This design comes from an exercise in tuning for small area and a short achievable clock period on the open sky130 flow, not from production work. RTL that was checked went through simulation tests only; none was proved equivalent to the original. Not every run is shown, and edits may drop behaviour that the tests do not exercise. Function not checked in runs 2 and 3: the RTL went through the layout flow alone. Power is estimated from default activity; no workload was simulated.

--- flow/design.v ---
module sparc_alu_reg (
    input             clk,
    input      [31:0] valA_in,
    input      [31:0] valB_in,
    input      [1:0]  op_in,
    input      [2:0]  op2_in,
    input      [21:0] imm22_in,
    input      [5:0]  op3_in,
    input             i_in,
    input      [12:0] simm13_in,
    input      [31:0] pc_in,
    input             a_in,
    input      [3:0]  cond_in,
    input      [29:0] disp30_in,
    input      [3:0]  icc_in,
    input      [31:0] y_in,
    output reg [63:0] res_out,
    output reg [31:0] target_out,
    output reg        mux_sel_out,
    output reg [3:0]  icc_out,
    output reg [31:0] y_out,
    output reg        a_out,
    output reg        trap_out
);
    reg [31:0] r_valA, r_valB, r_pc, r_y;
    reg [1:0]  r_op;
    reg [2:0]  r_op2;
    reg [21:0] r_imm22;
    reg [5:0]  r_op3;
    reg        r_i, r_a;
    reg [12:0] r_simm13;
    reg [3:0]  r_cond, r_icc;
    reg [29:0] r_disp30;
    wire [63:0] w_res;
    wire [31:0] w_target, w_y;
    wire        w_mux_sel, w_a, w_trap;
    wire [3:0]  w_icc;
    always @(posedge clk) begin
        r_valA   <= valA_in;
        r_valB   <= valB_in;
        r_op     <= op_in;
        r_op2    <= op2_in;
        r_imm22  <= imm22_in;
        r_op3    <= op3_in;
        r_i      <= i_in;
        r_simm13 <= simm13_in;
        r_pc     <= pc_in;
        r_a      <= a_in;
        r_cond   <= cond_in;
        r_disp30 <= disp30_in;
        r_icc    <= icc_in;
        r_y      <= y_in;
        res_out     <= w_res;
        target_out  <= w_target;
        mux_sel_out <= w_mux_sel;
        icc_out     <= w_icc;
        y_out       <= w_y;
        a_out       <= w_a;
        trap_out    <= w_trap;
    end
    ALU alu (
        .ALU_valA_in(r_valA), .ALU_valB_in(r_valB), .ALU_op_in(r_op),
        .ALU_op2_in(r_op2), .ALU_imm22_in(r_imm22), .ALU_op3_in(r_op3),
        .ALU_i_in(r_i), .ALU_simm13_in(r_simm13), .ALU_res_out(w_res),
        .ALU_PC_in(r_pc), .ALU_a_in(r_a), .ALU_cond_in(r_cond),
        .ALU_rd_in(5'd0), .ALU_disp30_in(r_disp30),
        .ALU_target_address_out(w_target), .ALU_mux_sel_out(w_mux_sel),
        .clk(clk), .reset(1'b0), .ALU_icc_in(r_icc), .ALU_icc_out(w_icc),
        .ALU_Y_in(r_y), .ALU_Y_out(w_y), .ALU_a_out(w_a),
        .ALU_trap_out(w_trap)
    );
endmodule

module ALU
(
	input [31:0] ALU_valA_in,
	input [31:0] ALU_valB_in,
	input [1:0] ALU_op_in,
	input [2:0] ALU_op2_in,
	input [21:0] ALU_imm22_in,
	input [5:0] ALU_op3_in,
	input ALU_i_in,
	input [12:0] ALU_simm13_in,
	output logic [63:0] ALU_res_out,
	input [31:0] ALU_PC_in,
	input ALU_a_in,
	input [3:0] ALU_cond_in,
	input [4:0] ALU_rd_in,
	input [29:0] ALU_disp30_in,
	output logic [31:0] ALU_target_address_out,
	output logic ALU_mux_sel_out,
	input clk, 
	input reset,
	input [3:0] ALU_icc_in,
	output logic [3:0] ALU_icc_out,
	input [31:0] ALU_Y_in,
	output logic [31:0] ALU_Y_out,
	output logic ALU_a_out,
	output logic ALU_trap_out
);
logic [31:0] valB;
logic c, z, n, v;
always_comb begin
	ALU_mux_sel_out = 0;
	ALU_target_address_out = 0;
	ALU_icc_out = ALU_icc_in;
	ALU_Y_out = ALU_Y_in;
	ALU_a_out = ALU_a_in;
	ALU_trap_out = 0;
	c = 0;
	z = 0;
	n = 0;
	v = 0;
	if (ALU_i_in)
		valB = 32'(signed'(ALU_simm13_in));
	else
		valB = ALU_valB_in;
	ALU_res_out = ALU_valA_in + valB;
	if (ALU_op_in == 2'b01) begin  
		ALU_target_address_out = ALU_PC_in + (4*ALU_disp30_in);
		ALU_mux_sel_out = 1;
		ALU_res_out = ALU_PC_in;
		ALU_a_out = 0;
	end
	if (ALU_op_in == 2'b11) begin  
			ALU_res_out = ALU_valA_in + valB;
	end
	if (ALU_op_in == 2'b00) begin 
		if (ALU_op2_in == 3'b100)
			ALU_res_out = {ALU_imm22_in, 10'b0000000000};
		if (ALU_op2_in == 3'b010) begin  
			c = ALU_icc_in[0];
			v = ALU_icc_in[1];
			z = ALU_icc_in[2];
			n = ALU_icc_in[3];
			ALU_target_address_out = ALU_PC_in + (4*(32'(signed'(ALU_imm22_in))));
			if (ALU_cond_in == 4'b1000) begin
				ALU_mux_sel_out = 1;
			end
			if (ALU_cond_in == 4'b0000) begin
				ALU_mux_sel_out = 0;
			end
			if (ALU_cond_in == 4'b1001) begin
				if (~z)	begin
					ALU_mux_sel_out = 1;
					ALU_a_out = 0;
				end
			end
			if (ALU_cond_in == 4'b0001) begin
				if (z) begin	
					ALU_mux_sel_out = 1;
					ALU_a_out = 0;
				end
			end
			if (ALU_cond_in == 4'b1010) begin
				if (~(z || (n ^ v))) begin
					ALU_mux_sel_out = 1;
					ALU_a_out = 0;
				end
			end
			if (ALU_cond_in == 4'b0010) begin
				if (z || (n ^ v)) begin		
					ALU_mux_sel_out = 1;
					ALU_a_out = 0;
				end
			end
			if (ALU_cond_in == 4'b1011) begin
				if (~(n ^ v)) begin		
					ALU_mux_sel_out = 1;
					ALU_a_out = 0;
				end
			end
			if (ALU_cond_in == 4'b0011) begin
				if (n ^ v) begin		
					ALU_mux_sel_out = 1;
					ALU_a_out = 0;
				end
			end
			if (ALU_cond_in == 4'b1100) begin
				if (~(c || z)) begin		
					ALU_mux_sel_out = 1;
					ALU_a_out = 0;
				end
			end
			if (ALU_cond_in == 4'b0100) begin
				if (c || z) begin		
					ALU_mux_sel_out = 1;
					ALU_a_out = 0;
				end
			end
			if (ALU_cond_in == 4'b1101) begin
				if (~c) begin		
					ALU_mux_sel_out = 1;
					ALU_a_out = 0;
				end
			end
			if (ALU_cond_in == 4'b0101) begin
				if (c) begin		
					ALU_mux_sel_out = 1;
					ALU_a_out = 0;
				end
			end
			if (ALU_cond_in == 4'b1110) begin
				if (~n) begin		
					ALU_mux_sel_out = 1;
					ALU_a_out = 0;
				end
			end
			if (ALU_cond_in == 4'b0110) begin
				if (n) begin		
					ALU_mux_sel_out = 1;
					ALU_a_out = 0;
				end
			end
			if (ALU_cond_in == 4'b1111) begin
				if (~v)	begin
					ALU_mux_sel_out = 1;
					ALU_a_out = 0;
				end
			end
			if (ALU_cond_in == 4'b0111) begin
				if (v) begin		
					ALU_mux_sel_out = 1;
					ALU_a_out = 0;
				end
			end
		end
	end
	if (ALU_op_in == 2'b10) begin  
		if (ALU_op3_in == 6'b100101) 
			ALU_res_out = ALU_valA_in << valB[4:0];			
		if (ALU_op3_in == 6'b100110)
			ALU_res_out = ALU_valA_in >> valB[4:0];
		if (ALU_op3_in == 6'b100111)
			ALU_res_out = 32'(signed'(ALU_valA_in)) >>> valB[4:0];
		if (ALU_op3_in == 6'b000001)
			ALU_res_out = ALU_valA_in & valB;
		if (ALU_op3_in == 6'b010001) begin
			ALU_res_out = ALU_valA_in & valB;
			z = ALU_res_out?0:1;
			ALU_icc_out = ALU_icc_in;
			ALU_icc_out[2] = z;
		end
		if (ALU_op3_in == 6'b000101	)
			ALU_res_out = ALU_valA_in & (~valB);
		if (ALU_op3_in == 6'b010101) begin
			ALU_res_out = ALU_valA_in & (~valB);
			z = ALU_res_out?0:1;
			ALU_icc_out = ALU_icc_in;
			ALU_icc_out[2] = z;
		end
		if (ALU_op3_in == 6'b000010)
			ALU_res_out = ALU_valA_in | valB;
		if (ALU_op3_in == 6'b010010) begin
			ALU_res_out = ALU_valA_in | valB;
			z = ALU_res_out?0:1;
			ALU_icc_out = ALU_icc_in;
			ALU_icc_out[2] = z;
		end
		if (ALU_op3_in == 6'b000110)
			ALU_res_out = ALU_valA_in | (~valB);
		if (ALU_op3_in == 6'b010110) begin
			ALU_res_out = ALU_valA_in | (~valB);
			z = ALU_res_out?0:1;
			ALU_icc_out = ALU_icc_in;
			ALU_icc_out[2] = z;
		end
		if (ALU_op3_in == 6'b000011)
			ALU_res_out = ALU_valA_in ^ valB;
		if (ALU_op3_in == 6'b010011) begin
			ALU_res_out = ALU_valA_in ^ valB;
			z = ALU_res_out?0:1;
			ALU_icc_out = ALU_icc_in;
			ALU_icc_out[2] = z;
		end
		if (ALU_op3_in == 6'b000111)
			ALU_res_out = ALU_valA_in ^ (~valB);
		if (ALU_op3_in == 6'b010111) begin
			ALU_res_out = ALU_valA_in ^ (~valB);
			z = ALU_res_out?0:1;
			ALU_icc_out = ALU_icc_in;
			ALU_icc_out[2] = z;
		end
		if (ALU_op3_in == 6'b000000 || ALU_op3_in == 6'b111100 || ALU_op3_in == 6'b111101)
			ALU_res_out = ALU_valA_in + valB;
		if (ALU_op3_in == 6'b010000) begin
			ALU_res_out = ALU_valA_in + valB;
			c = ALU_res_out[32];
			z = ALU_res_out?0:1;
			n = ALU_res_out[31]?1:0;
			v = 0;
			if ((ALU_valA_in[31] == valB[31]) && (ALU_valA_in[31] != ALU_res_out[31]))
				v = 1;
			ALU_icc_out = {n,z,v,c};
		end
		if (ALU_op3_in == 6'b001000)
			ALU_res_out = ALU_valA_in + valB + ALU_icc_in[0];
		if (ALU_op3_in == 6'b011000) begin
			ALU_res_out = ALU_valA_in + valB + ALU_icc_in[0];
			c = ALU_res_out[32];
			z = ALU_res_out?0:1;
			n = ALU_res_out[31]?1:0;
			v = 0;
			if ((ALU_valA_in[31] == valB[31]) && (ALU_valA_in[31] != ALU_res_out[31]))
				v = 1;
			ALU_icc_out = {n,z,v,c};
		end
		if (ALU_op3_in == 6'b100000) begin
			ALU_res_out = ALU_valA_in + valB;
			c = ALU_res_out[32];
			z = ALU_res_out?0:1;
			n = ALU_res_out[31]?1:0;
			v = 0;
			if (ALU_valA_in[0] || ALU_valA_in[1] || valB[0] || valB[1])
				v = 1;
			if ((ALU_valA_in[31] == valB[31]) && (ALU_valA_in[31] != ALU_res_out[31]))
				v = 1;
			ALU_icc_out = {n,z,v,c};
		end
		if (ALU_op3_in == 6'b100010) begin
			ALU_res_out = ALU_valA_in + valB;
			c = ALU_res_out[32];
			z = ALU_res_out?0:1;
			n = ALU_res_out[31]?1:0;
			v = 0;
			ALU_icc_out = {n,z,v,c};
			if (ALU_valA_in[0] || ALU_valA_in[1] || valB[0] || valB[1]) begin
				v = 1;
				ALU_icc_out = ALU_icc_in;
			end
			if ((ALU_valA_in[31] == valB[31]) && (ALU_valA_in[31] != ALU_res_out[31])) begin
				v = 1;
				ALU_icc_out = ALU_icc_in;
			end
		end
		if (ALU_op3_in == 6'b100001) begin
			ALU_res_out = ALU_valA_in - valB;
			c = ALU_res_out[32];
			z = ALU_res_out?0:1;
			n = ALU_res_out[31]?1:0;
			v = 0;
			if (ALU_valA_in[0] || ALU_valA_in[1] || valB[0] || valB[1]) begin
				v = 1;
			end
			if ((ALU_valA_in[31] != valB[31]) && (ALU_valA_in[31] != ALU_res_out[31]))
				v = 1;
			ALU_icc_out = {n,z,v,c};
		end
		if (ALU_op3_in == 6'b100011) begin
			ALU_res_out = ALU_valA_in - valB;
			c = ALU_res_out[32];
			z = ALU_res_out?0:1;
			n = ALU_res_out[31]?1:0;
			v = 0;
			ALU_icc_out = {n,z,v,c};
			if (ALU_valA_in[0] || ALU_valA_in[1] || valB[0] || valB[1]) begin
				v = 1;
				ALU_icc_out = ALU_icc_in;
			end
			if ((ALU_valA_in[31] != valB[31]) && (ALU_valA_in[31] != ALU_res_out[31])) begin
				v = 1;
				ALU_icc_out = ALU_icc_in;
			end
		end
		if (ALU_op3_in == 6'b000100)
			ALU_res_out = ALU_valA_in - valB;
		if (ALU_op3_in == 6'b010100) begin
			ALU_res_out = ALU_valA_in - valB;
			c = ALU_res_out[32];
			z = ALU_res_out?0:1;
			n = ALU_res_out[31]?1:0;
			v = 0;
			if ((ALU_valA_in[31] != valB[31]) && (ALU_valA_in[31] != ALU_res_out[31]))
				v = 1;
			ALU_icc_out = {n,z,v,c};
		end
		if (ALU_op3_in == 6'b001100)
			ALU_res_out = ALU_valA_in - valB - ALU_icc_in[0];
		if (ALU_op3_in == 6'b011100) begin
			ALU_res_out = ALU_valA_in - valB - ALU_icc_in[0];
			c = ALU_res_out[32];
			z = ALU_res_out?0:1;
			n = ALU_res_out[31]?1:0;
			v = 0;
			if ((ALU_valA_in[31] != valB[31]) && (ALU_valA_in[31] != ALU_res_out[31]))
				v = 1;
			ALU_icc_out = {n,z,v,c};
		end
		if (ALU_op3_in == 6'b100100) begin
			logic [31:0] step2;
			step2 = {(ALU_icc_in[3] ^ ALU_icc_in[1]), (ALU_valA_in>>1)};
			if (ALU_Y_in[0])
				ALU_res_out = valB + step2;
			else
				ALU_res_out = 0 + step2;
			c = ALU_res_out[32];
			z = ALU_res_out?0:1;
			n = ALU_res_out[31]?1:0;
			v = 0;
			if ((ALU_valA_in[31] == valB[31]) && (ALU_valA_in[31] != ALU_res_out[31]))
				v = 1;
			ALU_icc_out = {n,z,v,c};
			ALU_Y_out = {ALU_valA_in[0], ALU_Y_in[31:1]};
		end
		if (ALU_op3_in == 6'b001010) 
			ALU_res_out = ALU_valA_in * valB;
		if (ALU_op3_in == 6'b001011) 
			ALU_res_out = 64'(signed'(ALU_valA_in * valB));
		if (ALU_op3_in == 6'b011010) begin 
			ALU_res_out = ALU_valA_in * valB;
			n = ALU_res_out[31]?1:0;
			z = (ALU_res_out[31:0] == 0)?1:0;
			v = 0;
			c = 0;
			ALU_icc_out = {n,z,v,c};
		end
		if (ALU_op3_in == 6'b011011) begin 
			ALU_res_out = 64'(signed'(ALU_valA_in * valB));
			n = ALU_res_out[31]?1:0;
			z = (ALU_res_out[31:0] == 0)?1:0;
			v = 0;
			c = 0;
			ALU_icc_out = {n,z,v,c};
		end
		if (ALU_op3_in == 6'b001110)  begin
			logic [31:0] quotient, remainder;
			logic [32:0] result;
			quotient = {ALU_Y_in,ALU_valA_in} / valB;
			remainder = {ALU_Y_in,ALU_valA_in} % valB;
			result = remainder + quotient;
			if ((result>(2**32)-1) && (remainder == valB-1)) 
				ALU_res_out = 32'hffffffff;
			else
				ALU_res_out = quotient;			
		end
		if (ALU_op3_in == 6'b011110)  begin
			logic [31:0] quotient, remainder;
			logic [32:0] result;
			quotient = {ALU_Y_in,ALU_valA_in} / valB;
			remainder = {ALU_Y_in,ALU_valA_in} % valB;
			result = remainder + quotient;
			if ((result>(2**32)-1) && (remainder == valB-1)) begin
				ALU_res_out = 32'hffffffff;
				v = 1;
			end
			else begin
				ALU_res_out = quotient;			
				v = 0;
			end
			n = ALU_res_out[31]?1:0;
			z = (ALU_res_out[31:0] == 0)?1:0;
			c = 0;
			ALU_icc_out = {n,z,v,c};
		end
		if (ALU_op3_in == 6'b001111) begin
			logic [31:0] quotient;
			logic [30:0] remainder;
			logic [31:0] result;
			quotient = {ALU_Y_in,ALU_valA_in} / valB;
			remainder = {ALU_Y_in,ALU_valA_in} % valB;
			result = remainder + quotient;
			if (result[31]) begin  
				if ((result < (-2**31)) && remainder == 0)
					ALU_res_out = 32'(signed'('h80000000));
				else 	
					ALU_res_out = quotient;			
			end
			else begin
				if ((result > (2**31)-1) && (remainder == valB[30:0]-1)) 
					ALU_res_out = 32'h7fffffff;
				else
					ALU_res_out = quotient;			
			end
		end
		if (ALU_op3_in == 6'b011111)  begin
			logic [31:0] quotient;
			logic [30:0] remainder;
			logic [31:0] result;
			quotient = {ALU_Y_in,ALU_valA_in} / valB;
			remainder = {ALU_Y_in,ALU_valA_in} % valB;
			result = remainder + quotient;
			if (result[31]) begin  
				if ((result < (-2**31)) && remainder == 0) begin
					v = 1;
					ALU_res_out = 32'(signed'('h80000000));
				end 
				else begin 	
					ALU_res_out = quotient;			
					v = 0;
				end
			end
			else begin
				if ((result > (2**31)-1) && (remainder == valB[30:0]-1)) begin
					ALU_res_out = 32'h7fffffff;
					v = 1;
				end
				else begin
					v = 0;
					ALU_res_out = quotient;			
				end
			end
			n = ALU_res_out[31]?1:0;
			z = (ALU_res_out[31:0] == 0)?1:0;
			c = 0;
			ALU_icc_out = {n,z,v,c};
		end
		if (ALU_op3_in == 6'b111000) begin
			ALU_target_address_out = ALU_valA_in + valB;
			ALU_res_out = ALU_PC_in;
			ALU_mux_sel_out = 1;
		end
		if (ALU_op3_in == 6'b101000)
			ALU_res_out = ALU_Y_in;
		if (ALU_op3_in == 6'b110000)
			ALU_res_out = {ALU_valA_in ^ valB, 32'h00000000} ;  
		if (ALU_op3_in == 6'b111010) begin
			c = ALU_icc_in[0];
			v = ALU_icc_in[1];
			z = ALU_icc_in[2];
			n = ALU_icc_in[3];
			ALU_res_out = 0;  
			if (ALU_cond_in == 4'b1000) begin
				ALU_trap_out = 1;
			end
			if (ALU_cond_in == 4'b1001) begin
				if (~z)
					ALU_trap_out = 1;
			end
			if (ALU_cond_in == 4'b0001) begin
				if (z)
					ALU_trap_out = 1;
			end
			if (ALU_cond_in == 4'b1010) begin
				if (~(z || (n ^ v)))
					ALU_trap_out = 1;
			end
			if (ALU_cond_in == 4'b0010) begin
				if ((z || (n ^ v)))
					ALU_trap_out = 1;
			end
			if (ALU_cond_in == 4'b1011) begin
				if (~(n ^ v))
					ALU_trap_out = 1;
			end
			if (ALU_cond_in == 4'b0011) begin
				if ((n ^ v))
					ALU_trap_out = 1;
			end
			if (ALU_cond_in == 4'b1100) begin
				if (~(c || z))
					ALU_trap_out = 1;
			end
			if (ALU_cond_in == 4'b0100) begin
				if (c || z)
					ALU_trap_out = 1;
			end
			if (ALU_cond_in == 4'b1101) begin
				if (~c)
					ALU_trap_out = 1;
			end
			if (ALU_cond_in == 4'b0101) begin
				if (c)
					ALU_trap_out = 1;
			end
			if (ALU_cond_in == 4'b1110) begin
				if (~n)
					ALU_trap_out = 1;
			end
			if (ALU_cond_in == 4'b0100) begin
				if (n)
					ALU_trap_out = 1;
			end
			if (ALU_cond_in == 4'b1111) begin
				if (~v)
					ALU_trap_out = 1;
			end
			if (ALU_cond_in == 4'b0111) begin
				if (v)
					ALU_trap_out = 1;
			end
		end
	end
end		
endmodule
--- flow/run.sh ---
#!/bin/bash
# synth_recipe.tcl (not shown) runs the flow's synth.tcl, then flattens the netlist and writes it again
# the make line also repeats each setting of config.mk as NAME=value (left out here)
make -C /OpenROAD-flow-scripts/flow DESIGN_CONFIG=/design/flow/config.mk WORK_HOME=/design/flow/orfs CLKGATE_MAP_FILE= SYNTH_SCRIPT=/design/flow/synth_recipe.tcl finish
--- flow/config.mk ---
export PLATFORM = sky130hd
export DESIGN_NAME = sparc_alu_reg
export DESIGN_NICKNAME = sparc_alu_reg
export VERILOG_FILES = /design/flow/design.v
export SDC_FILE = /design/flow/constraint.sdc
export NUM_CORES = 8
export LEC_CHECK = 0
export CAP_MARGIN = 20
export CORE_MARGIN = 2
export CORE_UTILIZATION = 40
export SLEW_MARGIN = 20
--- flow/constraint.sdc ---
create_clock -name core_clock -period 400.0 [get_ports {clk}]
set_input_delay 80.0000 -clock core_clock [delete_from_list [all_inputs] [get_ports {clk}]]
set_output_delay 80.0000 -clock core_clock [all_outputs]
set_load 0.01 [all_outputs]
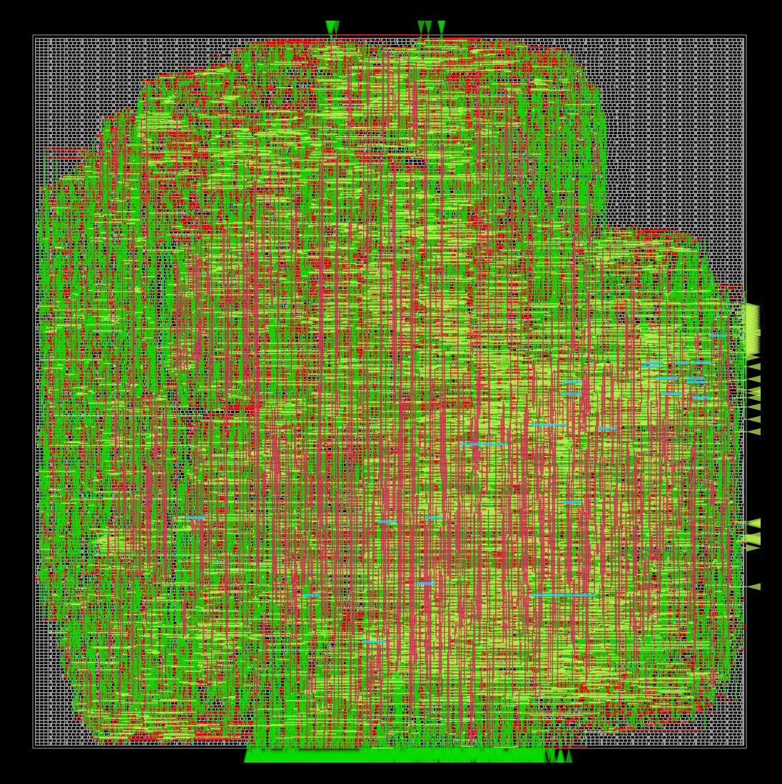
Fig. 1. Routing view (run 1).
routed metal-1 wire length: 313000 um
combined global-route utilization of all metal layers: 0.398

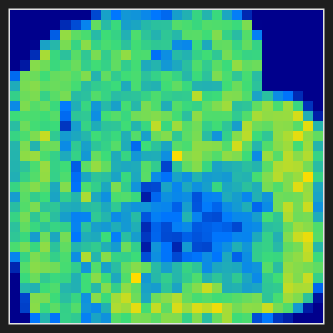
Fig. 2. Cell density map (run 1).
Drawn at 0.5 px/um. 31 x 31 tiles, from dark blue (low) to red (high), 0 to 100% covered.
nearly empty tiles: 8.9%
fullest tile: 75%
tiles over 75% full: 0.10%
densest ninth of the die: right middle
mean over tiles: 41%
emptiest ninth of the die: top right

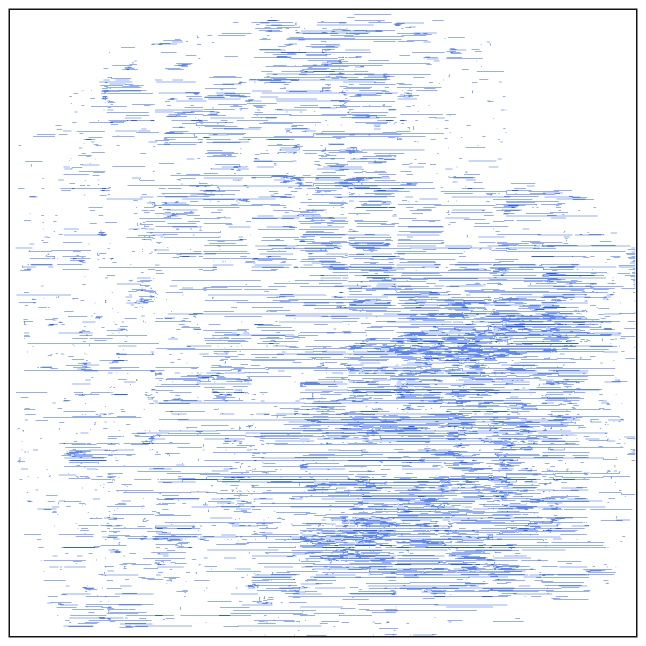
Fig. 3. The metal 3 layer (run 1).
Drawn at 1 px/um.
wire length on this layer: 85.7 mm
nets with wire on the layer: 2517
main direction: horizontal
met3 track demand over resource in global routing: 0.108
wirelength, routed: 810000 um
via count of the routed design: 168000

==> impl_metrics.xml, run 1 <==
<?xml version="1.0" encoding="UTF-8"?>
<metrics>
  <group name="logic_synthesis">
    <metric name="syn-instance-count" unit="">21100</metric>
    <metric name="syn_nets" unit="">24300</metric>
    <metric name="synth_cell_types" unit="">183</metric>
    <metric name="synth.top_cells.by_area" unit="">sky130_fd_sc_hd__ha_1 17%, sky130_fd_sc_hd__fa_1 12%, sky130_fd_sc_hd__a21oi_1 5.9%</metric>
    <metric name="yosys.area.top_type" unit="">sky130_fd_sc_hd__ha_1</metric>
    <metric name="edff_count_synth" unit="">0</metric>
    <metric name="synth_top_flop_cell" unit="">sky130_fd_sc_hd__dfxtp_1</metric>
    <metric name="async_reset_ff_frac" unit="">0</metric>
    <metric name="synth_largest_type_area_fraction" unit="">0.170</metric>
    <metric name="syn-cell-area" unit="um2">155000</metric>
  </group>
  <group name="floorplan">
    <metric name="start_util" unit="">0.401</metric>
    <metric name="std_cell_rows" unit="">228</metric>
    <metric name="design.portCount" unit="">350</metric>
    <metric name="floorplan.die_area" unit="um2">392000</metric>
    <metric name="placeableCoreArea" unit="um2">385000</metric>
    <metric name="die_width" unit="um">626</metric>
  </group>
  <group name="pwr">
    <metric name="comb_cell_power" unit="mW">731</metric>
    <metric name="clock_net_power" unit="mW">0.0439</metric>
    <metric name="internal-power" unit="mW">297</metric>
    <metric name="power_sequential" unit="mW">0.0439</metric>
    <metric name="power.share.combinational" unit="">1.000</metric>
    <metric name="net-switching-power" unit="mW">434</metric>
    <metric name="power.share.clock" unit="">0</metric>
    <metric name="power_switching_share" unit="">0.594</metric>
    <metric name="power.sequential.fraction" unit="">0</metric>
  </group>
  <group name="route">
    <metric name="drt_first_pass_iters" unit="">8</metric>
    <metric name="drt.antenna.violating_nets" unit="">0</metric>
    <metric name="first_iter_violations" unit="">19200</metric>
    <metric name="avgViaCountPerCell" unit="">6.35</metric>
    <metric name="detail_route.drc_violations" unit="">0</metric>
  </group>
  <group name="sta">
    <metric name="setup_repair_after_global_routing_missed_its_margin" unit="">no</metric>
    <metric name="timing.final.hold_violations" unit="">0</metric>
    <metric name="setup_viol" unit="">0</metric>
    <metric name="final_hold_slack" unit="ns">0.492</metric>
    <metric name="slew_headroom" unit="">0.0201</metric>
    <metric name="period_share" unit="">0.887</metric>
    <metric name="timing.final.crit_period" unit="ns">354.66</metric>
  </group>
  <group name="cts">
    <metric name="clk_pin_slew" unit="ns">0.07</metric>
    <metric name="cts_hold_buf" unit="">0</metric>
    <metric name="cts_htree_levels" unit="">2</metric>
    <metric name="cts_root_buffer" unit="">sky130_fd_sc_hd__clkbuf_16</metric>
    <metric name="cts_repair_resize_count" unit="">0</metric>
    <metric name="tritoncts" unit="">built</metric>
    <metric name="cts_max_path_buffers" unit="">3</metric>
    <metric name="cts_inserted_buffers" unit="">42</metric>
  </group>
  <group name="final_layout">
    <metric name="number_of_fillers_in_the_final_layout" unit="">39800</metric>
    <metric name="post_route_cells_drive_above_1_share" unit="">0.0819</metric>
    <metric name="flow.area_growth_from_synthesis" unit="%">7.97</metric>
    <metric name="utilization" unit="">0.433</metric>
  </group>
  <group name="placement">
    <metric name="dp_cells" unit="">26300</metric>
    <metric name="placement.io_buffers" unit="">349</metric>
    <metric name="pre_cts_slack" unit="ns">52.80</metric>
    <metric name="gp_congestion" unit="">1.11</metric>
    <metric name="hpwl" unit="um">658000</metric>
    <metric name="dpl-instance-area" unit="um2">165000</metric>
  </group>
  <group name="global_routing">
    <metric name="first_global_vias" unit="">158000</metric>
    <metric name="antenna_found_initial" unit="">101</metric>
    <metric name="globalRouteOverflowTotal" unit="">0</metric>
    <metric name="largest_net_degree_at_the_start_of_global_routing" unit="">76</metric>
  </group>
  <group name="flow_run">
    <metric name="max_cap_violations" unit="">0</metric>
  </group>
  <group name="status">
    <metric name="outcome" unit="">complete, no violations</metric>
  </group>
  <group name="worst_hold_path">
    <metric name="hold_path.startpoint" unit="">r_a</metric>
    <metric name="holdCritPathClass" unit="">reg2reg</metric>
    <metric name="min_delay_worst_endpoint" unit="">a_out</metric>
    <metric name="hold-path-cell-count" unit="">1</metric>
  </group>
  <group name="critical_path">
    <metric name="reg2reg_to" unit="">res_out[11]</metric>
    <metric name="worstReg2RegStart" unit="">r_i</metric>
    <metric name="r2r_cells" unit="">1646</metric>
  </group>
</metrics>
[run 1: registers in the layout, summed over array words and instances, names as in the netlist]
register / count
r_simm13: 13
r_pc: 32
r_disp30: 30
r_valB: 32
r_i: 1
r_valA: 32
r_cond: 4
y_out: 32
trap_out: 1
res_out: 64
a_out: 1
mux_sel_out: 1
target_out: 32
r_op: 2
r_y: 32
r_icc: 4
r_op3: 6
r_a: 1
r_op2: 3
icc_out: 4
r_imm22: 22
[run 1: cell usage after synthesis (all sizes together), types with 43 or more instances]
library cell and count:
mux2 361, clkbuf 605, a31oi 165, a22oi 100
dfxtp 349, a221oi 57, buf 283, ha 2100
a31o 52, nand2 2010, o221ai 91, nor2b 202
nor3b 43, nor2 2278, or4 57, fa 903
nor3 854, a211oi 256, o22ai 69, o2111ai 45
o21ai 965, o31ai 291, o211ai 197, nand4 189
and2 161, a2111oi 62, nand3 357, or2 261
inv 1637, xor2 611, xnor2 775, a21boi 76
nor4 159, and4 45, or3 192, mux2i 259
and3 141, a21o 404, o21a 692, a21oi 1831
nand2b 129, o21bai 136
[run 1: cells in the final DEF, fill, tap and decap left out, drive strengths merged, types with 76 or more instances in the layout]
cell and count:
nand3 357, nand4 189, xor2 611, o31ai 291, a22oi 100, nor2b 202
a21o 404, o211ai 197, xnor2 775, or2 261, nor3 854, o221ai 91
a21boi 76, nand2b 129, and3 141, or3 192, o21ai 965, o21bai 136
inv 1642, clkdlybuf4s50 349, buf 573, mux2 361, nand2 2010, nor4 159
o21a 692, fa 903, a211oi 256, ha 2100, dfxtp 349, nor2 2278
mux2i 259, and2 161, a21oi 1831, a31oi 165
[run 1: metal layers]
metal,GRT usage,share of wire,routed length [um]
met4,0.287,0.087,70400
met2,0.606,0.42,341000
met3,0.108,0.11,85700
met5,0,0.00049,399
met1,0.483,0.39,313000
[run 1: cell type report]
cell class	count	area, um2	area share
Multi-Input combinational cell	18200	138000	0.825
Timing Repair Buffer	922	7930	0.0475
Sequential cell	349	7030	0.0421
Tap cell	5175	6470	0.0388
Inverter	1658	6270	0.0375
Clock buffer	54	1130	0.00674
Clock inverter	21	308	0.00184
Antenna cell	55	138	0.000824
[run 1: logic make-up after synthesis]
group	synth area share
flops	0.0452
xor+xnor	0.0789
compound gates	0.255
buf+inv	0.0689
mux	0.0435
fa+ha+maj	0.287
simple gates	0.221
Fig. 4: run 1, cell classes on the final placement
Drawn at 1 px/um.
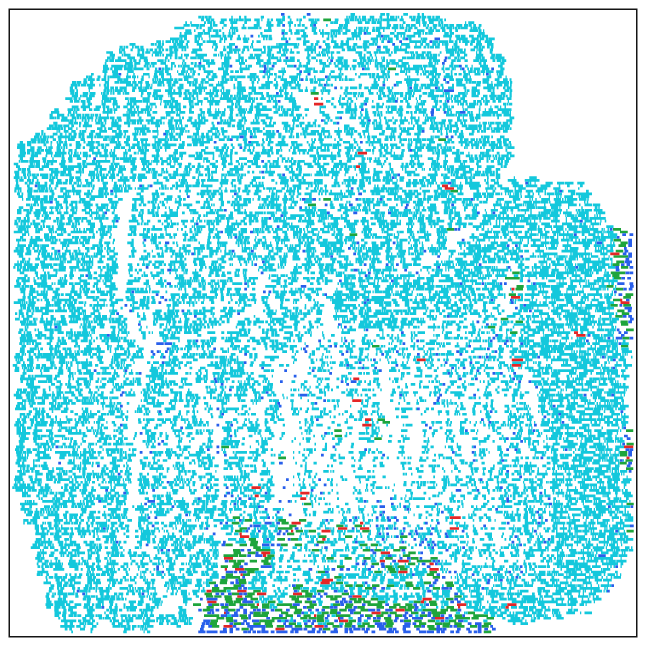

--- run 2 (changed files replaced; the others as in run 1) ---
==> flow/design.v <==
module sparc_alu_reg (
    input             clk,
    input      [31:0] valA_in,
    input      [31:0] valB_in,
    input      [1:0]  op_in,
    input      [2:0]  op2_in,
    input      [21:0] imm22_in,
    input      [5:0]  op3_in,
    input             i_in,
    input      [12:0] simm13_in,
    input      [31:0] pc_in,
    input             a_in,
    input      [3:0]  cond_in,
    input      [29:0] disp30_in,
    input      [3:0]  icc_in,
    input      [31:0] y_in,
    output reg [63:0] res_out,
    output reg [31:0] target_out,
    output reg        mux_sel_out,
    output reg [3:0]  icc_out,
    output reg [31:0] y_out,
    output reg        a_out,
    output reg        trap_out
);
    reg [31:0] r_valA, r_valB, r_pc, r_y;
    reg [1:0]  r_op;
    reg [2:0]  r_op2;
    reg [21:0] r_imm22;
    reg [5:0]  r_op3;
    reg        r_i, r_a;
    reg [12:0] r_simm13;
    reg [3:0]  r_cond, r_icc;
    reg [29:0] r_disp30;
    wire [63:0] w_res;
    wire [31:0] w_target, w_y;
    wire        w_mux_sel, w_a, w_trap;
    wire [3:0]  w_icc;
    always @(posedge clk) begin
        r_valA   <= valA_in;
        r_valB   <= valB_in;
        r_op     <= op_in;
        r_op2    <= op2_in;
        r_imm22  <= imm22_in;
        r_op3    <= op3_in;
        r_i      <= i_in;
        r_simm13 <= simm13_in;
        r_pc     <= pc_in;
        r_a      <= a_in;
        r_cond   <= cond_in;
        r_disp30 <= disp30_in;
        r_icc    <= icc_in;
        r_y      <= y_in;
        res_out     <= w_res;
        target_out  <= w_target;
        mux_sel_out <= w_mux_sel;
        icc_out     <= w_icc;
        y_out       <= w_y;
        a_out       <= w_a;
        trap_out    <= w_trap;
    end
    ALU alu (
        .ALU_valA_in(r_valA), .ALU_valB_in(r_valB), .ALU_op_in(r_op),
        .ALU_op2_in(r_op2), .ALU_imm22_in(r_imm22), .ALU_op3_in(r_op3),
        .ALU_i_in(r_i), .ALU_simm13_in(r_simm13), .ALU_res_out(w_res),
        .ALU_PC_in(r_pc), .ALU_a_in(r_a), .ALU_cond_in(r_cond),
        .ALU_rd_in(5'd0), .ALU_disp30_in(r_disp30),
        .ALU_target_address_out(w_target), .ALU_mux_sel_out(w_mux_sel),
        .clk(clk), .reset(1'b0), .ALU_icc_in(r_icc), .ALU_icc_out(w_icc),
        .ALU_Y_in(r_y), .ALU_Y_out(w_y), .ALU_a_out(w_a),
        .ALU_trap_out(w_trap)
    );
endmodule

module alu_fa (input a, input b, input c, output s, output co);
	assign s  = a ^ b ^ c;
	assign co = (a & b) | (a & c) | (b & c);
endmodule
module alu_rca #(parameter W = 32) (
	input  [W-1:0] a,
	input  [W-1:0] b,
	input          ci,
	output [W-1:0] s,
	output         co
);
	wire [W:0] c;
	assign c[0] = ci;
	genvar i;
	generate for (i = 0; i < W; i = i + 1) begin : g
		alu_fa fa (.a(a[i]), .b(b[i]), .c(c[i]), .s(s[i]), .co(c[i+1]));
	end endgenerate
	assign co = c[W];
endmodule
module alu_mul (
	input  [31:0] a,
	input  [31:0] b,
	output [63:0] p
);
	wire [31:0] ppn [0:31];
	genvar i, j;
	generate for (j = 0; j < 32; j = j + 1) begin : pp
		assign ppn[j] = ~(a & {32{b[j]}});
	end endgenerate
	wire [31:0] sn [0:31];
	wire [31:0] cn [0:31];
	wire [63:0] pn;
	assign pn[0] = ppn[0][0];
	assign sn[0] = {1'b1, ppn[0][31:1]};
	assign cn[0] = {32{1'b1}};
	generate for (j = 1; j < 32; j = j + 1) begin : row
		wire [31:0] s, c;
		for (i = 0; i < 32; i = i + 1) begin : col
			alu_fa fa (.a(ppn[j][i]), .b(sn[j-1][i]), .c(cn[j-1][i]), .s(s[i]), .co(c[i]));
		end
		assign pn[j] = s[0];
		assign sn[j] = {1'b1, s[31:1]};
		assign cn[j] = c;
	end endgenerate
	wire con;
	alu_rca #(32) fin (.a(sn[31]), .b(cn[31]), .ci(1'b1), .s(pn[63:32]), .co(con));
	assign p = ~pn;
endmodule
module alu_qsel (input [6:0] est, input [2:0] d, output pos, output s1, output s2);
	logic signed [6:0] tm1, t0, t1, t2;
	always_comb begin
		case (d)
			3'd0: begin tm1 = -7'sd13; t0 = -7'sd5; t1 = 7'sd4; t2 = 7'sd12; end
			3'd1: begin tm1 = -7'sd15; t0 = -7'sd5; t1 = 7'sd4; t2 = 7'sd14; end
			3'd2: begin tm1 = -7'sd16; t0 = -7'sd5; t1 = 7'sd4; t2 = 7'sd15; end
			3'd3: begin tm1 = -7'sd17; t0 = -7'sd5; t1 = 7'sd4; t2 = 7'sd17; end
			3'd4: begin tm1 = -7'sd19; t0 = -7'sd8; t1 = 7'sd6; t2 = 7'sd19; end
			3'd5: begin tm1 = -7'sd20; t0 = -7'sd8; t1 = 7'sd6; t2 = 7'sd20; end
			3'd6: begin tm1 = -7'sd21; t0 = -7'sd8; t1 = 7'sd6; t2 = 7'sd22; end
			default: begin tm1 = -7'sd23; t0 = -7'sd8; t1 = 7'sd6; t2 = 7'sd24; end
		endcase
	end
	wire signed [6:0] e = est;
	wire gm1 = e >= tm1;
	wire g0  = e >= t0;
	wire g1  = e >= t1;
	wire g2  = e >= t2;
	assign pos = g1;
	assign s2  = g2 | ~gm1;
	assign s1  = (g1 & ~g2) | (gm1 & ~g0);
endmodule
module alu_srt_step (
	input  [32:0] si,
	input  [32:0] ci,
	input  [1:0]  nb,     
	input  [31:0] dn,     
	output [32:0] so,
	output [32:0] co,
	output        pos,
	output        s1,
	output        s2
);
	wire [34:0] ys = {si, nb};
	wire [34:0] yc = {ci, 2'b00};
	wire [6:0] est = ys[34:28] + yc[34:28];
	alu_qsel q (.est(est), .d(dn[30:28]), .pos(pos), .s1(s1), .s2(s2));
	wire [32:0] d1 = {1'b0, dn};
	wire [32:0] d2 = {dn, 1'b0};
	wire [32:0] m = ((d1 & {33{s1}}) | (d2 & {33{s2}})) ^ {33{pos}};
	wire [31:0] mj;
	genvar i;
	generate for (i = 0; i < 33; i = i + 1) begin : b
		if (i < 32) begin : f
			alu_fa fa (.a(ys[i]), .b(yc[i]), .c(m[i]), .s(so[i]), .co(mj[i]));
		end else begin : l
			assign so[i] = ys[i] ^ yc[i] ^ m[i];
		end
	end endgenerate
	assign co = {mj, pos};
endmodule
module alu_div (
	input  [63:0] n,
	input  [31:0] d,
	output [31:0] q,
	output [31:0] r
);
	wire z16 = ~|d[31:16];
	wire [31:0] d_1 = z16 ? {d[15:0], 16'b0} : d;
	wire z8 = ~|d_1[31:24];
	wire [31:0] d_2 = z8 ? {d_1[23:0], 8'b0} : d_1;
	wire z4 = ~|d_2[31:28];
	wire [31:0] d_3 = z4 ? {d_2[27:0], 4'b0} : d_2;
	wire z2 = ~|d_3[31:30];
	wire [31:0] d_4 = z2 ? {d_3[29:0], 2'b0} : d_3;
	wire z1 = ~d_4[31];
	wire [31:0] dn = z1 ? {d_4[30:0], 1'b0} : d_4;
	wire [79:0] n_1 = z16 ? {n, 16'b0} : {16'b0, n};
	wire [87:0] n_2 = z8 ? {n_1, 8'b0} : {8'b0, n_1};
	wire [91:0] n_3 = z4 ? {n_2, 4'b0} : {4'b0, n_2};
	wire [93:0] n_4 = z2 ? {n_3, 2'b0} : {2'b0, n_3};
	wire [94:0] nn  = z1 ? {n_4, 1'b0} : {1'b0, n_4};
	wire [32:0] s [0:33];
	wire [32:0] c [0:33];
	wire [32:0] pos, s1, s2;
	assign s[33] = {4'b0, nn[94:66]};
	assign c[33] = 33'b0;
	genvar k;
	generate for (k = 32; k >= 0; k = k - 1) begin : st
		alu_srt_step step (.si(s[k+1]), .ci(c[k+1]), .nb(nn[2*k+1:2*k]), .dn(dn),
			.so(s[k]), .co(c[k]), .pos(pos[k]), .s1(s1[k]), .s2(s2[k]));
	end endgenerate
	wire [32:0] rem = s[0] + c[0];
	wire neg = rem[32];
	wire [31:0] qp, qn;
	generate for (k = 0; k < 16; k = k + 1) begin : qd
		assign qp[2*k+1:2*k] = {pos[k] & s2[k], pos[k] & s1[k]};
		assign qn[2*k+1:2*k] = {~pos[k] & s2[k], ~pos[k] & s1[k]};
	end endgenerate
	assign q = qp + ~qn + {31'b0, ~neg};
	wire [31:0] rc = rem[31:0] + (dn & {32{neg}});
	wire [31:0] r_1 = z1 ? {1'b0, rc[31:1]} : rc;
	wire [31:0] r_2 = z2 ? {2'b0, r_1[31:2]} : r_1;
	wire [31:0] r_3 = z4 ? {4'b0, r_2[31:4]} : r_2;
	wire [31:0] r_4 = z8 ? {8'b0, r_3[31:8]} : r_3;
	assign r = z16 ? {16'b0, r_4[31:16]} : r_4;
endmodule
module ALU
(
	input [31:0] ALU_valA_in,
	input [31:0] ALU_valB_in,
	input [1:0] ALU_op_in,
	input [2:0] ALU_op2_in,
	input [21:0] ALU_imm22_in,
	input [5:0] ALU_op3_in,
	input ALU_i_in,
	input [12:0] ALU_simm13_in,
	output logic [63:0] ALU_res_out,
	input [31:0] ALU_PC_in,
	input ALU_a_in,
	input [3:0] ALU_cond_in,
	input [4:0] ALU_rd_in,
	input [29:0] ALU_disp30_in,
	output logic [31:0] ALU_target_address_out,
	output logic ALU_mux_sel_out,
	input clk, 
	input reset,
	input [3:0] ALU_icc_in,
	output logic [3:0] ALU_icc_out,
	input [31:0] ALU_Y_in,
	output logic [31:0] ALU_Y_out,
	output logic ALU_a_out,
	output logic ALU_trap_out
);
	wire [31:0] A = ALU_valA_in;
	wire [31:0] B = ALU_i_in ? {{19{ALU_simm13_in[12]}}, ALU_simm13_in} : ALU_valB_in;
	wire [31:0] Y = ALU_Y_in;
	wire [5:0] op3 = ALU_op3_in;
	wire [3:0] cond = ALU_cond_in;
	wire [3:0] icc = ALU_icc_in;
	wire f3 = ALU_op_in == 2'b10;
	wire is_call = ALU_op_in == 2'b01;
	wire is_sethi = ALU_op_in == 2'b00 && ALU_op2_in == 3'b100;
	wire is_br = ALU_op_in == 2'b00 && ALU_op2_in == 3'b010;
	wire o_logic = f3 && op3[5] == 1'b0 && op3[3] == 1'b0 && op3[1:0] != 2'b00;
	wire o_logcc = o_logic && op3[4];
	wire o_sub   = f3 && (op3 == 6'b000100 || op3 == 6'b010100 || op3 == 6'b001100 || op3 == 6'b011100 ||
	                      op3 == 6'b100001 || op3 == 6'b100011);
	wire o_usec  = f3 && (op3 == 6'b001000 || op3 == 6'b011000 || op3 == 6'b001100 || op3 == 6'b011100);
	wire o_arcc  = f3 && (op3 == 6'b010000 || op3 == 6'b011000 || op3 == 6'b010100 || op3 == 6'b011100 ||
	                      op3 == 6'b100000 || op3 == 6'b100001 || op3 == 6'b100100);
	wire o_tag   = f3 && (op3 == 6'b100000 || op3 == 6'b100001);
	wire o_tagtv = f3 && (op3 == 6'b100010 || op3 == 6'b100011);
	wire o_mulscc = f3 && op3 == 6'b100100;
	wire o_shift = f3 && (op3 == 6'b100101 || op3 == 6'b100110 || op3 == 6'b100111);
	wire o_umul  = f3 && (op3 == 6'b001010 || op3 == 6'b011010);
	wire o_smul  = f3 && (op3 == 6'b001011 || op3 == 6'b011011);
	wire o_mulcc = f3 && (op3 == 6'b011010 || op3 == 6'b011011);
	wire o_udiv  = f3 && (op3 == 6'b001110 || op3 == 6'b011110);
	wire o_sdiv  = f3 && (op3 == 6'b001111 || op3 == 6'b011111);
	wire o_udivcc = f3 && op3 == 6'b011110;
	wire o_sdivcc = f3 && op3 == 6'b011111;
	wire o_jmpl  = f3 && op3 == 6'b111000;
	wire o_rdy   = f3 && op3 == 6'b101000;
	wire o_wry   = f3 && op3 == 6'b110000;
	wire o_trap  = f3 && op3 == 6'b111010;
	wire [31:0] ax = o_mulscc ? {1'b0, A[31:1]} : A;
	wire [31:0] bx = o_mulscc ? (B & {32{Y[0]}}) : B;
	wire cuse = o_usec & icc[0];
	wire [31:0] sum;
	wire cout;
	alu_rca #(32) add (.a(ax), .b(bx ^ {32{o_sub}}), .ci(cuse ^ o_sub), .s(sum), .co(cout));
	wire r32 = cout ^ o_sub;   
	wire [63:0] res_add = {{31{o_sub & r32}}, r32, sum};
	wire [31:0] bl = B ^ {32{op3[2]}};
	wire [31:0] lres = op3[1:0] == 2'b01 ? (A & bl) : op3[1:0] == 2'b10 ? (A | bl) : (A ^ bl);
	wire lhi = op3[2] & op3[1];   
	wire [63:0] res_log = {{32{lhi}}, lres};
	wire [4:0] sh = B[4:0];
	wire left = op3[1:0] == 2'b01;
	wire [4:0] ramt = left ? (~sh + 5'd1) : sh;
	wire [31:0] rt1 = ramt[0] ? {A[0], A[31:1]} : A;
	wire [31:0] rt2 = ramt[1] ? {rt1[1:0], rt1[31:2]} : rt1;
	wire [31:0] rt3 = ramt[2] ? {rt2[3:0], rt2[31:4]} : rt2;
	wire [31:0] rt4 = ramt[3] ? {rt3[7:0], rt3[31:8]} : rt3;
	wire [31:0] rot = ramt[4] ? {rt4[15:0], rt4[31:16]} : rt4;
	wire [31:0] ge;    
	genvar gi;
	generate for (gi = 0; gi < 32; gi = gi + 1) begin : thermo
		assign ge[gi] = gi >= sh;
	end endgenerate
	wire [31:0] ger;
	generate for (gi = 0; gi < 32; gi = gi + 1) begin : thermor
		assign ger[gi] = ge[31-gi];
	end endgenerate
	wire sgn = op3[0] & A[31];   
	wire [63:0] res_sh = left ? {rot & ~ge, rot & ge} :
	                     {{32{sgn}}, (rot & ger) | ({32{sgn}} & ~ger)};
	wire [63:0] prod;
	alu_mul mul (.a(A), .b(B), .p(prod));
	wire [31:0] dq, dr;
	alu_div div (.n({Y, A}), .d(B), .q(dq), .r(dr));
	wire [32:0] qr = {1'b0, dq} + {1'b0, dr};
	wire sat = qr[32] && dr == B - 32'd1;
	wire [31:0] udq = sat ? 32'hffffffff : dq;
	always_comb begin
		ALU_res_out = res_add;
		if (is_call || o_jmpl) ALU_res_out = {32'b0, ALU_PC_in};
		if (is_sethi) ALU_res_out = {32'b0, ALU_imm22_in, 10'b0};
		if (o_logic) ALU_res_out = res_log;
		if (o_shift) ALU_res_out = res_sh;
		if (o_umul) ALU_res_out = prod;
		if (o_smul) ALU_res_out = {{32{prod[31]}}, prod[31:0]};
		if (o_udiv) ALU_res_out = {32'b0, udq};
		if (o_sdiv) ALU_res_out = {32'b0, dq};
		if (o_rdy) ALU_res_out = {32'b0, Y};
		if (o_wry) ALU_res_out = {A ^ B, 32'b0};
		if (o_trap) ALU_res_out = 64'b0;
	end
	wire zadd = ~r32 & ~|sum;
	wire ovf = ~(A[31] ^ B[31] ^ o_sub) & (A[31] ^ sum[31]);
	wire tag = A[0] | A[1] | B[0] | B[1];
	always_comb begin
		ALU_icc_out = icc;
		if (o_logcc) ALU_icc_out[2] = ~lhi & ~|lres;
		if (o_arcc) ALU_icc_out = {sum[31], zadd, ovf | (o_tag & tag), r32};
		if (o_tagtv && !(tag || ovf)) ALU_icc_out = {sum[31], zadd, 1'b0, r32};
		if (o_mulcc) ALU_icc_out = {prod[31], ~|prod[31:0], 2'b00};
		if (o_udivcc) ALU_icc_out = {udq[31], ~|udq, sat, 1'b0};
		if (o_sdivcc) ALU_icc_out = {dq[31], ~|dq, 2'b00};
	end
	assign ALU_Y_out = o_mulscc ? {A[0], Y[31:1]} : Y;
	wire cn = icc[3], cz = icc[2], cv = icc[1], cc = icc[0];
	logic base;
	always_comb begin
		case (cond[2:0])
			3'd0: base = 1'b0;
			3'd1: base = cz;
			3'd2: base = cz | (cn ^ cv);
			3'd3: base = cn ^ cv;
			3'd4: base = cc | cz;
			3'd5: base = cc;
			3'd6: base = cn;
			default: base = cv;
		endcase
	end
	wire take = base ^ cond[3];
	wire ttake = cond == 4'b0100 ? (cc | cz | cn) : cond == 4'b0110 ? 1'b0 : take;
	wire [29:0] off = is_call ? ALU_disp30_in : {{8{ALU_imm22_in[21]}}, ALU_imm22_in};
	wire [29:0] pct;
	wire pcc;
	alu_rca #(30) tadd (.a(ALU_PC_in[31:2]), .b(off), .ci(1'b0), .s(pct), .co(pcc));
	assign ALU_target_address_out = o_jmpl ? sum : (is_call || is_br) ? {pct, ALU_PC_in[1:0]} : 32'b0;
	assign ALU_mux_sel_out = is_call | o_jmpl | (is_br & take);
	assign ALU_a_out = ALU_a_in & ~is_call & ~(is_br & take & (cond[2:0] != 3'b000));
	assign ALU_trap_out = o_trap & ttake;
endmodule
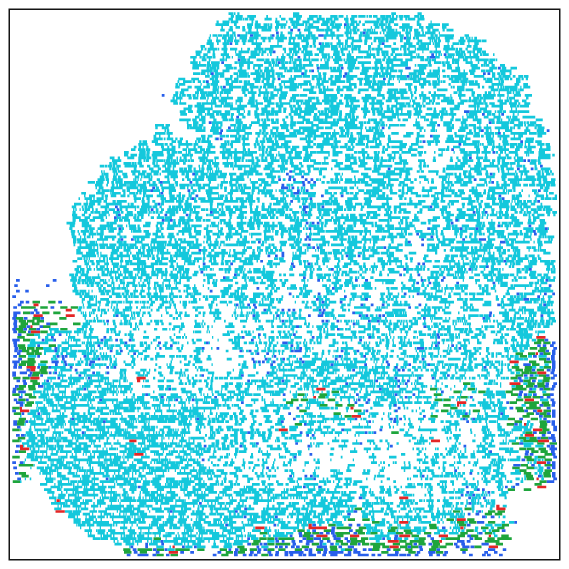
Fig. 5. Cell classes on the final placement (run 2).
Drawn at 1 px/um.
[green] flops | cells: 349
[cyan] combinational and other logic | cells: 12235
[blue] other buffers and delay cells | cells: 866
[red] clock drivers and dummy loads | cells: 62
Final Cell Area: 129000 um2
final cell utilization of the core: 0.437
std cell rows: 200
core outline area: 296000 um2

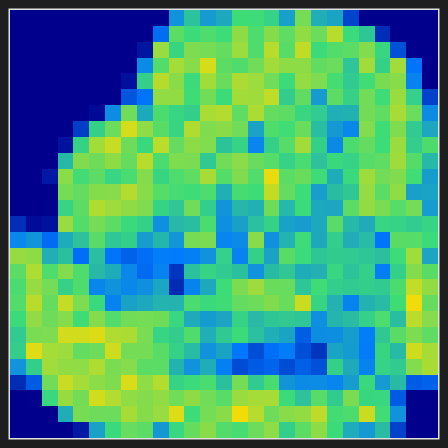
Fig. 6. Cell density map (run 2).
27 x 27 tiles, from dark blue (low) to red (high), 0 to 100% covered.
fullest tile: 73%
mean over tiles: 41%
emptiest ninth of the die: top left

==> impl_metrics.xml, run 2 <==
<?xml version="1.0" encoding="UTF-8"?>
<metrics>
  <group name="cts">
    <metric name="cts_hold_buf" unit="">0</metric>
    <metric name="tritoncts" unit="">built</metric>
    <metric name="cts_repair_resize_count" unit="">0</metric>
    <metric name="cts_root_buffer" unit="">sky130_fd_sc_hd__clkbuf_16</metric>
    <metric name="cts_inserted_buffers" unit="">35</metric>
    <metric name="cts_htree_levels" unit="">2</metric>
    <metric name="clk_pin_slew" unit="ns">0.08</metric>
    <metric name="cts_max_path_buffers" unit="">3</metric>
  </group>
  <group name="logic_synthesis">
    <metric name="synth_largest_type_area_fraction" unit="">0.339</metric>
    <metric name="syn-instance-count" unit="">13700</metric>
    <metric name="synth_cell_types" unit="">112</metric>
    <metric name="syn_nets" unit="">16800</metric>
    <metric name="edff_count_synth" unit="">0</metric>
    <metric name="synth_top_flop_cell" unit="">sky130_fd_sc_hd__dfxtp_1</metric>
    <metric name="synth_most_common_cell" unit="">sky130_fd_sc_hd__fa_1</metric>
    <metric name="yosys.area.top_type" unit="">sky130_fd_sc_hd__fa_1</metric>
    <metric name="syn-cell-area" unit="um2">119000</metric>
  </group>
  <group name="global_routing">
    <metric name="largest_net_degree_at_the_start_of_global_routing" unit="">125</metric>
    <metric name="antenna_found_initial" unit="">77</metric>
    <metric name="first_global_vias" unit="">104000</metric>
    <metric name="groute.usage.overall" unit="">0.371</metric>
    <metric name="globalRouteOverflowTotal" unit="">0</metric>
  </group>
  <group name="route">
    <metric name="drt_first_pass_iters" unit="">9</metric>
    <metric name="first_iter_violations" unit="">15200</metric>
    <metric name="via_count" unit="">108000</metric>
    <metric name="detail_route.drc_violations" unit="">0</metric>
    <metric name="avgViaCountPerCell" unit="">6.19</metric>
    <metric name="routed_wirelength" unit="um">568000</metric>
    <metric name="drt.antenna.violating_nets" unit="">0</metric>
  </group>
  <group name="critical_path">
    <metric name="r2r_cells" unit="">637</metric>
    <metric name="start_kind" unit="">flip-flop</metric>
    <metric name="reg2reg_to" unit="">res_out[25]</metric>
    <metric name="worstReg2RegStart" unit="">r_i</metric>
  </group>
  <group name="sta">
    <metric name="setup_viol" unit="">0</metric>
    <metric name="slew_headroom" unit="">0.0896</metric>
    <metric name="timing.final.hold_violations" unit="">0</metric>
    <metric name="period_share" unit="">0.391</metric>
    <metric name="timing.final.crit_period" unit="ns">156.59</metric>
  </group>
  <group name="placement">
    <metric name="hpwl" unit="um">461000</metric>
    <metric name="dp_cells" unit="">17400</metric>
    <metric name="gp_congestion" unit="">1.10</metric>
    <metric name="placement.io_buffers" unit="">349</metric>
  </group>
  <group name="worst_hold_path">
    <metric name="hold_path.startpoint" unit="">r_a</metric>
    <metric name="min_delay_worst_endpoint" unit="">a_out</metric>
    <metric name="hold-path-cell-count" unit="">1</metric>
    <metric name="holdCritPathClass" unit="">reg2reg</metric>
  </group>
  <group name="floorplan">
    <metric name="floorplan.die_area" unit="um2">302000</metric>
    <metric name="design.portCount" unit="">350</metric>
    <metric name="die_width" unit="um">549</metric>
    <metric name="start_util" unit="">0.401</metric>
  </group>
  <group name="pwr">
    <metric name="power_per_cell_area" unit="nW/um2">9610</metric>
    <metric name="comb_cell_power" unit="mW">1240</metric>
    <metric name="power.share.combinational" unit="">1.000</metric>
    <metric name="net-switching-power" unit="mW">746</metric>
    <metric name="power_switching_share" unit="">0.599</metric>
    <metric name="power.sequential.fraction" unit="">0</metric>
    <metric name="clock_net_power" unit="mW">0.0373</metric>
    <metric name="internal-power" unit="mW">498</metric>
    <metric name="power_sequential" unit="mW">0.0571</metric>
    <metric name="power.share.clock" unit="">0</metric>
  </group>
  <group name="final_layout">
    <metric name="largest_register_ffs" unit="">64</metric>
    <metric name="flow.area_growth_from_synthesis" unit="%">8.96</metric>
    <metric name="post_route_cells_drive_above_1_share" unit="">0.0681</metric>
    <metric name="final_common_cell" unit="">sky130_fd_sc_hd__fa_1</metric>
    <metric name="number_of_fillers_in_the_final_layout" unit="">29600</metric>
    <metric name="commonest_cells_after_routing_fill_and_taps_aside" unit="">2011 x sky130_fd_sc_hd__fa_1, 1228 x sky130_fd_sc_hd__inv_1, 1171 x sky130_fd_sc_hd__xnor2_1</metric>
  </group>
  <group name="status">
    <metric name="outcome" unit="">complete, no violations</metric>
  </group>
</metrics>
-- run 2: cell families after synthesis --
kind of cell / share of synthesized area
AOI/OAI and AO/OA: 0.163
xor gates and xnor gates: 0.109
adders and majority gates: 0.437
buffers and inverters: 0.0760
DFF: 0.0588
muxes: 0.0423
and+or+nand+nor: 0.114
-- run 2: layout make-up --
class                   instances  area, um2  area share
multi-input cells           11000     104000       0.803
repair buffers                866       7430      0.0574
flip-flops and latches        349       6990      0.0540
well taps                    3939       4930      0.0381
inverters                    1265       4760      0.0367
clock buffers                  42        932     0.00720
clock inverters                20        283     0.00218
diodes                         63        158     0.00122
-- run 2: stage by stage --
step | hold slack [ns] | worst slack [ns] | instance area (um2)
5_1_grt | 0.472 | 233.14 | 129000
6_report | 0.461 | 243.41 | 129000
3_5_place_dp | 0.452 | 246.39 | 128000
4_1_cts | 0.464 | 245.87 | 129000
3_3_place_gp | 0.447 | 247.53 | 128000
2_1_floorplan | 0.425 | 260.83 | 119000
-- run 2: per-layer routing --
layer,vias to the layer above,wire length (um),track usage
li1,45400,-,-
met1,54500,239000,0.528
met2,7214,217000,0.490
met3,1108,82800,0.146
met4,48,29300,0.156
met5,-,356,0
Fig. 7: run 2, routed metal, one color a layer
Drawn at 1 px/um. Only two layers are drawn.
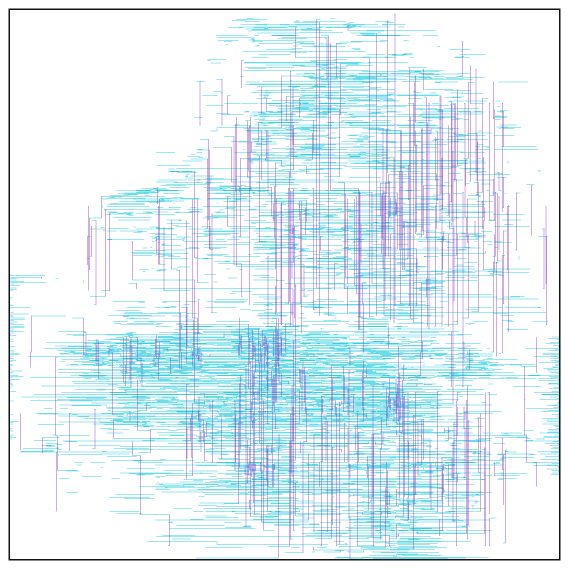

==> run 3: changes to the inputs <==
--- a/flow/design.v
+++ b/flow/design.v
@@ -121,53 +121,95 @@
 endmodule
-module alu_qsel (input [6:0] est, input [2:0] d, output pos, output s1, output s2);
-	logic signed [6:0] tm1, t0, t1, t2;
-	always_comb begin
-		case (d)
-			3'd0: begin tm1 = -7'sd13; t0 = -7'sd5; t1 = 7'sd4; t2 = 7'sd12; end
-			3'd1: begin tm1 = -7'sd15; t0 = -7'sd5; t1 = 7'sd4; t2 = 7'sd14; end
-			3'd2: begin tm1 = -7'sd16; t0 = -7'sd5; t1 = 7'sd4; t2 = 7'sd15; end
-			3'd3: begin tm1 = -7'sd17; t0 = -7'sd5; t1 = 7'sd4; t2 = 7'sd17; end
-			3'd4: begin tm1 = -7'sd19; t0 = -7'sd8; t1 = 7'sd6; t2 = 7'sd19; end
-			3'd5: begin tm1 = -7'sd20; t0 = -7'sd8; t1 = 7'sd6; t2 = 7'sd20; end
-			3'd6: begin tm1 = -7'sd21; t0 = -7'sd8; t1 = 7'sd6; t2 = 7'sd22; end
-			default: begin tm1 = -7'sd23; t0 = -7'sd8; t1 = 7'sd6; t2 = 7'sd24; end
-		endcase
-	end
-	wire signed [6:0] e = est;
-	wire gm1 = e >= tm1;
-	wire g0  = e >= t0;
-	wire g1  = e >= t1;
-	wire g2  = e >= t2;
-	assign pos = g1;
-	assign s2  = g2 | ~gm1;
-	assign s1  = (g1 & ~g2) | (gm1 & ~g0);
+module alu_qsel (input [7:0] est, input [7:0] ds, output qp1, output qp2, output qn1, output qn2);
+	function automatic ge8(input [7:0] x, input [7:0] c);
+		logic r;
+		integer i;
+		begin
+			r = 1'b1;
+			for (i = 0; i < 8; i = i + 1)
+				if (c[i] ^ (i == 7)) r = (x[i] ^ (i == 7)) & r;
+				else r = (x[i] ^ (i == 7)) | r;
+			ge8 = r;
+		end
+	endfunction
+	wire gm1 = (ds[0] & ge8(est, 8'd230)) | (ds[1] & ge8(est, 8'd226)) | (ds[2] & ge8(est, 8'd224)) | (ds[3] & ge8(est, 8'd220)) | (ds[4] & ge8(est, 8'd216)) | (ds[5] & ge8(est, 8'd216)) | (ds[6] & ge8(est, 8'd212)) | (ds[7] & ge8(est, 8'd208));
+	wire g0 = (ds[0] & ge8(est, 8'd248)) | (ds[1] & ge8(est, 8'd244)) | (ds[2] & ge8(est, 8'd244)) | (ds[3] & ge8(est, 8'd244)) | (ds[4] & ge8(est, 8'd244)) | (ds[5] & ge8(est, 8'd244)) | (ds[6] & ge8(est, 8'd244)) | (ds[7] & ge8(est, 8'd240));
+	wire g1 = (ds[0] & ge8(est, 8'd8)) | (ds[1] & ge8(est, 8'd8)) | (ds[2] & ge8(est, 8'd8)) | (ds[3] & ge8(est, 8'd8)) | (ds[4] & ge8(est, 8'd12)) | (ds[5] & ge8(est, 8'd12)) | (ds[6] & ge8(est, 8'd12)) | (ds[7] & ge8(est, 8'd12));
+	wire g2 = (ds[0] & ge8(est, 8'd24)) | (ds[1] & ge8(est, 8'd28)) | (ds[2] & ge8(est, 8'd30)) | (ds[3] & ge8(est, 8'd32)) | (ds[4] & ge8(est, 8'd36)) | (ds[5] & ge8(est, 8'd40)) | (ds[6] & ge8(est, 8'd40)) | (ds[7] & ge8(est, 8'd44));
+	assign qp2 = g2;
+	assign qp1 = g1 & ~g2;
+	assign qn1 = gm1 & ~g0;
+	assign qn2 = ~gm1;
+endmodule
+module alu_add8 (input [7:0] a, input [7:0] b, output [7:0] s);
+	wire [7:0] p = a ^ b;
+	wire [7:0] P1, G1, P2, G2, P3, G3;
+	genvar i;
+	generate for (i = 0; i < 8; i = i + 1) begin : l
+		if (i % 2 == 1) begin : o1
+			assign P1[i] = p[i] & p[i-1];
+			assign G1[i] = p[i] ? a[i-1] : a[i];
+		end else begin : e1
+			assign P1[i] = p[i];
+			assign G1[i] = a[i];
+		end
+		if (i % 4 >= 2) begin : o2
+			assign P2[i] = P1[i] & P1[(i/4)*4+1];
+			assign G2[i] = P1[i] ? G1[(i/4)*4+1] : G1[i];
+		end else begin : e2
+			assign P2[i] = P1[i];
+			assign G2[i] = G1[i];
+		end
+		if (i >= 4) begin : o3
+			assign P3[i] = P2[i] & P2[3];
+			assign G3[i] = P2[i] ? G2[3] : G2[i];
+		end else begin : e3
+			assign P3[i] = P2[i];
+			assign G3[i] = G2[i];
+		end
+	end endgenerate
+	wire [7:0] c = {~P3[6:0] & G3[6:0], 1'b0};
+	assign s = p ^ c;
 endmodule
 module alu_srt_step (
-	input  [32:0] si,
-	input  [32:0] ci,
+	input  [7:0]  ti,
+	input  [24:0] si,
+	input  [24:0] ci,
+	input         ei,
 	input  [1:0]  nb,     
-	input  [31:0] dn,     
-	output [32:0] so,
-	output [32:0] co,
-	output        pos,
-	output        s1,
-	output        s2
+	input  [31:0] dn,
+	input  [31:0] dnb,    
+	input  [7:0]  ds,
+	output [7:0]  to,
+	output [24:0] so,
+	output [24:0] co,
+	output        eo,
+	output        qp1, qp2, qn1, qn2
 );
-	wire [34:0] ys = {si, nb};
-	wire [34:0] yc = {ci, 2'b00};
-	wire [6:0] est = ys[34:28] + yc[34:28];
-	alu_qsel q (.est(est), .d(dn[30:28]), .pos(pos), .s1(s1), .s2(s2));
-	wire [32:0] d1 = {1'b0, dn};
-	wire [32:0] d2 = {dn, 1'b0};
-	wire [32:0] m = ((d1 & {33{s1}}) | (d2 & {33{s2}})) ^ {33{pos}};
-	wire [31:0] mj;
+	alu_qsel q (.est(ti), .ds(ds), .qp1(qp1), .qp2(qp2), .qn1(qn1), .qn2(qn2));
+	wire [26:0] ys = {si, nb};
+	wire [26:0] yc = {ci, 2'b00};
+	wire [32:0] d1 = {1'b0, dn}, d1b = {1'b1, dnb};
+	wire [32:0] d2 = {dn, 1'b0}, d2b = {dnb, 1'b1};
+	wire [32:0] m = (d1b & {33{qp1}}) | (d1 & {33{qn1}}) | (d2b & {33{qp2}}) | (d2 & {33{qn2}});
+	wire [24:0] mj;
 	genvar i;
-	generate for (i = 0; i < 33; i = i + 1) begin : b
-		if (i < 32) begin : f
-			alu_fa fa (.a(ys[i]), .b(yc[i]), .c(m[i]), .s(so[i]), .co(mj[i]));
-		end else begin : l
-			assign so[i] = ys[i] ^ yc[i] ^ m[i];
-		end
+	generate for (i = 0; i < 25; i = i + 1) begin : b
+		alu_fa fa (.a(ys[i]), .b(yc[i]), .c(m[i]), .s(so[i]), .co(mj[i]));
+	end endgenerate
+	assign co = {mj[23:0], qp1 | qp2};
+	assign eo = mj[24];
+	wire [2:0] p = ys[26:25] + yc[26:25];
+	wire v1 = ei & p[2], v0 = ei ^ p[2];
+	wire [6:0] ic;
+	wire [5:0] ui;
+	assign ic[0] = v0;
+	assign ui[0] = ti[0] ^ v0;
+	assign ic[1] = (ti[0] & v0) | v1;
+	genvar j;
+	generate for (j = 1; j < 6; j = j + 1) begin : inc
+		assign ui[j] = ti[j] ^ ic[j];
+		assign ic[j+1] = ti[j] & ic[j];
 	end endgenerate
-	assign co = {mj, pos};
+	wire [7:0] u = {ui, p[1:0]};
+	alu_add8 ta (.a(u), .b(m[32:25]), .s(to));
 endmodule
@@ -189,2 +231,4 @@
 	wire [31:0] dn = z1 ? {d_4[30:0], 1'b0} : d_4;
+	wire [31:0] dnb = ~dn;
+	wire [7:0] ds = 8'b1 << dn[30:28];
 	wire [79:0] n_1 = z16 ? {n, 16'b0} : {16'b0, n};
@@ -194,13 +238,18 @@
 	wire [94:0] nn  = z1 ? {n_4, 1'b0} : {1'b0, n_4};
-	wire [32:0] s [0:33];
-	wire [32:0] c [0:33];
-	wire [32:0] pos, s1, s2;
-	assign s[33] = {4'b0, nn[94:66]};
-	assign c[33] = 33'b0;
+	wire [7:0]  t [0:33];
+	wire [24:0] s [0:33];
+	wire [24:0] c [0:33];
+	wire [33:0] e;
+	wire [32:0] qp1, qp2, qn1, qn2;
+	assign t[33] = {4'b0, nn[94:91]};
+	assign s[33] = nn[90:66];
+	assign c[33] = 25'b0;
+	assign e[33] = 1'b0;
 	genvar k;
 	generate for (k = 32; k >= 0; k = k - 1) begin : st
-		alu_srt_step step (.si(s[k+1]), .ci(c[k+1]), .nb(nn[2*k+1:2*k]), .dn(dn),
-			.so(s[k]), .co(c[k]), .pos(pos[k]), .s1(s1[k]), .s2(s2[k]));
+		alu_srt_step step (.ti(t[k+1]), .si(s[k+1]), .ci(c[k+1]), .ei(e[k+1]), .nb(nn[2*k+1:2*k]),
+			.dn(dn), .dnb(dnb), .ds(ds), .to(t[k]), .so(s[k]), .co(c[k]), .eo(e[k]),
+			.qp1(qp1[k]), .qp2(qp2[k]), .qn1(qn1[k]), .qn2(qn2[k]));
 	end endgenerate
-	wire [32:0] rem = s[0] + c[0];
+	wire [32:0] rem = {t[0], s[0]} + {7'b0, e[0], c[0]};
 	wire neg = rem[32];
@@ -208,4 +257,4 @@
 	generate for (k = 0; k < 16; k = k + 1) begin : qd
-		assign qp[2*k+1:2*k] = {pos[k] & s2[k], pos[k] & s1[k]};
-		assign qn[2*k+1:2*k] = {~pos[k] & s2[k], ~pos[k] & s1[k]};
+		assign qp[2*k+1:2*k] = {qp2[k], qp1[k]};
+		assign qn[2*k+1:2*k] = {qn2[k], qn1[k]};
 	end endgenerate
--- a/flow/config.mk
+++ b/flow/config.mk
@@ -7,2 +7,3 @@
 export LEC_CHECK = 0
+export ABC_AREA = 1
 export CAP_MARGIN = 20
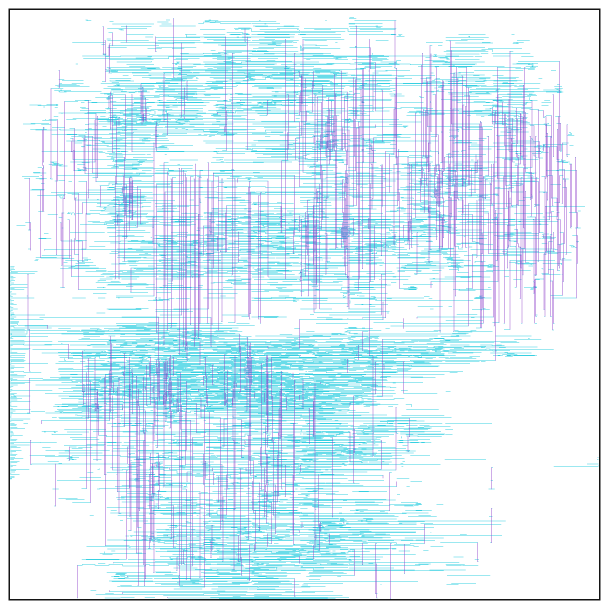
Fig. 8. Routed metal, one color a layer (run 3).
Drawn at 1 px/um. Only two layers are drawn.
[cyan] metal 3 | wire length: 113 mm
[purple] metal 4 | wire length: 38.8 mm

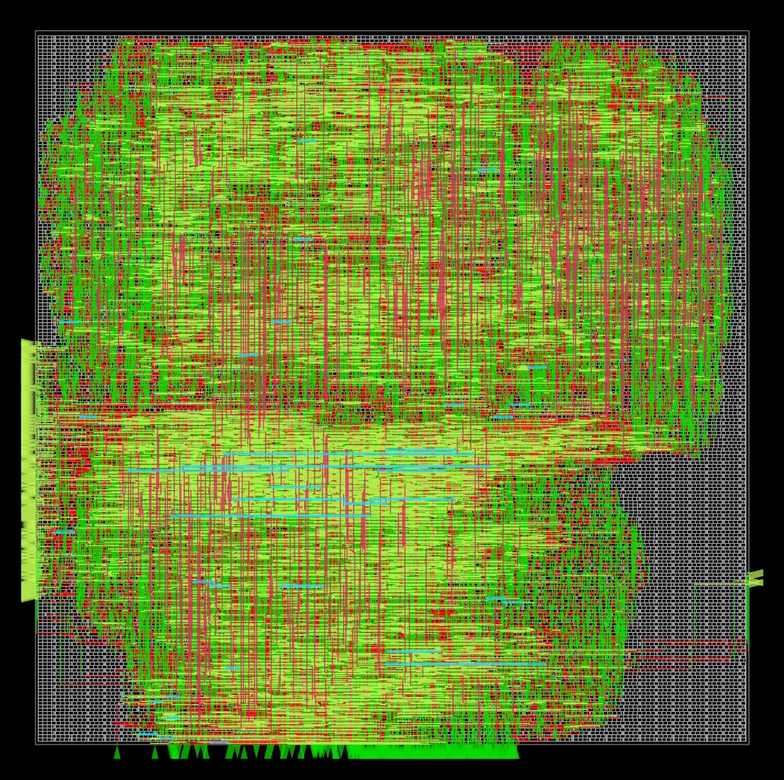
Fig. 9. Routing view (run 3).
top routing layer in use: met5
wirelength, routed: 719000 um

==> impl_metrics.xml, run 3 <==
<?xml version="1.0" encoding="UTF-8"?>
<metrics>
  <group name="status">
    <metric name="outcome" unit="">complete, no violations</metric>
  </group>
  <group name="logic_synthesis">
    <metric name="synthSimpleGateAreaFrac" unit="">0.312</metric>
    <metric name="yosys.area.top_type" unit="">sky130_fd_sc_hd__fa_1</metric>
    <metric name="synth_top_flop_cell" unit="">sky130_fd_sc_hd__dfxtp_1</metric>
    <metric name="synth_largest_type_area_fraction" unit="">0.267</metric>
    <metric name="dominant_combinational_cell_family_by_area_after_synthesis" unit="">adder cells</metric>
    <metric name="synth-adder-area-share" unit="">0.316</metric>
    <metric name="synth-xor-area-share" unit="">0.0199</metric>
    <metric name="synth_compound_gate_area_share" unit="">0.163</metric>
    <metric name="syn_nets" unit="">22000</metric>
    <metric name="syn-cell-area" unit="um2">137000</metric>
  </group>
  <group name="sta">
    <metric name="final.setup.worst_slack" unit="ns">302.36</metric>
    <metric name="timing.final.hold_violations" unit="">0</metric>
    <metric name="slew_headroom" unit="">0.0647</metric>
    <metric name="period_share" unit="">0.244</metric>
    <metric name="setup_viol" unit="">0</metric>
    <metric name="final_hold_slack" unit="ns">0.439</metric>
  </group>
  <group name="pwr">
    <metric name="power_sequential" unit="mW">0.0458</metric>
    <metric name="power.share.combinational" unit="">1.000</metric>
    <metric name="net-switching-power" unit="mW">994</metric>
    <metric name="clock_net_power" unit="mW">0.0367</metric>
    <metric name="internal-power" unit="mW">512</metric>
    <metric name="power_per_cell_area" unit="nW/um2">10600</metric>
    <metric name="comb_cell_power" unit="mW">1510</metric>
    <metric name="power.sequential.fraction" unit="">0</metric>
  </group>
  <group name="placement">
    <metric name="hpwl" unit="um">573000</metric>
    <metric name="dpl-instance-area" unit="um2">140000</metric>
    <metric name="gp_congestion" unit="">1.14</metric>
    <metric name="dp_cells" unit="">23400</metric>
  </group>
  <group name="global_routing">
    <metric name="use_met3" unit="">0.173</metric>
    <metric name="top_usage_layer" unit="">met1</metric>
    <metric name="met2_use_gr" unit="">0.534</metric>
    <metric name="groute.usage.overall" unit="">0.405</metric>
    <metric name="first_global_vias" unit="">128000</metric>
    <metric name="gr-usage-met1" unit="">0.560</metric>
    <metric name="antenna_found_initial" unit="">100</metric>
  </group>
  <group name="worst_hold_path">
    <metric name="holdCritPathClass" unit="">reg2reg</metric>
  </group>
  <group name="cts">
    <metric name="cts_htree_levels" unit="">2</metric>
    <metric name="cts_repair_resize_count" unit="">0</metric>
    <metric name="cts_inserted_buffers" unit="">37</metric>
    <metric name="cts_max_path_buffers" unit="">3</metric>
    <metric name="cts_hold_buf" unit="">0</metric>
    <metric name="clk_pin_slew" unit="ns">0.06</metric>
    <metric name="cts_root_buffer" unit="">sky130_fd_sc_hd__clkbuf_16</metric>
  </group>
  <group name="critical_path">
    <metric name="start_kind" unit="">flip-flop</metric>
    <metric name="worstReg2RegStart" unit="">r_i</metric>
    <metric name="r2r_cells" unit="">654</metric>
    <metric name="reg2reg_to" unit="">res_out[11]</metric>
  </group>
  <group name="floorplan">
    <metric name="start_util" unit="">0.402</metric>
    <metric name="floorplan.die_area" unit="um2">347000</metric>
    <metric name="std_cell_rows" unit="">214</metric>
    <metric name="die_width" unit="um">589</metric>
    <metric name="design.portCount" unit="">350</metric>
  </group>
  <group name="route">
    <metric name="drt.antenna.violating_nets" unit="">0</metric>
    <metric name="via_count" unit="">140000</metric>
    <metric name="avgViaCountPerCell" unit="">5.95</metric>
  </group>
  <group name="final_layout">
    <metric name="final_common_cell" unit="">sky130_fd_sc_hd__nand2_1</metric>
    <metric name="post_route_cells_drive_above_1_share" unit="">0.148</metric>
    <metric name="flow.area_growth_from_synthesis" unit="%">3.65</metric>
    <metric name="largest_register_ffs" unit="">64</metric>
    <metric name="final_cell_area" unit="um2">142000</metric>
  </group>
</metrics>
## run 3: changes by cell type in the layout (fill, tap and decap cells not counted), moves of 718 or more
cell,previous run,this run
sky130_fd_sc_hd__nand2_1,1099,4579
sky130_fd_sc_hd__xnor2_1,1171,70
sky130_fd_sc_hd__nand3_1,83,823
sky130_fd_sc_hd__o21ai_0,436,1753
sky130_fd_sc_hd__inv_1,1228,1973
sky130_fd_sc_hd__o22ai_1,828,110
sky130_fd_sc_hd__nand2_2,7,875
## run 3: cells by family (layout without fill, tap and decap cells)
logic type / Yosys count / count (layout)
AND/OR/NAND/NOR: 8974 / 8974
AO/OA/AOI/OAI: 3758 / 3758
adder cells (fa/ha/maj): 2360 / 2360
flip-flops: 349 / 349
buffers and inverters: 3670 / 3215
XOR/XNOR: 284 / 284
other: 0 / 67
multiplexers: 6 / 6
## run 3: layer usage
layer | vias up | wire [um]
li1 | 61000 | -
met1 | 67800 | 294000
met2 | 9721 | 271000
met3 | 1502 | 113000
met4 | 70 | 38800
met5 | - | 1600
## run 3: layout make-up
type | instances | area (um2)
fill | 36000 | 198000
multi-input combinational | 15400 | 112000
inverter | 2354 | 9170
sequential | 349 | 6990
timing repair buffer | 793 | 6890
tap | 4536 | 5680
clock buffer | 53 | 1080
clock inverter | 15 | 183
antenna | 67 | 168
Fig. 10: run 3, the metal 3 layer
Drawn at 1 px/um.
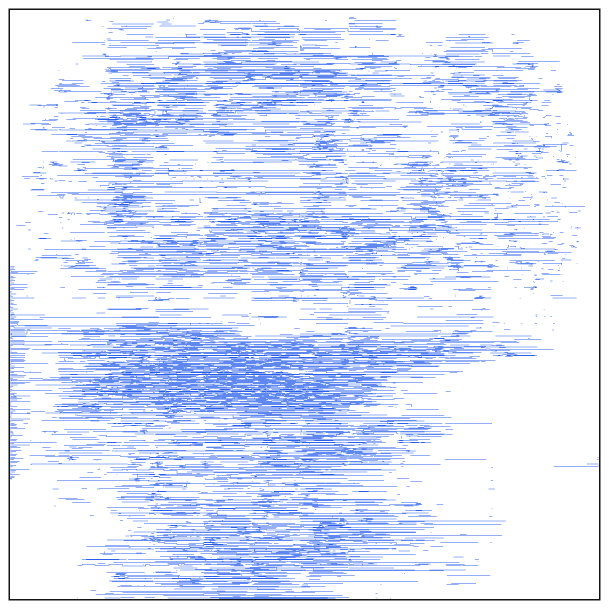

## Run 4: large edit since run 3, in outline
flow/design.v: 418 -> 611 lines; modules unchanged: 1
  alu_fa: edited, 4 -> 4 lines
  alu_rca: edited, 15 -> 15 lines
  alu_rca0: new, 15 lines
  alu_add_sk: new, 32 lines
  alu_carry: new, 19 lines
  alu_qsel: edited, 21 -> 21 lines
  alu_qsel2: new, 24 lines
  alu_add7: new, 31 lines
  alu_sm: new, 5 lines
  alu_srt_win: new, 36 lines
  alu_srt_step: edited, 43 -> 42 lines
  alu_div_norm: new, 23 lines
  alu_div_fin: new, 49 lines
  alu_muldiv: new, 71 lines
  ALU: edited, 150 -> 151 lines
  removed: alu_mul, alu_add8, alu_div
==> module alu_fa as of run 4 <==
module alu_fa (input A, input B, input CIN, output SUM, output COUT);
	assign SUM  = A ^ B ^ CIN;
	assign COUT = (A & B) | (A & CIN) | (B & CIN);
endmodule
==> module alu_rca as of run 4 <==
module alu_rca #(parameter W = 32) (
	input  [W-1:0] a,
	input  [W-1:0] b,
	input          ci,
	output [W-1:0] s,
	output         co
);
	wire [W:0] c;
	assign c[0] = ci;
	genvar i;
	generate for (i = 0; i < W; i = i + 1) begin : g
		alu_fa fa (.A(a[i]), .B(b[i]), .CIN(c[i]), .SUM(s[i]), .COUT(c[i+1]));
	end endgenerate
	assign co = c[W];
endmodule
==> module alu_qsel2 as of run 4 <==
module alu_qsel2 (input [6:0] est, input [27:0] thr, output qp1, output qp2, output qn1, output qn2);
	function automatic ge(input [6:0] x, input [6:0] y);
		reg [6:0] a, b, g, p;
		reg [6:0] G, P;
		integer i;
		begin
			a = x ^ 7'h40;
			b = ~(y ^ 7'h40);
			g = a & b;
			p = a | b;
			G[0] = g[0] | p[0];
			for (i = 1; i < 7; i = i + 1) G[i] = g[i] | (p[i] & G[i-1]);
			ge = G[6];
		end
	endfunction
	wire gm1 = ge(est, thr[6:0]);
	wire g0  = ge(est, thr[13:7]);
	wire g1  = ge(est, thr[20:14]);
	wire g2  = ge(est, thr[27:21]);
	assign qp2 = g2;
	assign qp1 = g1 & ~g2;
	assign qn1 = gm1 & ~g0;
	assign qn2 = ~gm1;
endmodule
==> module alu_add_sk as of run 4 <==
module alu_add_sk #(parameter W = 32) (
	input  [W-1:0] a,
	input  [W-1:0] b,
	input          ci,
	output [W-1:0] s,
	output         co
);
	localparam L = W > 32 ? 6 : W > 16 ? 5 : W > 8 ? 4 : W > 4 ? 3 : W > 2 ? 2 : 1;
	wire [W-1:0] g [0:L];
	wire [W-1:0] p [0:L];
	assign g[0] = a & b;
	assign p[0] = a ^ b;
	genvar l, i;
	generate for (l = 0; l < L; l = l + 1) begin : lv
		for (i = 0; i < W; i = i + 1) begin : nd
			if ((i >> l) % 2 == 1) begin : c
				assign g[l+1][i] = g[l][i] | (p[l][i] & g[l][((i >> l) << l) - 1]);
				assign p[l+1][i] = p[l][i] & p[l][((i >> l) << l) - 1];
			end else begin : n
				assign g[l+1][i] = g[l][i];
				assign p[l+1][i] = p[l][i];
			end
		end
	end endgenerate
	wire [W:0] c;
	assign c[0] = ci;
	generate for (i = 0; i < W; i = i + 1) begin : cc
		assign c[i+1] = g[L][i] | (p[L][i] & ci);
	end endgenerate
	assign s = p[0] ^ c[W-1:0];
	assign co = c[W];
endmodule
==> module alu_rca0 as of run 4 <==
module alu_rca0 #(parameter W = 32) (
	input  [W-1:0] a,
	input  [W-1:0] b,
	output [W-1:0] s,
	output         co
);
	wire [W:0] c;
	assign s[0] = a[0] ^ b[0];
	assign c[1] = a[0] & b[0];
	genvar i;
	generate for (i = 1; i < W; i = i + 1) begin : g
		alu_fa fa (.A(a[i]), .B(b[i]), .CIN(c[i]), .SUM(s[i]), .COUT(c[i+1]));
	end endgenerate
	assign co = c[W];
endmodule
==> module alu_sm as of run 4 <==
module alu_sm (input qp1, input qp2, input qn1, input qn2, output pos, output m1, output m2);
	assign pos = qp1 | qp2;
	assign m1 = qp1 | qn1;
	assign m2 = qp2 | qn2;
endmodule
==> module alu_qsel as of run 4 <==
module alu_qsel (input [6:0] est, input [7:0] ds, output qp1, output qp2, output qn1, output qn2);
	function automatic ge7(input [6:0] x, input [6:0] c);
		logic r;
		integer i;
		begin
			r = 1'b1;
			for (i = 0; i < 7; i = i + 1)
				if (c[i] ^ (i == 6)) r = (x[i] ^ (i == 6)) & r;
				else r = (x[i] ^ (i == 6)) | r;
			ge7 = r;
		end
	endfunction
	wire gm1 = (ds[0] & ge7(est, 7'd115)) | (ds[1] & ge7(est, 7'd113)) | (ds[2] & ge7(est, 7'd112)) | (ds[3] & ge7(est, 7'd111)) | (ds[4] & ge7(est, 7'd109)) | (ds[5] & ge7(est, 7'd108)) | (ds[6] & ge7(est, 7'd107)) | (ds[7] & ge7(est, 7'd105));
	wire g0 = (ds[0] & ge7(est, 7'd123)) | (ds[1] & ge7(est, 7'd123)) | (ds[2] & ge7(est, 7'd123)) | (ds[3] & ge7(est, 7'd123)) | (ds[4] & ge7(est, 7'd120)) | (ds[5] & ge7(est, 7'd120)) | (ds[6] & ge7(est, 7'd120)) | (ds[7] & ge7(est, 7'd120));
	wire g1 = (ds[0] & ge7(est, 7'd4)) | (ds[1] & ge7(est, 7'd4)) | (ds[2] & ge7(est, 7'd4)) | (ds[3] & ge7(est, 7'd4)) | (ds[4] & ge7(est, 7'd6)) | (ds[5] & ge7(est, 7'd6)) | (ds[6] & ge7(est, 7'd6)) | (ds[7] & ge7(est, 7'd6));
	wire g2 = (ds[0] & ge7(est, 7'd12)) | (ds[1] & ge7(est, 7'd14)) | (ds[2] & ge7(est, 7'd15)) | (ds[3] & ge7(est, 7'd17)) | (ds[4] & ge7(est, 7'd19)) | (ds[5] & ge7(est, 7'd20)) | (ds[6] & ge7(est, 7'd22)) | (ds[7] & ge7(est, 7'd24));
	assign qp2 = g2;
	assign qp1 = g1 & ~g2;
	assign qn1 = gm1 & ~g0;
	assign qn2 = ~gm1;
endmodule
==> module alu_add7 as of run 4 <==
module alu_add7 (input [6:0] a, input [6:0] b, input ci, output [6:0] s, output co);
	wire [6:0] p = a ^ b;
	wire [6:0] P1, G1, P2, G2, P3, G3;
	genvar i;
	generate for (i = 0; i < 7; i = i + 1) begin : l
		if (i % 2 == 1) begin : o1
			assign P1[i] = p[i] & p[i-1];
			assign G1[i] = p[i] ? a[i-1] : a[i];
		end else begin : e1
			assign P1[i] = p[i];
			assign G1[i] = a[i];
		end
		if (i % 4 >= 2) begin : o2
			assign P2[i] = P1[i] & P1[(i/4)*4+1];
			assign G2[i] = P1[i] ? G1[(i/4)*4+1] : G1[i];
		end else begin : e2
			assign P2[i] = P1[i];
			assign G2[i] = G1[i];
		end
		if (i >= 4) begin : o3
			assign P3[i] = P2[i] & P2[3];
			assign G3[i] = P2[i] ? G2[3] : G2[i];
		end else begin : e3
			assign P3[i] = P2[i];
			assign G3[i] = G2[i];
		end
	end endgenerate
	wire [6:0] c = {(P3[5:0] & {6{ci}}) | (~P3[5:0] & G3[5:0]), ci};
	assign s = p ^ c;
	assign co = P3[6] ? ci : G3[6];
endmodule
==> module alu_srt_win as of run 4 <==
module alu_srt_win (
	input  [6:0] ti,      
	input  [1:0] ys2,     
	input  [1:0] yc2,     
	input  [7:0] ds,      
	input  [6:0] dt,      
	input        cl,      
	input        mul,     
	input  [3:0] bs,      
	output [6:0] to,      
	output       hc,      
	output       ac,      
	output       qp1, qp2, qn1, qn2
);
	wire sp1, sp2, sn1, sn2;
	alu_qsel q (.est(ti), .ds(ds), .qp1(sp1), .qp2(sp2), .qn1(sn1), .qn2(sn2));
	assign qp1 = mul ? bs[3] : sp1;
	assign qp2 = mul ? bs[2] : sp2;
	assign qn1 = mul ? bs[1] : sn1;
	assign qn2 = mul ? bs[0] : sn2;
	wire [6:0] d1 = {1'b0, dt[6:1]};
	wire [6:0] d2 = dt;
	wire [6:0] m = (~d1 & {7{qp1}}) | (d1 & {7{qn1}}) | (~d2 & {7{qp2}}) | (d2 & {7{qn2}});
	wire [2:0] p = {ys2[1] & yc2[1] | (ys2[0] & yc2[0] & (ys2[1] ^ yc2[1])),
	                ys2[1] ^ yc2[1] ^ (ys2[0] & yc2[0]), ys2[0] ^ yc2[0]};
	wire [5:0] ic;
	wire [4:0] ui;
	assign ic[0] = p[2];
	genvar j;
	generate for (j = 0; j < 5; j = j + 1) begin : inc
		assign ui[j] = ti[j] ^ ic[j];
		assign ic[j+1] = ti[j] & ic[j];
	end endgenerate
	assign hc = ic[5];
	alu_add7 ta (.a({ui, p[1:0]}), .b(m), .ci(cl), .s(to), .co(ac));
endmodule
==> module alu_div_fin as of run 4 <==
module alu_div_fin (
	input  [6:0]  t,
	input  [25:0] s,
	input  [25:0] c,
	input  [31:0] d,      
	input  [31:0] dn,     
	input  [4:0]  lz,
	input  [31:0] qp,
	input  [31:0] qn,
	output [31:0] q,
	output        sat,
	output [32:0] pl,
	output        plc
);
	wire [32:0] rem;
	alu_add_sk #(33) ar (.a({t, s}), .b({7'b0, c}), .ci(1'b0), .s(rem), .co(plc));
	assign pl = rem;
	wire neg = rem[32];
	wire qc;
	alu_add_sk #(32) aq (.a(qp), .b(~qn), .ci(~neg), .s(q), .co(qc));
	wire [32:0] ge, low;
	wire [31:0] dz;
	genvar i;
	generate for (i = 0; i < 33; i = i + 1) begin : st
		assign ge[i] = i >= lz;
		if (i == 0) begin : z
			assign low[i] = 1'b1;
			assign dz[i] = 1'b1;
		end else begin : nz
			assign low[i] = low[i-1] & ~dn[i-1];
			if (i < 32) begin : dd
				assign dz[i] = dz[i-1] & ~d[i-1];
			end
		end
	end endgenerate
	wire [32:0] k1 = {1'b0, dn} ^ (ge & low);    
	wire [32:0] k2 = ge;                          
	wire [31:0] dm1 = d ^ dz;                     
	wire [32:0] ea = {t, s}, eb = {7'b0, c};
	wire [32:0] ex = ea ^ eb;
	wire [32:0] x1 = ex ^ k1, x2 = ex ^ k2;
	wire [32:0] m1 = (ea & eb) | (ex & ~k1);
	wire [32:0] m2 = (ea & eb) | (ex & ~k2);
	wire eq1 = ~|(x1 ^ {m1[31:0], 1'b0});
	wire eq2 = ~|(x2 ^ {m2[31:0], 1'b0});
	wire qd;
	alu_carry #(32) qdc (.a(q), .b(dm1), .co(qd));
	assign sat = (eq1 | eq2) & qd;
endmodule
==> module alu_carry as of run 4 <==
module alu_carry #(parameter W = 32) (
	input  [W-1:0] a,
	input  [W-1:0] b,
	output         co
);
	function automatic [1:0] gp(input integer lo, input integer n, input [W-1:0] x, input [W-1:0] y);
		reg [1:0] h, l;
		begin
			if (n == 1) gp = {x[lo] & y[lo], x[lo] | y[lo]};
			else begin
				l = gp(lo, n / 2, x, y);
				h = gp(lo + n / 2, n - n / 2, x, y);
				gp = {h[1] | (h[0] & l[1]), h[0] & l[0]};
			end
		end
	endfunction
	wire [1:0] r = gp(0, W, a, b);
	assign co = r[1];
endmodule
==> module alu_srt_step as of run 4 <==
module alu_srt_step #(parameter FIRST = 0) (
	input  [6:0]  ti,
	input  [25:0] si,
	input  [25:0] ci,
	input  [1:0]  nb,     
	input  [31:0] dn,     
	input  [7:0]  ds,
	input         mul,
	input  [3:0]  bs,
	output [6:0]  to,
	output [25:0] so,
	output [25:0] co,
	output        hc, ac,
	output        qp1, qp2, qn1, qn2
);
	wire [27:0] ys = {si, nb};
	wire [27:0] yc = {ci, 2'b00};
	wire [25:0] mj;
	alu_srt_win win (.ti(ti), .ys2(ys[27:26]), .yc2(yc[27:26]), .ds(ds), .dt(dn[31:25]),
		.cl(mj[25]), .mul(mul), .bs(bs), .to(to), .hc(hc), .ac(ac),
		.qp1(qp1), .qp2(qp2), .qn1(qn1), .qn2(qn2));
	wire lpos, lm1, lm2;
	alu_sm sm (.qp1(qp1), .qp2(qp2), .qn1(qn1), .qn2(qn2), .pos(lpos), .m1(lm1), .m2(lm2));
	wire [25:0] d1 = dn[25:0];
	wire [25:0] d2 = {dn[24:0], 1'b0};
	wire [25:0] m;
	assign m[25] = (~d1[25] & qp1) | (d1[25] & qn1) | (~d2[25] & qp2) | (d2[25] & qn2);
	assign m[24:0] = ((d1[24:0] & {25{lm1}}) | (d2[24:0] & {25{lm2}})) ^ {25{lpos}};
	genvar i;
	generate for (i = 0; i < 26; i = i + 1) begin : b
		if (FIRST || i < 2) begin : h
			assign so[i] = ys[i] ^ m[i];
			assign mj[i] = ys[i] & m[i];
		end else if (i == 25) begin : t
			assign so[i] = ys[i] ^ yc[i] ^ m[i];
			assign mj[i] = (ys[i] & yc[i]) | (m[i] & (ys[i] | yc[i]));
		end else begin : f
			alu_fa fa (.A(ys[i]), .B(yc[i]), .CIN(m[i]), .SUM(so[i]), .COUT(mj[i]));
		end
	end endgenerate
	assign co = {mj[24:0], lpos};
endmodule
--- a/flow/config.mk
+++ b/flow/config.mk
@@ -9,4 +9,4 @@
 export CAP_MARGIN = 20
 export CORE_MARGIN = 2
-export CORE_UTILIZATION = 40
+export CORE_UTILIZATION = 55
 export SLEW_MARGIN = 20
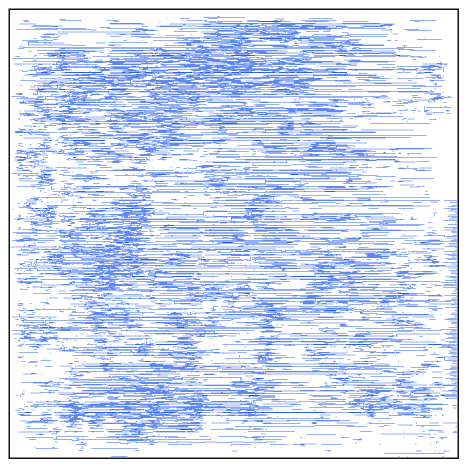
Fig. 11. The metal 3 layer (run 4).
Drawn at 1 px/um.
main direction: horizontal
wire length on this layer: 88.1 mm
longest straight run: 270 um
share of all routed wire: 16%
nets with wire on the layer: 2747

==> impl_metrics.xml, run 4 <==
<?xml version="1.0" encoding="UTF-8"?>
<metrics>
  <group name="pwr">
    <metric name="net-switching-power" unit="mW">1040</metric>
    <metric name="power.static_leakage" unit="nW">55.9</metric>
    <metric name="power_per_cell_area" unit="nW/um2">13800</metric>
    <metric name="clock_net_power" unit="mW">0.0354</metric>
    <metric name="comb_cell_power" unit="mW">1570</metric>
    <metric name="internal-power" unit="mW">535</metric>
    <metric name="power_sequential" unit="mW">0.0494</metric>
    <metric name="power_switching_share" unit="">0.660</metric>
    <metric name="power.share.combinational" unit="">1.000</metric>
    <metric name="power.sequential.fraction" unit="">0</metric>
  </group>
  <group name="final_layout">
    <metric name="final_common_cell" unit="">sky130_fd_sc_hd__nand2_1</metric>
    <metric name="number_of_fillers_in_the_final_layout" unit="">18200</metric>
    <metric name="largest_register_ffs" unit="">64</metric>
    <metric name="commonest_cells_after_routing_fill_and_taps_aside" unit="">3997 x sky130_fd_sc_hd__nand2_1, 1691 x sky130_fd_sc_hd__inv_1, 998 x sky130_fd_sc_hd__o21ai_0</metric>
    <metric name="post_route_cells_drive_above_1_share" unit="">0.159</metric>
    <metric name="flow.area_growth_from_synthesis" unit="%">5.43</metric>
  </group>
  <group name="cts">
    <metric name="cts_inserted_buffers" unit="">36</metric>
    <metric name="clk_pin_slew" unit="ns">0.06</metric>
    <metric name="cts_root_buffer" unit="">sky130_fd_sc_hd__clkbuf_16</metric>
    <metric name="cts_max_path_buffers" unit="">3</metric>
    <metric name="cts_hold_buf" unit="">0</metric>
    <metric name="cts_htree_levels" unit="">2</metric>
    <metric name="cts_repair_resize_count" unit="">0</metric>
  </group>
  <group name="logic_synthesis">
    <metric name="synth_largest_type_area_fraction" unit="">0.173</metric>
    <metric name="syn-cell-area" unit="um2">108000</metric>
    <metric name="async_reset_ff_frac" unit="">0</metric>
    <metric name="most_numerous_cell_types_in_the_synthesized_netlist" unit="">3998 x sky130_fd_sc_hd__nand2_1, 1699 x sky130_fd_sc_hd__inv_1, 1008 x sky130_fd_sc_hd__o21ai_0</metric>
    <metric name="synthSimpleGateAreaFrac" unit="">0.343</metric>
    <metric name="yosys.area.top_type" unit="">sky130_fd_sc_hd__fa_1</metric>
    <metric name="synth_top_flop_cell" unit="">sky130_fd_sc_hd__dfxtp_1</metric>
    <metric name="dominant_combinational_cell_family_by_area_after_synthesis" unit="">simple AND/OR/NAND/NOR gates</metric>
    <metric name="syn-instance-count" unit="">15800</metric>
    <metric name="syn_nets" unit="">17500</metric>
    <metric name="synth-adder-area-share" unit="">0.235</metric>
    <metric name="synth-xor-area-share" unit="">0.0802</metric>
    <metric name="synth_compound_gate_area_share" unit="">0.156</metric>
  </group>
  <group name="placement">
    <metric name="hpwl" unit="um">431000</metric>
    <metric name="dp_cells" unit="">18300</metric>
    <metric name="gp_congestion" unit="">1.16</metric>
  </group>
  <group name="critical_path">
    <metric name="start_kind" unit="">flip-flop</metric>
    <metric name="crit_path_max_incr_delay" unit="ns">0.86</metric>
    <metric name="worst_ep_arrival_time" unit="ns">97.28</metric>
    <metric name="cp_data_required_time" unit="ns">400.41</metric>
    <metric name="worstReg2RegStart" unit="">r_i</metric>
    <metric name="reg2reg_to" unit="">res_out[4]</metric>
    <metric name="cp-endpoint" unit="">res_out[4]</metric>
    <metric name="r2r_cells" unit="">627</metric>
  </group>
  <group name="sta">
    <metric name="finClkSkew" unit="ns">0.0535</metric>
    <metric name="period_share" unit="">0.242</metric>
    <metric name="setup_viol" unit="">0</metric>
    <metric name="slew_headroom" unit="">0.109</metric>
    <metric name="final_hold_slack" unit="ns">0.458</metric>
    <metric name="timing.final.hold_violations" unit="">0</metric>
  </group>
  <group name="status">
    <metric name="outcome" unit="">complete, no violations</metric>
  </group>
  <group name="route">
    <metric name="routed_wirelength" unit="um">544000</metric>
    <metric name="highest_layer" unit="">met5</metric>
    <metric name="first_iter_violations" unit="">19100</metric>
    <metric name="wl_met3" unit="um">88100</metric>
    <metric name="avgViaCountPerCell" unit="">6.54</metric>
    <metric name="via_count" unit="">120000</metric>
    <metric name="drt.antenna.violating_nets" unit="">0</metric>
    <metric name="detail_route.wirelength.met1" unit="um">193000</metric>
  </group>
  <group name="worst_hold_path">
    <metric name="hold-path-cell-count" unit="">2</metric>
    <metric name="holdCritPathClass" unit="">reg2reg</metric>
  </group>
  <group name="floorplan">
    <metric name="design.portCount" unit="">350</metric>
    <metric name="start_util" unit="">0.554</metric>
    <metric name="placeableCoreArea" unit="um2">195000</metric>
    <metric name="floorplan.die_area" unit="um2">200000</metric>
    <metric name="std_cell_rows" unit="">162</metric>
    <metric name="die_width" unit="um">447</metric>
  </group>
  <group name="global_routing">
    <metric name="antenna_found_initial" unit="">58</metric>
    <metric name="groute.usage.overall" unit="">0.526</metric>
    <metric name="first_global_vias" unit="">112000</metric>
  </group>
</metrics>
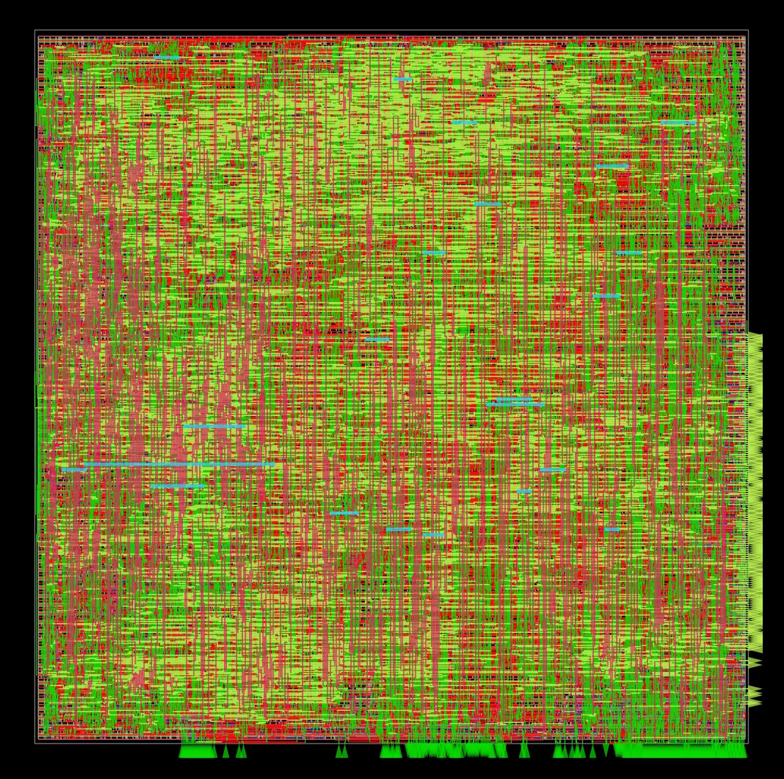
Fig. 12. Routing view (run 4).
metal2 WL: 209000 um
WL/cell: 29.6 um

run 4: cell families after synthesis:
| group | Yosys count |
|---|---|
| buffers and inverters | 2752 |
| AND/OR/NAND/NOR | 7434 |
| XOR/XNOR | 977 |
| adder cells (fa/ha/maj) | 1474 |
| flip-flops | 349 |
| AO/OA/AOI/OAI | 2781 |
| multiplexers | 23 |
run 4: layout make-up:
| cell class | count | area (um2) | share of cell area |
|---|---|---|---|
| clock buffer | 46 | 998 | 0.00876 |
| antenna | 62 | 155 | 0.00136 |
| tap | 2624 | 3280 | 0.0288 |
| inverter | 1932 | 7610 | 0.0667 |
| multi-input combinational | 12700 | 88800 | 0.779 |
| timing repair buffer | 673 | 5960 | 0.0523 |
| sequential | 349 | 6990 | 0.0613 |
| clock inverter | 17 | 219 | 0.00192 |
run 4: stage by stage:
step | utilization | worst slack (ns) | total power [mW] | cell area, um2
5_1_grt | 0.583 | 297.03 | 1620 | 114000
3_3_place_gp | 0.577 | 308.60 | 1590 | 113000
6_report | 0.584 | 303.13 | 1570 | 114000
4_1_cts | 0.583 | 307.02 | 1600 | 114000
3_5_place_dp | 0.577 | 307.31 | 1600 | 113000
2_1_floorplan | - | 319.67 | 1690 | 108000
run 4: routing by layer:
layer  up-vias  global-route usage
li1      50900                   -
met1     55900               0.648
met2     10600               0.717
met3      2883               0.224
met4        44               0.407
met5         -                   0
Fig. 13: run 4, cell classes on the final placement
Drawn at 1 px/um.
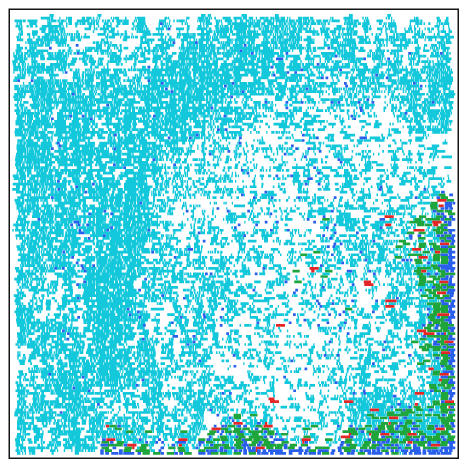

==> run 5: changes to the inputs <==
--- a/flow/design.v
+++ b/flow/design.v
@@ -139,2 +139,34 @@
 endmodule
+module alu_add_mx #(parameter W = 32) (
+	input  [W-1:0] a,
+	input  [W-1:0] b,
+	input          ci,
+	output [W-1:0] s,
+	output         co
+);
+	localparam L = W > 32 ? 6 : W > 16 ? 5 : W > 8 ? 4 : W > 4 ? 3 : W > 2 ? 2 : 1;
+	wire [W-1:0] g [0:L];
+	wire [W-1:0] p [0:L];
+	assign g[0] = a;
+	assign p[0] = a ^ b;
+	genvar l, i;
+	generate for (l = 0; l < L; l = l + 1) begin : lv
+		for (i = 0; i < W; i = i + 1) begin : nd
+			if ((i >> l) % 2 == 1) begin : c
+				assign g[l+1][i] = p[l][i] ? g[l][((i >> l) << l) - 1] : g[l][i];
+				assign p[l+1][i] = p[l][i] & p[l][((i >> l) << l) - 1];
+			end else begin : n
+				assign g[l+1][i] = g[l][i];
+				assign p[l+1][i] = p[l][i];
+			end
+		end
+	end endgenerate
+	wire [W:0] c;
+	assign c[0] = ci;
+	generate for (i = 0; i < W; i = i + 1) begin : cc
+		assign c[i+1] = p[L][i] ? ci : g[L][i];
+	end endgenerate
+	assign s = p[0] ^ c[W-1:0];
+	assign co = c[W];
+endmodule
 module alu_carry #(parameter W = 32) (
@@ -355,3 +387,3 @@
 	wire [32:0] rem;
-	alu_add_sk #(33) ar (.a({t, s}), .b({7'b0, c}), .ci(1'b0), .s(rem), .co(plc));
+	alu_add_mx #(33) ar (.a({t, s}), .b({7'b0, c}), .ci(1'b0), .s(rem), .co(plc));
 	assign pl = rem;
@@ -359,3 +391,3 @@
 	wire qc;
-	alu_add_sk #(32) aq (.a(qp), .b(~qn), .ci(~neg), .s(q), .co(qc));
+	alu_add_mx #(32) aq (.a(qp), .b(~qn), .ci(~neg), .s(q), .co(qc));
 	wire [32:0] ge, low;
@@ -457,3 +489,3 @@
 	wire phc;
-	alu_add_sk #(31) ah (.a(hs), .b({hk[29:0], 1'b1}), .ci(plc), .s(ph), .co(phc));
+	alu_add_mx #(31) ah (.a(hs), .b({hk[29:0], 1'b1}), .ci(plc), .s(ph), .co(phc));
 	assign p = {ph, pl};
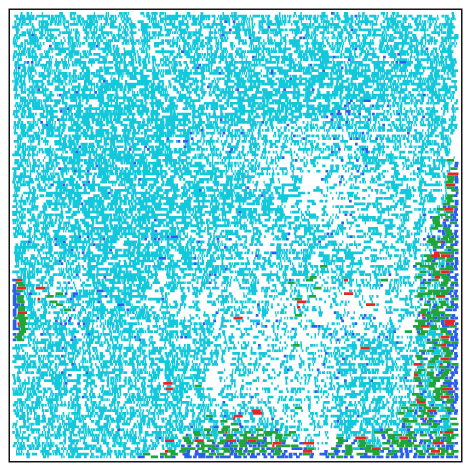
Fig. 14. Cell classes on the final placement (run 5).
Drawn at 1 px/um.
[red] clock drivers and dummy loads | cells: 64
[green] flops | cells: 349
[cyan] combinational and other logic | cells: 15307
[blue] other buffers and delay cells | cells: 653

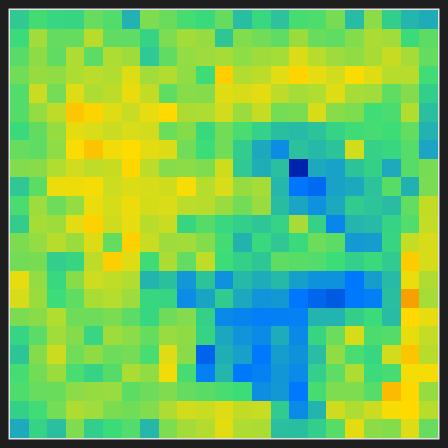
Fig. 15. Cell density map (run 5).
23 x 23 tiles, from dark blue (low) to red (high), 0 to 100% covered.
fullest tile: 82%
mean over tiles: 55%
tiles over 75% full: 3.2%
core outline area: 199000 um2
Starting Density: 0.552

==> impl_metrics.xml, run 5 <==
<?xml version="1.0" encoding="UTF-8"?>
<metrics>
  <group name="status">
    <metric name="outcome" unit="">complete, no violations</metric>
  </group>
  <group name="final_layout">
    <metric name="post_route_cells_drive_above_1_share" unit="">0.152</metric>
    <metric name="utilization" unit="">0.581</metric>
    <metric name="flow.area_growth_from_synthesis" unit="%">5.25</metric>
    <metric name="number_of_fillers_in_the_final_layout" unit="">19600</metric>
    <metric name="commonest_cells_after_routing_fill_and_taps_aside" unit="">4154 x sky130_fd_sc_hd__nand2_1, 1870 x sky130_fd_sc_hd__inv_1, 1022 x sky130_fd_sc_hd__o21ai_0</metric>
    <metric name="final_cell_area" unit="um2">116000</metric>
  </group>
  <group name="critical_path">
    <metric name="worst_ep_arrival_time" unit="ns">87.70</metric>
    <metric name="crit_path_max_incr_delay" unit="ns">1.11</metric>
    <metric name="worstReg2RegStart" unit="">r_i</metric>
    <metric name="cp_data_required_time" unit="ns">400.46</metric>
  </group>
  <group name="pwr">
    <metric name="comb_cell_power" unit="mW">1600</metric>
    <metric name="clock_net_power" unit="mW">0.0372</metric>
    <metric name="power_per_cell_area" unit="nW/um2">13900</metric>
    <metric name="internal-power" unit="mW">549</metric>
    <metric name="power.sequential.fraction" unit="">0</metric>
    <metric name="power.share.combinational" unit="">1.000</metric>
  </group>
  <group name="logic_synthesis">
    <metric name="async_reset_ff_frac" unit="">0</metric>
    <metric name="syn_nets" unit="">18100</metric>
    <metric name="synth_largest_type_area_fraction" unit="">0.169</metric>
  </group>
  <group name="cts">
    <metric name="cts_repair_resize_count" unit="">0</metric>
    <metric name="cts_max_path_buffers" unit="">3</metric>
    <metric name="cts_root_buffer" unit="">sky130_fd_sc_hd__clkbuf_16</metric>
    <metric name="cts_hold_buf" unit="">0</metric>
    <metric name="cts_inserted_buffers" unit="">36</metric>
    <metric name="clk_pin_slew" unit="ns">0.07</metric>
  </group>
  <group name="floorplan">
    <metric name="die_width" unit="um">451</metric>
    <metric name="floorplan.die_area" unit="um2">203000</metric>
    <metric name="std_cell_rows" unit="">164</metric>
  </group>
  <group name="placement">
    <metric name="pre_cts_slack" unit="ns">315.43</metric>
    <metric name="dpl-instance-area" unit="um2">114000</metric>
    <metric name="dp_cells" unit="">19000</metric>
    <metric name="hpwl" unit="um">416000</metric>
  </group>
  <group name="route">
    <metric name="detail_route.wl_per_cell" unit="um">27.1</metric>
    <metric name="first_iter_violations" unit="">16600</metric>
  </group>
  <group name="sta">
    <metric name="final.setup.worst_slack" unit="ns">312.76</metric>
    <metric name="slew_headroom" unit="">0.136</metric>
    <metric name="timing.final.hold_violations" unit="">0</metric>
    <metric name="period_share" unit="">0.218</metric>
    <metric name="finClkSkew" unit="ns">0.0305</metric>
  </group>
  <group name="global_routing">
    <metric name="groute.usage.overall" unit="">0.491</metric>
    <metric name="antenna_found_initial" unit="">46</metric>
    <metric name="first_global_vias" unit="">107000</metric>
  </group>
  <group name="worst_hold_path">
    <metric name="hold-path-cell-count" unit="">2</metric>
  </group>
</metrics>
-- run 5: layout make-up --
| type | instances | area (um2) | area share |
|---|---|---|---|
| well taps | 2656 | 3320 | 0.0287 |
| inverters | 2155 | 8460 | 0.0732 |
| diodes | 46 | 115 | 0.000996 |
| multi-input cells | 13200 | 89600 | 0.775 |
| flip-flops and latches | 349 | 6990 | 0.0604 |
| repair buffers | 653 | 5850 | 0.0506 |
| clock inverters | 17 | 267 | 0.00231 |
| clock buffers | 47 | 993 | 0.00859 |
-- run 5: worst min path at each step --
stage	from	end	slack, ns	cells after the start
3_3_place_gp	r_a	a_out	0.42	2
2_1_floorplan	r_a	a_out	0.41	2
-- run 5: cell families after synthesis --
family	share of synthesized area
flip-flops	0.0636
adder cells (fa/ha/maj)	0.224
AO/OA/AOI/OAI	0.154
multiplexers	0.00230
AND/OR/NAND/NOR	0.353
XOR/XNOR	0.0789
buffers and inverters	0.125
-- run 5: layer usage --
| metal | up-vias | global-route usage | wire length (um) |
|---|---|---|---|
| met2 | 8465 | 0.674 | 202000 |
| met3 | 1781 | 0.178 | 77200 |
| met5 | - | 0 | 183 |
| met4 | 28 | 0.318 | 40800 |
| met1 | 54800 | 0.642 | 196000 |
| li1 | 52900 | - | - |
-- run 5: power by group through the flow --
stage,sequential (mW),clock (mW),combinational (mW)
floorplan,0.0612,0,1750
global placement,0.0513,0,1600
Fig. 16: run 5, the metal 3 layer
Drawn at 1 px/um.
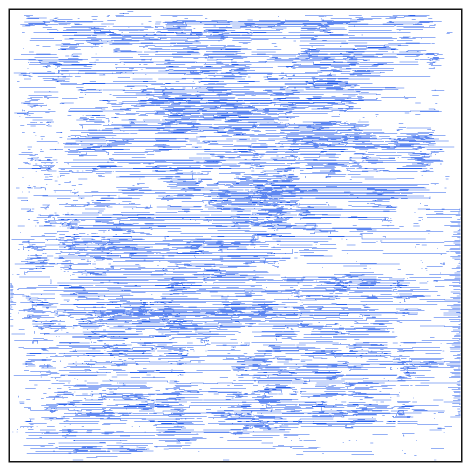

==> run 6: changes to the inputs <==
--- a/flow/config.mk
+++ b/flow/config.mk
@@ -8,5 +8,5 @@
 export ABC_AREA = 1
-export CAP_MARGIN = 20
+export CAP_MARGIN = 50
 export CORE_MARGIN = 2
 export CORE_UTILIZATION = 55
-export SLEW_MARGIN = 20
+export SLEW_MARGIN = 50
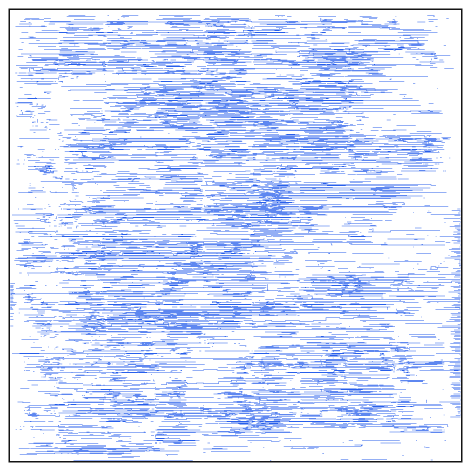
Fig. 17. The metal 3 layer (run 6).
Drawn at 1 px/um.
share of all routed wire: 15%
longest straight run: 284 um
main direction: horizontal

==> impl_metrics.xml, run 6 <==
<?xml version="1.0" encoding="UTF-8"?>
<metrics>
  <group name="floorplan">
    <metric name="design.portCount" unit="">350</metric>
    <metric name="die_width" unit="um">451</metric>
    <metric name="start_util" unit="">0.552</metric>
    <metric name="placeableCoreArea" unit="um2">199000</metric>
    <metric name="std_cell_rows" unit="">164</metric>
    <metric name="floorplan.die_area" unit="um2">203000</metric>
    <metric name="floorplan.die.height" unit="um">451</metric>
  </group>
  <group name="final_layout">
    <metric name="commonest_cells_after_routing_fill_and_taps_aside" unit="">4151 x sky130_fd_sc_hd__nand2_1, 1844 x sky130_fd_sc_hd__inv_1, 986 x sky130_fd_sc_hd__o21ai_0</metric>
    <metric name="flow.area_growth_from_synthesis" unit="%">5.66</metric>
    <metric name="number_of_fillers_in_the_final_layout" unit="">19700</metric>
    <metric name="nets" unit="">18000</metric>
    <metric name="final_common_cell" unit="">sky130_fd_sc_hd__nand2_1</metric>
    <metric name="utilization" unit="">0.583</metric>
    <metric name="post_route_cells_drive_above_1_share" unit="">0.158</metric>
  </group>
  <group name="pwr">
    <metric name="internal-power" unit="mW">572</metric>
    <metric name="power_sequential" unit="mW">0.0500</metric>
    <metric name="clock_net_power" unit="mW">0.0373</metric>
    <metric name="largestPowerGroup" unit="">combinational logic</metric>
    <metric name="power.share.combinational" unit="">1.000</metric>
    <metric name="power.sequential.fraction" unit="">0</metric>
    <metric name="ir_worst_vdd" unit="mV">16.0</metric>
    <metric name="power.static_leakage" unit="nW">56.9</metric>
    <metric name="net-switching-power" unit="mW">1090</metric>
    <metric name="comb_cell_power" unit="mW">1660</metric>
    <metric name="power_switching_share" unit="">0.657</metric>
    <metric name="power_per_cell_area" unit="nW/um2">14300</metric>
    <metric name="total_power" unit="mW">1660</metric>
  </group>
  <group name="critical_path">
    <metric name="critical_path.top_delay_family" unit="">simple AND/OR/NAND/NOR gates</metric>
    <metric name="r2r_cells" unit="">580</metric>
    <metric name="worst_ep_arrival_time" unit="ns">85.75</metric>
    <metric name="crit_path_max_fanout" unit="">75</metric>
    <metric name="critical_path.n_buffers_inverters" unit="">67</metric>
    <metric name="critPathKind" unit="">reg2reg</metric>
    <metric name="start_kind" unit="">flip-flop</metric>
    <metric name="worstReg2RegStart" unit="">r_i</metric>
    <metric name="cp-endpoint" unit="">icc_out[2]</metric>
    <metric name="cp_data_required_time" unit="ns">400.48</metric>
    <metric name="critPathCaptureType" unit="">flip-flop</metric>
    <metric name="crit_path_max_incr_delay" unit="ns">0.79</metric>
  </group>
  <group name="sta">
    <metric name="fmaxAchievable" unit="MHz">11.7</metric>
    <metric name="timing.final.hold_violations" unit="">0</metric>
    <metric name="slew_headroom" unit="">0.378</metric>
    <metric name="period_share" unit="">0.213</metric>
    <metric name="final_max_slew_viol_count" unit="">0</metric>
    <metric name="finClkSkew" unit="ns">0.0204</metric>
    <metric name="setup_repair_after_global_routing_missed_its_margin" unit="">no</metric>
    <metric name="setup_viol" unit="">0</metric>
    <metric name="setup_tns" unit="ns">0</metric>
  </group>
  <group name="logic_synthesis">
    <metric name="edff_count_synth" unit="">0</metric>
    <metric name="synth_top_flop_cell" unit="">sky130_fd_sc_hd__dfxtp_1</metric>
    <metric name="synth.top_cells.by_area" unit="">sky130_fd_sc_hd__fa_1 17%, sky130_fd_sc_hd__nand2_1 14%, sky130_fd_sc_hd__inv_1 6.4%</metric>
    <metric name="synth_largest_type_area_fraction" unit="">0.169</metric>
    <metric name="syn_avg_cell_area" unit="um2">6.67</metric>
    <metric name="synth_most_common_cell" unit="">sky130_fd_sc_hd__nand2_1</metric>
    <metric name="syn-instance-count" unit="">16500</metric>
    <metric name="async_reset_ff_frac" unit="">0</metric>
    <metric name="syn_nets" unit="">18100</metric>
    <metric name="synth-seq-cells" unit="">349</metric>
    <metric name="synth_cell_types" unit="">114</metric>
    <metric name="syn-cell-area" unit="um2">110000</metric>
  </group>
  <group name="route">
    <metric name="detail_route.wl_per_cell" unit="um">27.1</metric>
    <metric name="drt_first_pass_iters" unit="">9</metric>
    <metric name="first_iter_violations" unit="">17800</metric>
  </group>
  <group name="cts">
    <metric name="cts_root_buffer" unit="">sky130_fd_sc_hd__clkbuf_16</metric>
    <metric name="cts_repair_resize_count" unit="">0</metric>
    <metric name="cts_max_path_buffers" unit="">3</metric>
    <metric name="cts_inserted_buffers" unit="">36</metric>
    <metric name="clk_pin_slew" unit="ns">0.07</metric>
    <metric name="cts_hold_buf" unit="">0</metric>
    <metric name="cts_htree_levels" unit="">2</metric>
    <metric name="clk-insertion-delay-late" unit="ns">0.63</metric>
  </group>
  <group name="worst_hold_path">
    <metric name="holdCritPathClass" unit="">reg2reg</metric>
    <metric name="hold_path.startpoint" unit="">r_a</metric>
    <metric name="hold-path-cell-count" unit="">2</metric>
  </group>
  <group name="global_routing">
    <metric name="largest_net_degree_at_the_start_of_global_routing" unit="">88</metric>
    <metric name="antenna_found_initial" unit="">49</metric>
    <metric name="first_global_vias" unit="">107000</metric>
    <metric name="groute.usage.overall" unit="">0.492</metric>
    <metric name="globalRouteOverflowTotal" unit="">0</metric>
  </group>
  <group name="status">
    <metric name="outcome" unit="">complete, no violations</metric>
  </group>
  <group name="placement">
    <metric name="gp_congestion" unit="">1.14</metric>
    <metric name="placement.io_buffers" unit="">349</metric>
    <metric name="dp_cells" unit="">19000</metric>
    <metric name="hpwl" unit="um">416000</metric>
  </group>
  <group name="flow_run">
    <metric name="max_cap_violations" unit="">0</metric>
  </group>
</metrics>
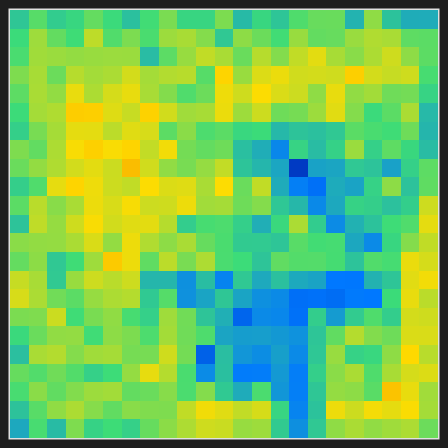
Fig. 18. Cell density map (run 6).
23 x 23 tiles, from dark blue (low) to red (high), 0 to 100% covered.
mean over tiles: 55%
fullest tile: 79%
tiles over 75% full: 2.3%

[run 6: per-stage QoR]
stage / cell area (um2) / setup slack [ns]
global route: 116000 / 307.71
floorplan: 110000 / 319.67
global placement: 114000 / 316.23
finish: 116000 / 314.74
CTS: 116000 / 317.06
detailed placement: 115000 / 317.39
[run 6: worst max-delay path by stage]
stage          startpoint           to  slack (ns)  depth (start not counted)
3_3_place_gp          r_i  res_out[10]      316.23                        523
2_1_floorplan       a_out        a_out      319.67                          0
[run 6: power by group through the flow]
stage / registers [mW] / logic [mW] / clock network [mW]
after floorplan: 0.0612 / 1750 / 0
after global placement: 0.0513 / 1600 / 0
[run 6: metal layers]
metal	vias up	global-route usage	part of all wire
met5	-	0	0.00073
met1	54800	0.646	0.38
met4	52	0.310	0.079
li1	52900	-	-
met3	1745	0.177	0.15
met2	8429	0.677	0.39
[run 6: layout make-up]
cell class / count / area, um2 / share of cell area
repair buffers: 665 / 6040 / 0.0520
diodes: 57 / 143 / 0.00123
clock inverters: 15 / 258 / 0.00222
inverters: 2155 / 8470 / 0.0730
well taps: 2656 / 3320 / 0.0286
multi-input cells: 13200 / 89900 / 0.774
clock buffers: 47 / 1000 / 0.00863
flip-flops and latches: 349 / 6990 / 0.0602
[run 6: kinds of logic after synthesis]
kind of cell    synth area share
fa+ha+maj                  0.224
buf+inv                    0.125
flops                     0.0636
simple gates               0.353
xor+xnor                  0.0789
compound gates             0.154
mux                      0.00230

==> notes/layouts.md <==
Pictures saved along the way, in no particular order.

Routing view.
(a)
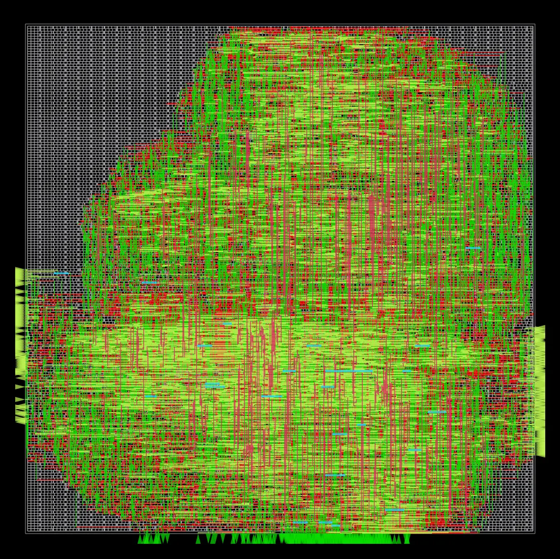
(b)
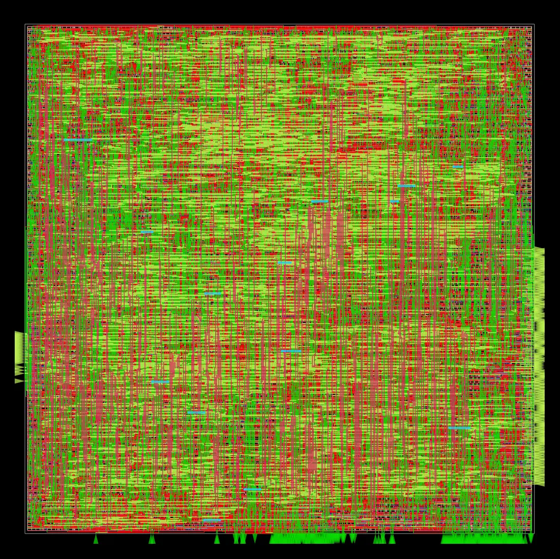
- most wire per cell: (a)
- highest track usage: (b)
| from | picture |
|---|---|
| run 2 | (a) |
| run 5 | (b) |


==> notes/layouts.md <==
Pictures saved along the way, in no particular order.

Routed metal, one color a layer.
Drawn at 1 px/um. Only two layers are drawn.
Plate I
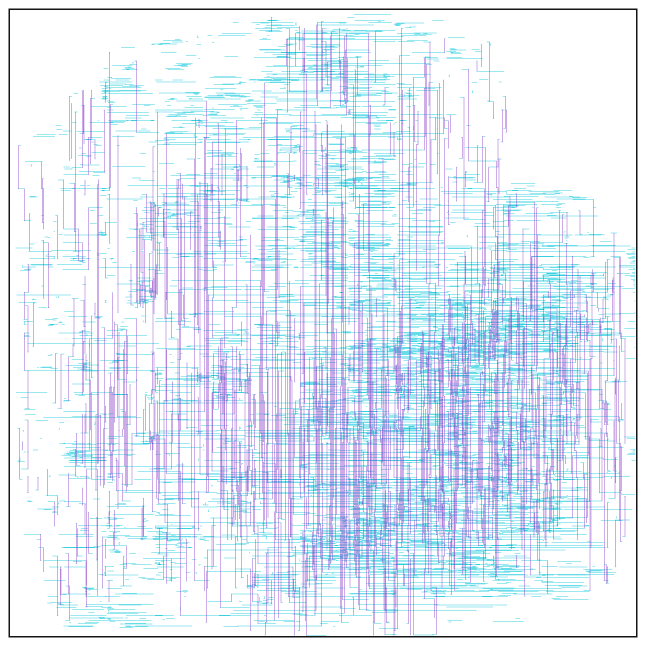
Plate II
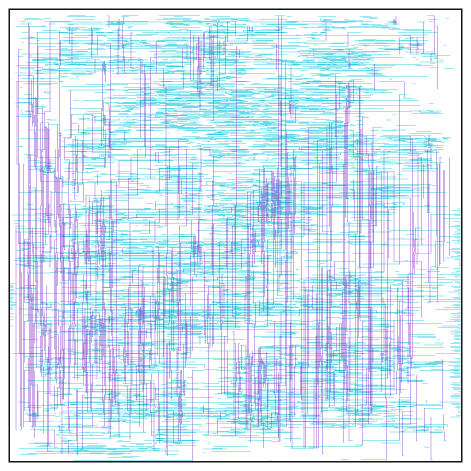
Plate III
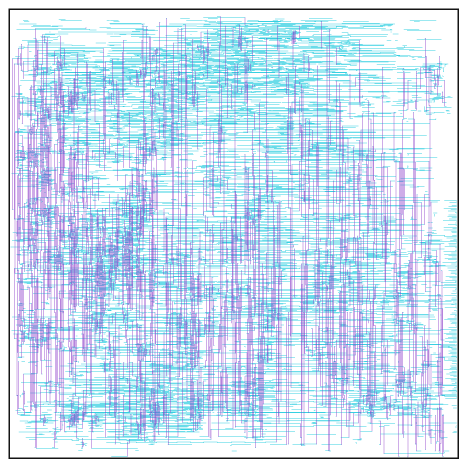
Plate I -> run 1
Plate III -> run 4
Plate II -> run 6
Of these, most wire: Plate I

afterwards: timing with drivers on the ports:
Ports are ideal in the flow. The routed layouts listed here were re-timed in OpenROAD. Step 1, drivers: a clkbuf_16 drives clk and a buf_2 each remaining input, both assumed. Step 2, shift: input delay + t, output delay - t, t = (earliest + latest rising clock arrival at the registers) / 2. This alone moves slack from input paths to output paths. Three values: ideal, step 1, step 2; two values: the first two.
run | t (ns) | slack for setup (ns) | hold WS [ns] | worst data-port slew with drivers (ns) | pins driven straight from the clock port
run 1 | 0.804 | 45.344 / 45.344 / 45.344 | 0.492 / 0.492 / 0.492 | 0.24 | 1
run 2 | 0.686 | 243.406 / 243.406 / 243.406 | 0.461 / 0.461 / 0.461 | 0.16 | 1
run 3 | 0.710 | 302.364 / 302.364 / 302.364 | 0.439 / 0.439 / 0.439 | 0.28 | 1
run 4 | 0.662 | 303.134 / 303.134 / 303.134 | 0.458 / 0.458 / 0.458 | 0.12 | 1
run 5 | 0.676 | 312.764 / 312.764 / 312.764 | 0.430 / 0.430 / 0.430 | 0.10 | 1
run 6 | 0.689 | 314.736 / 314.736 / 314.736 | 0.429 / 0.429 / 0.429 | 0.10 | 1
After both steps every run listed still meets setup and hold.
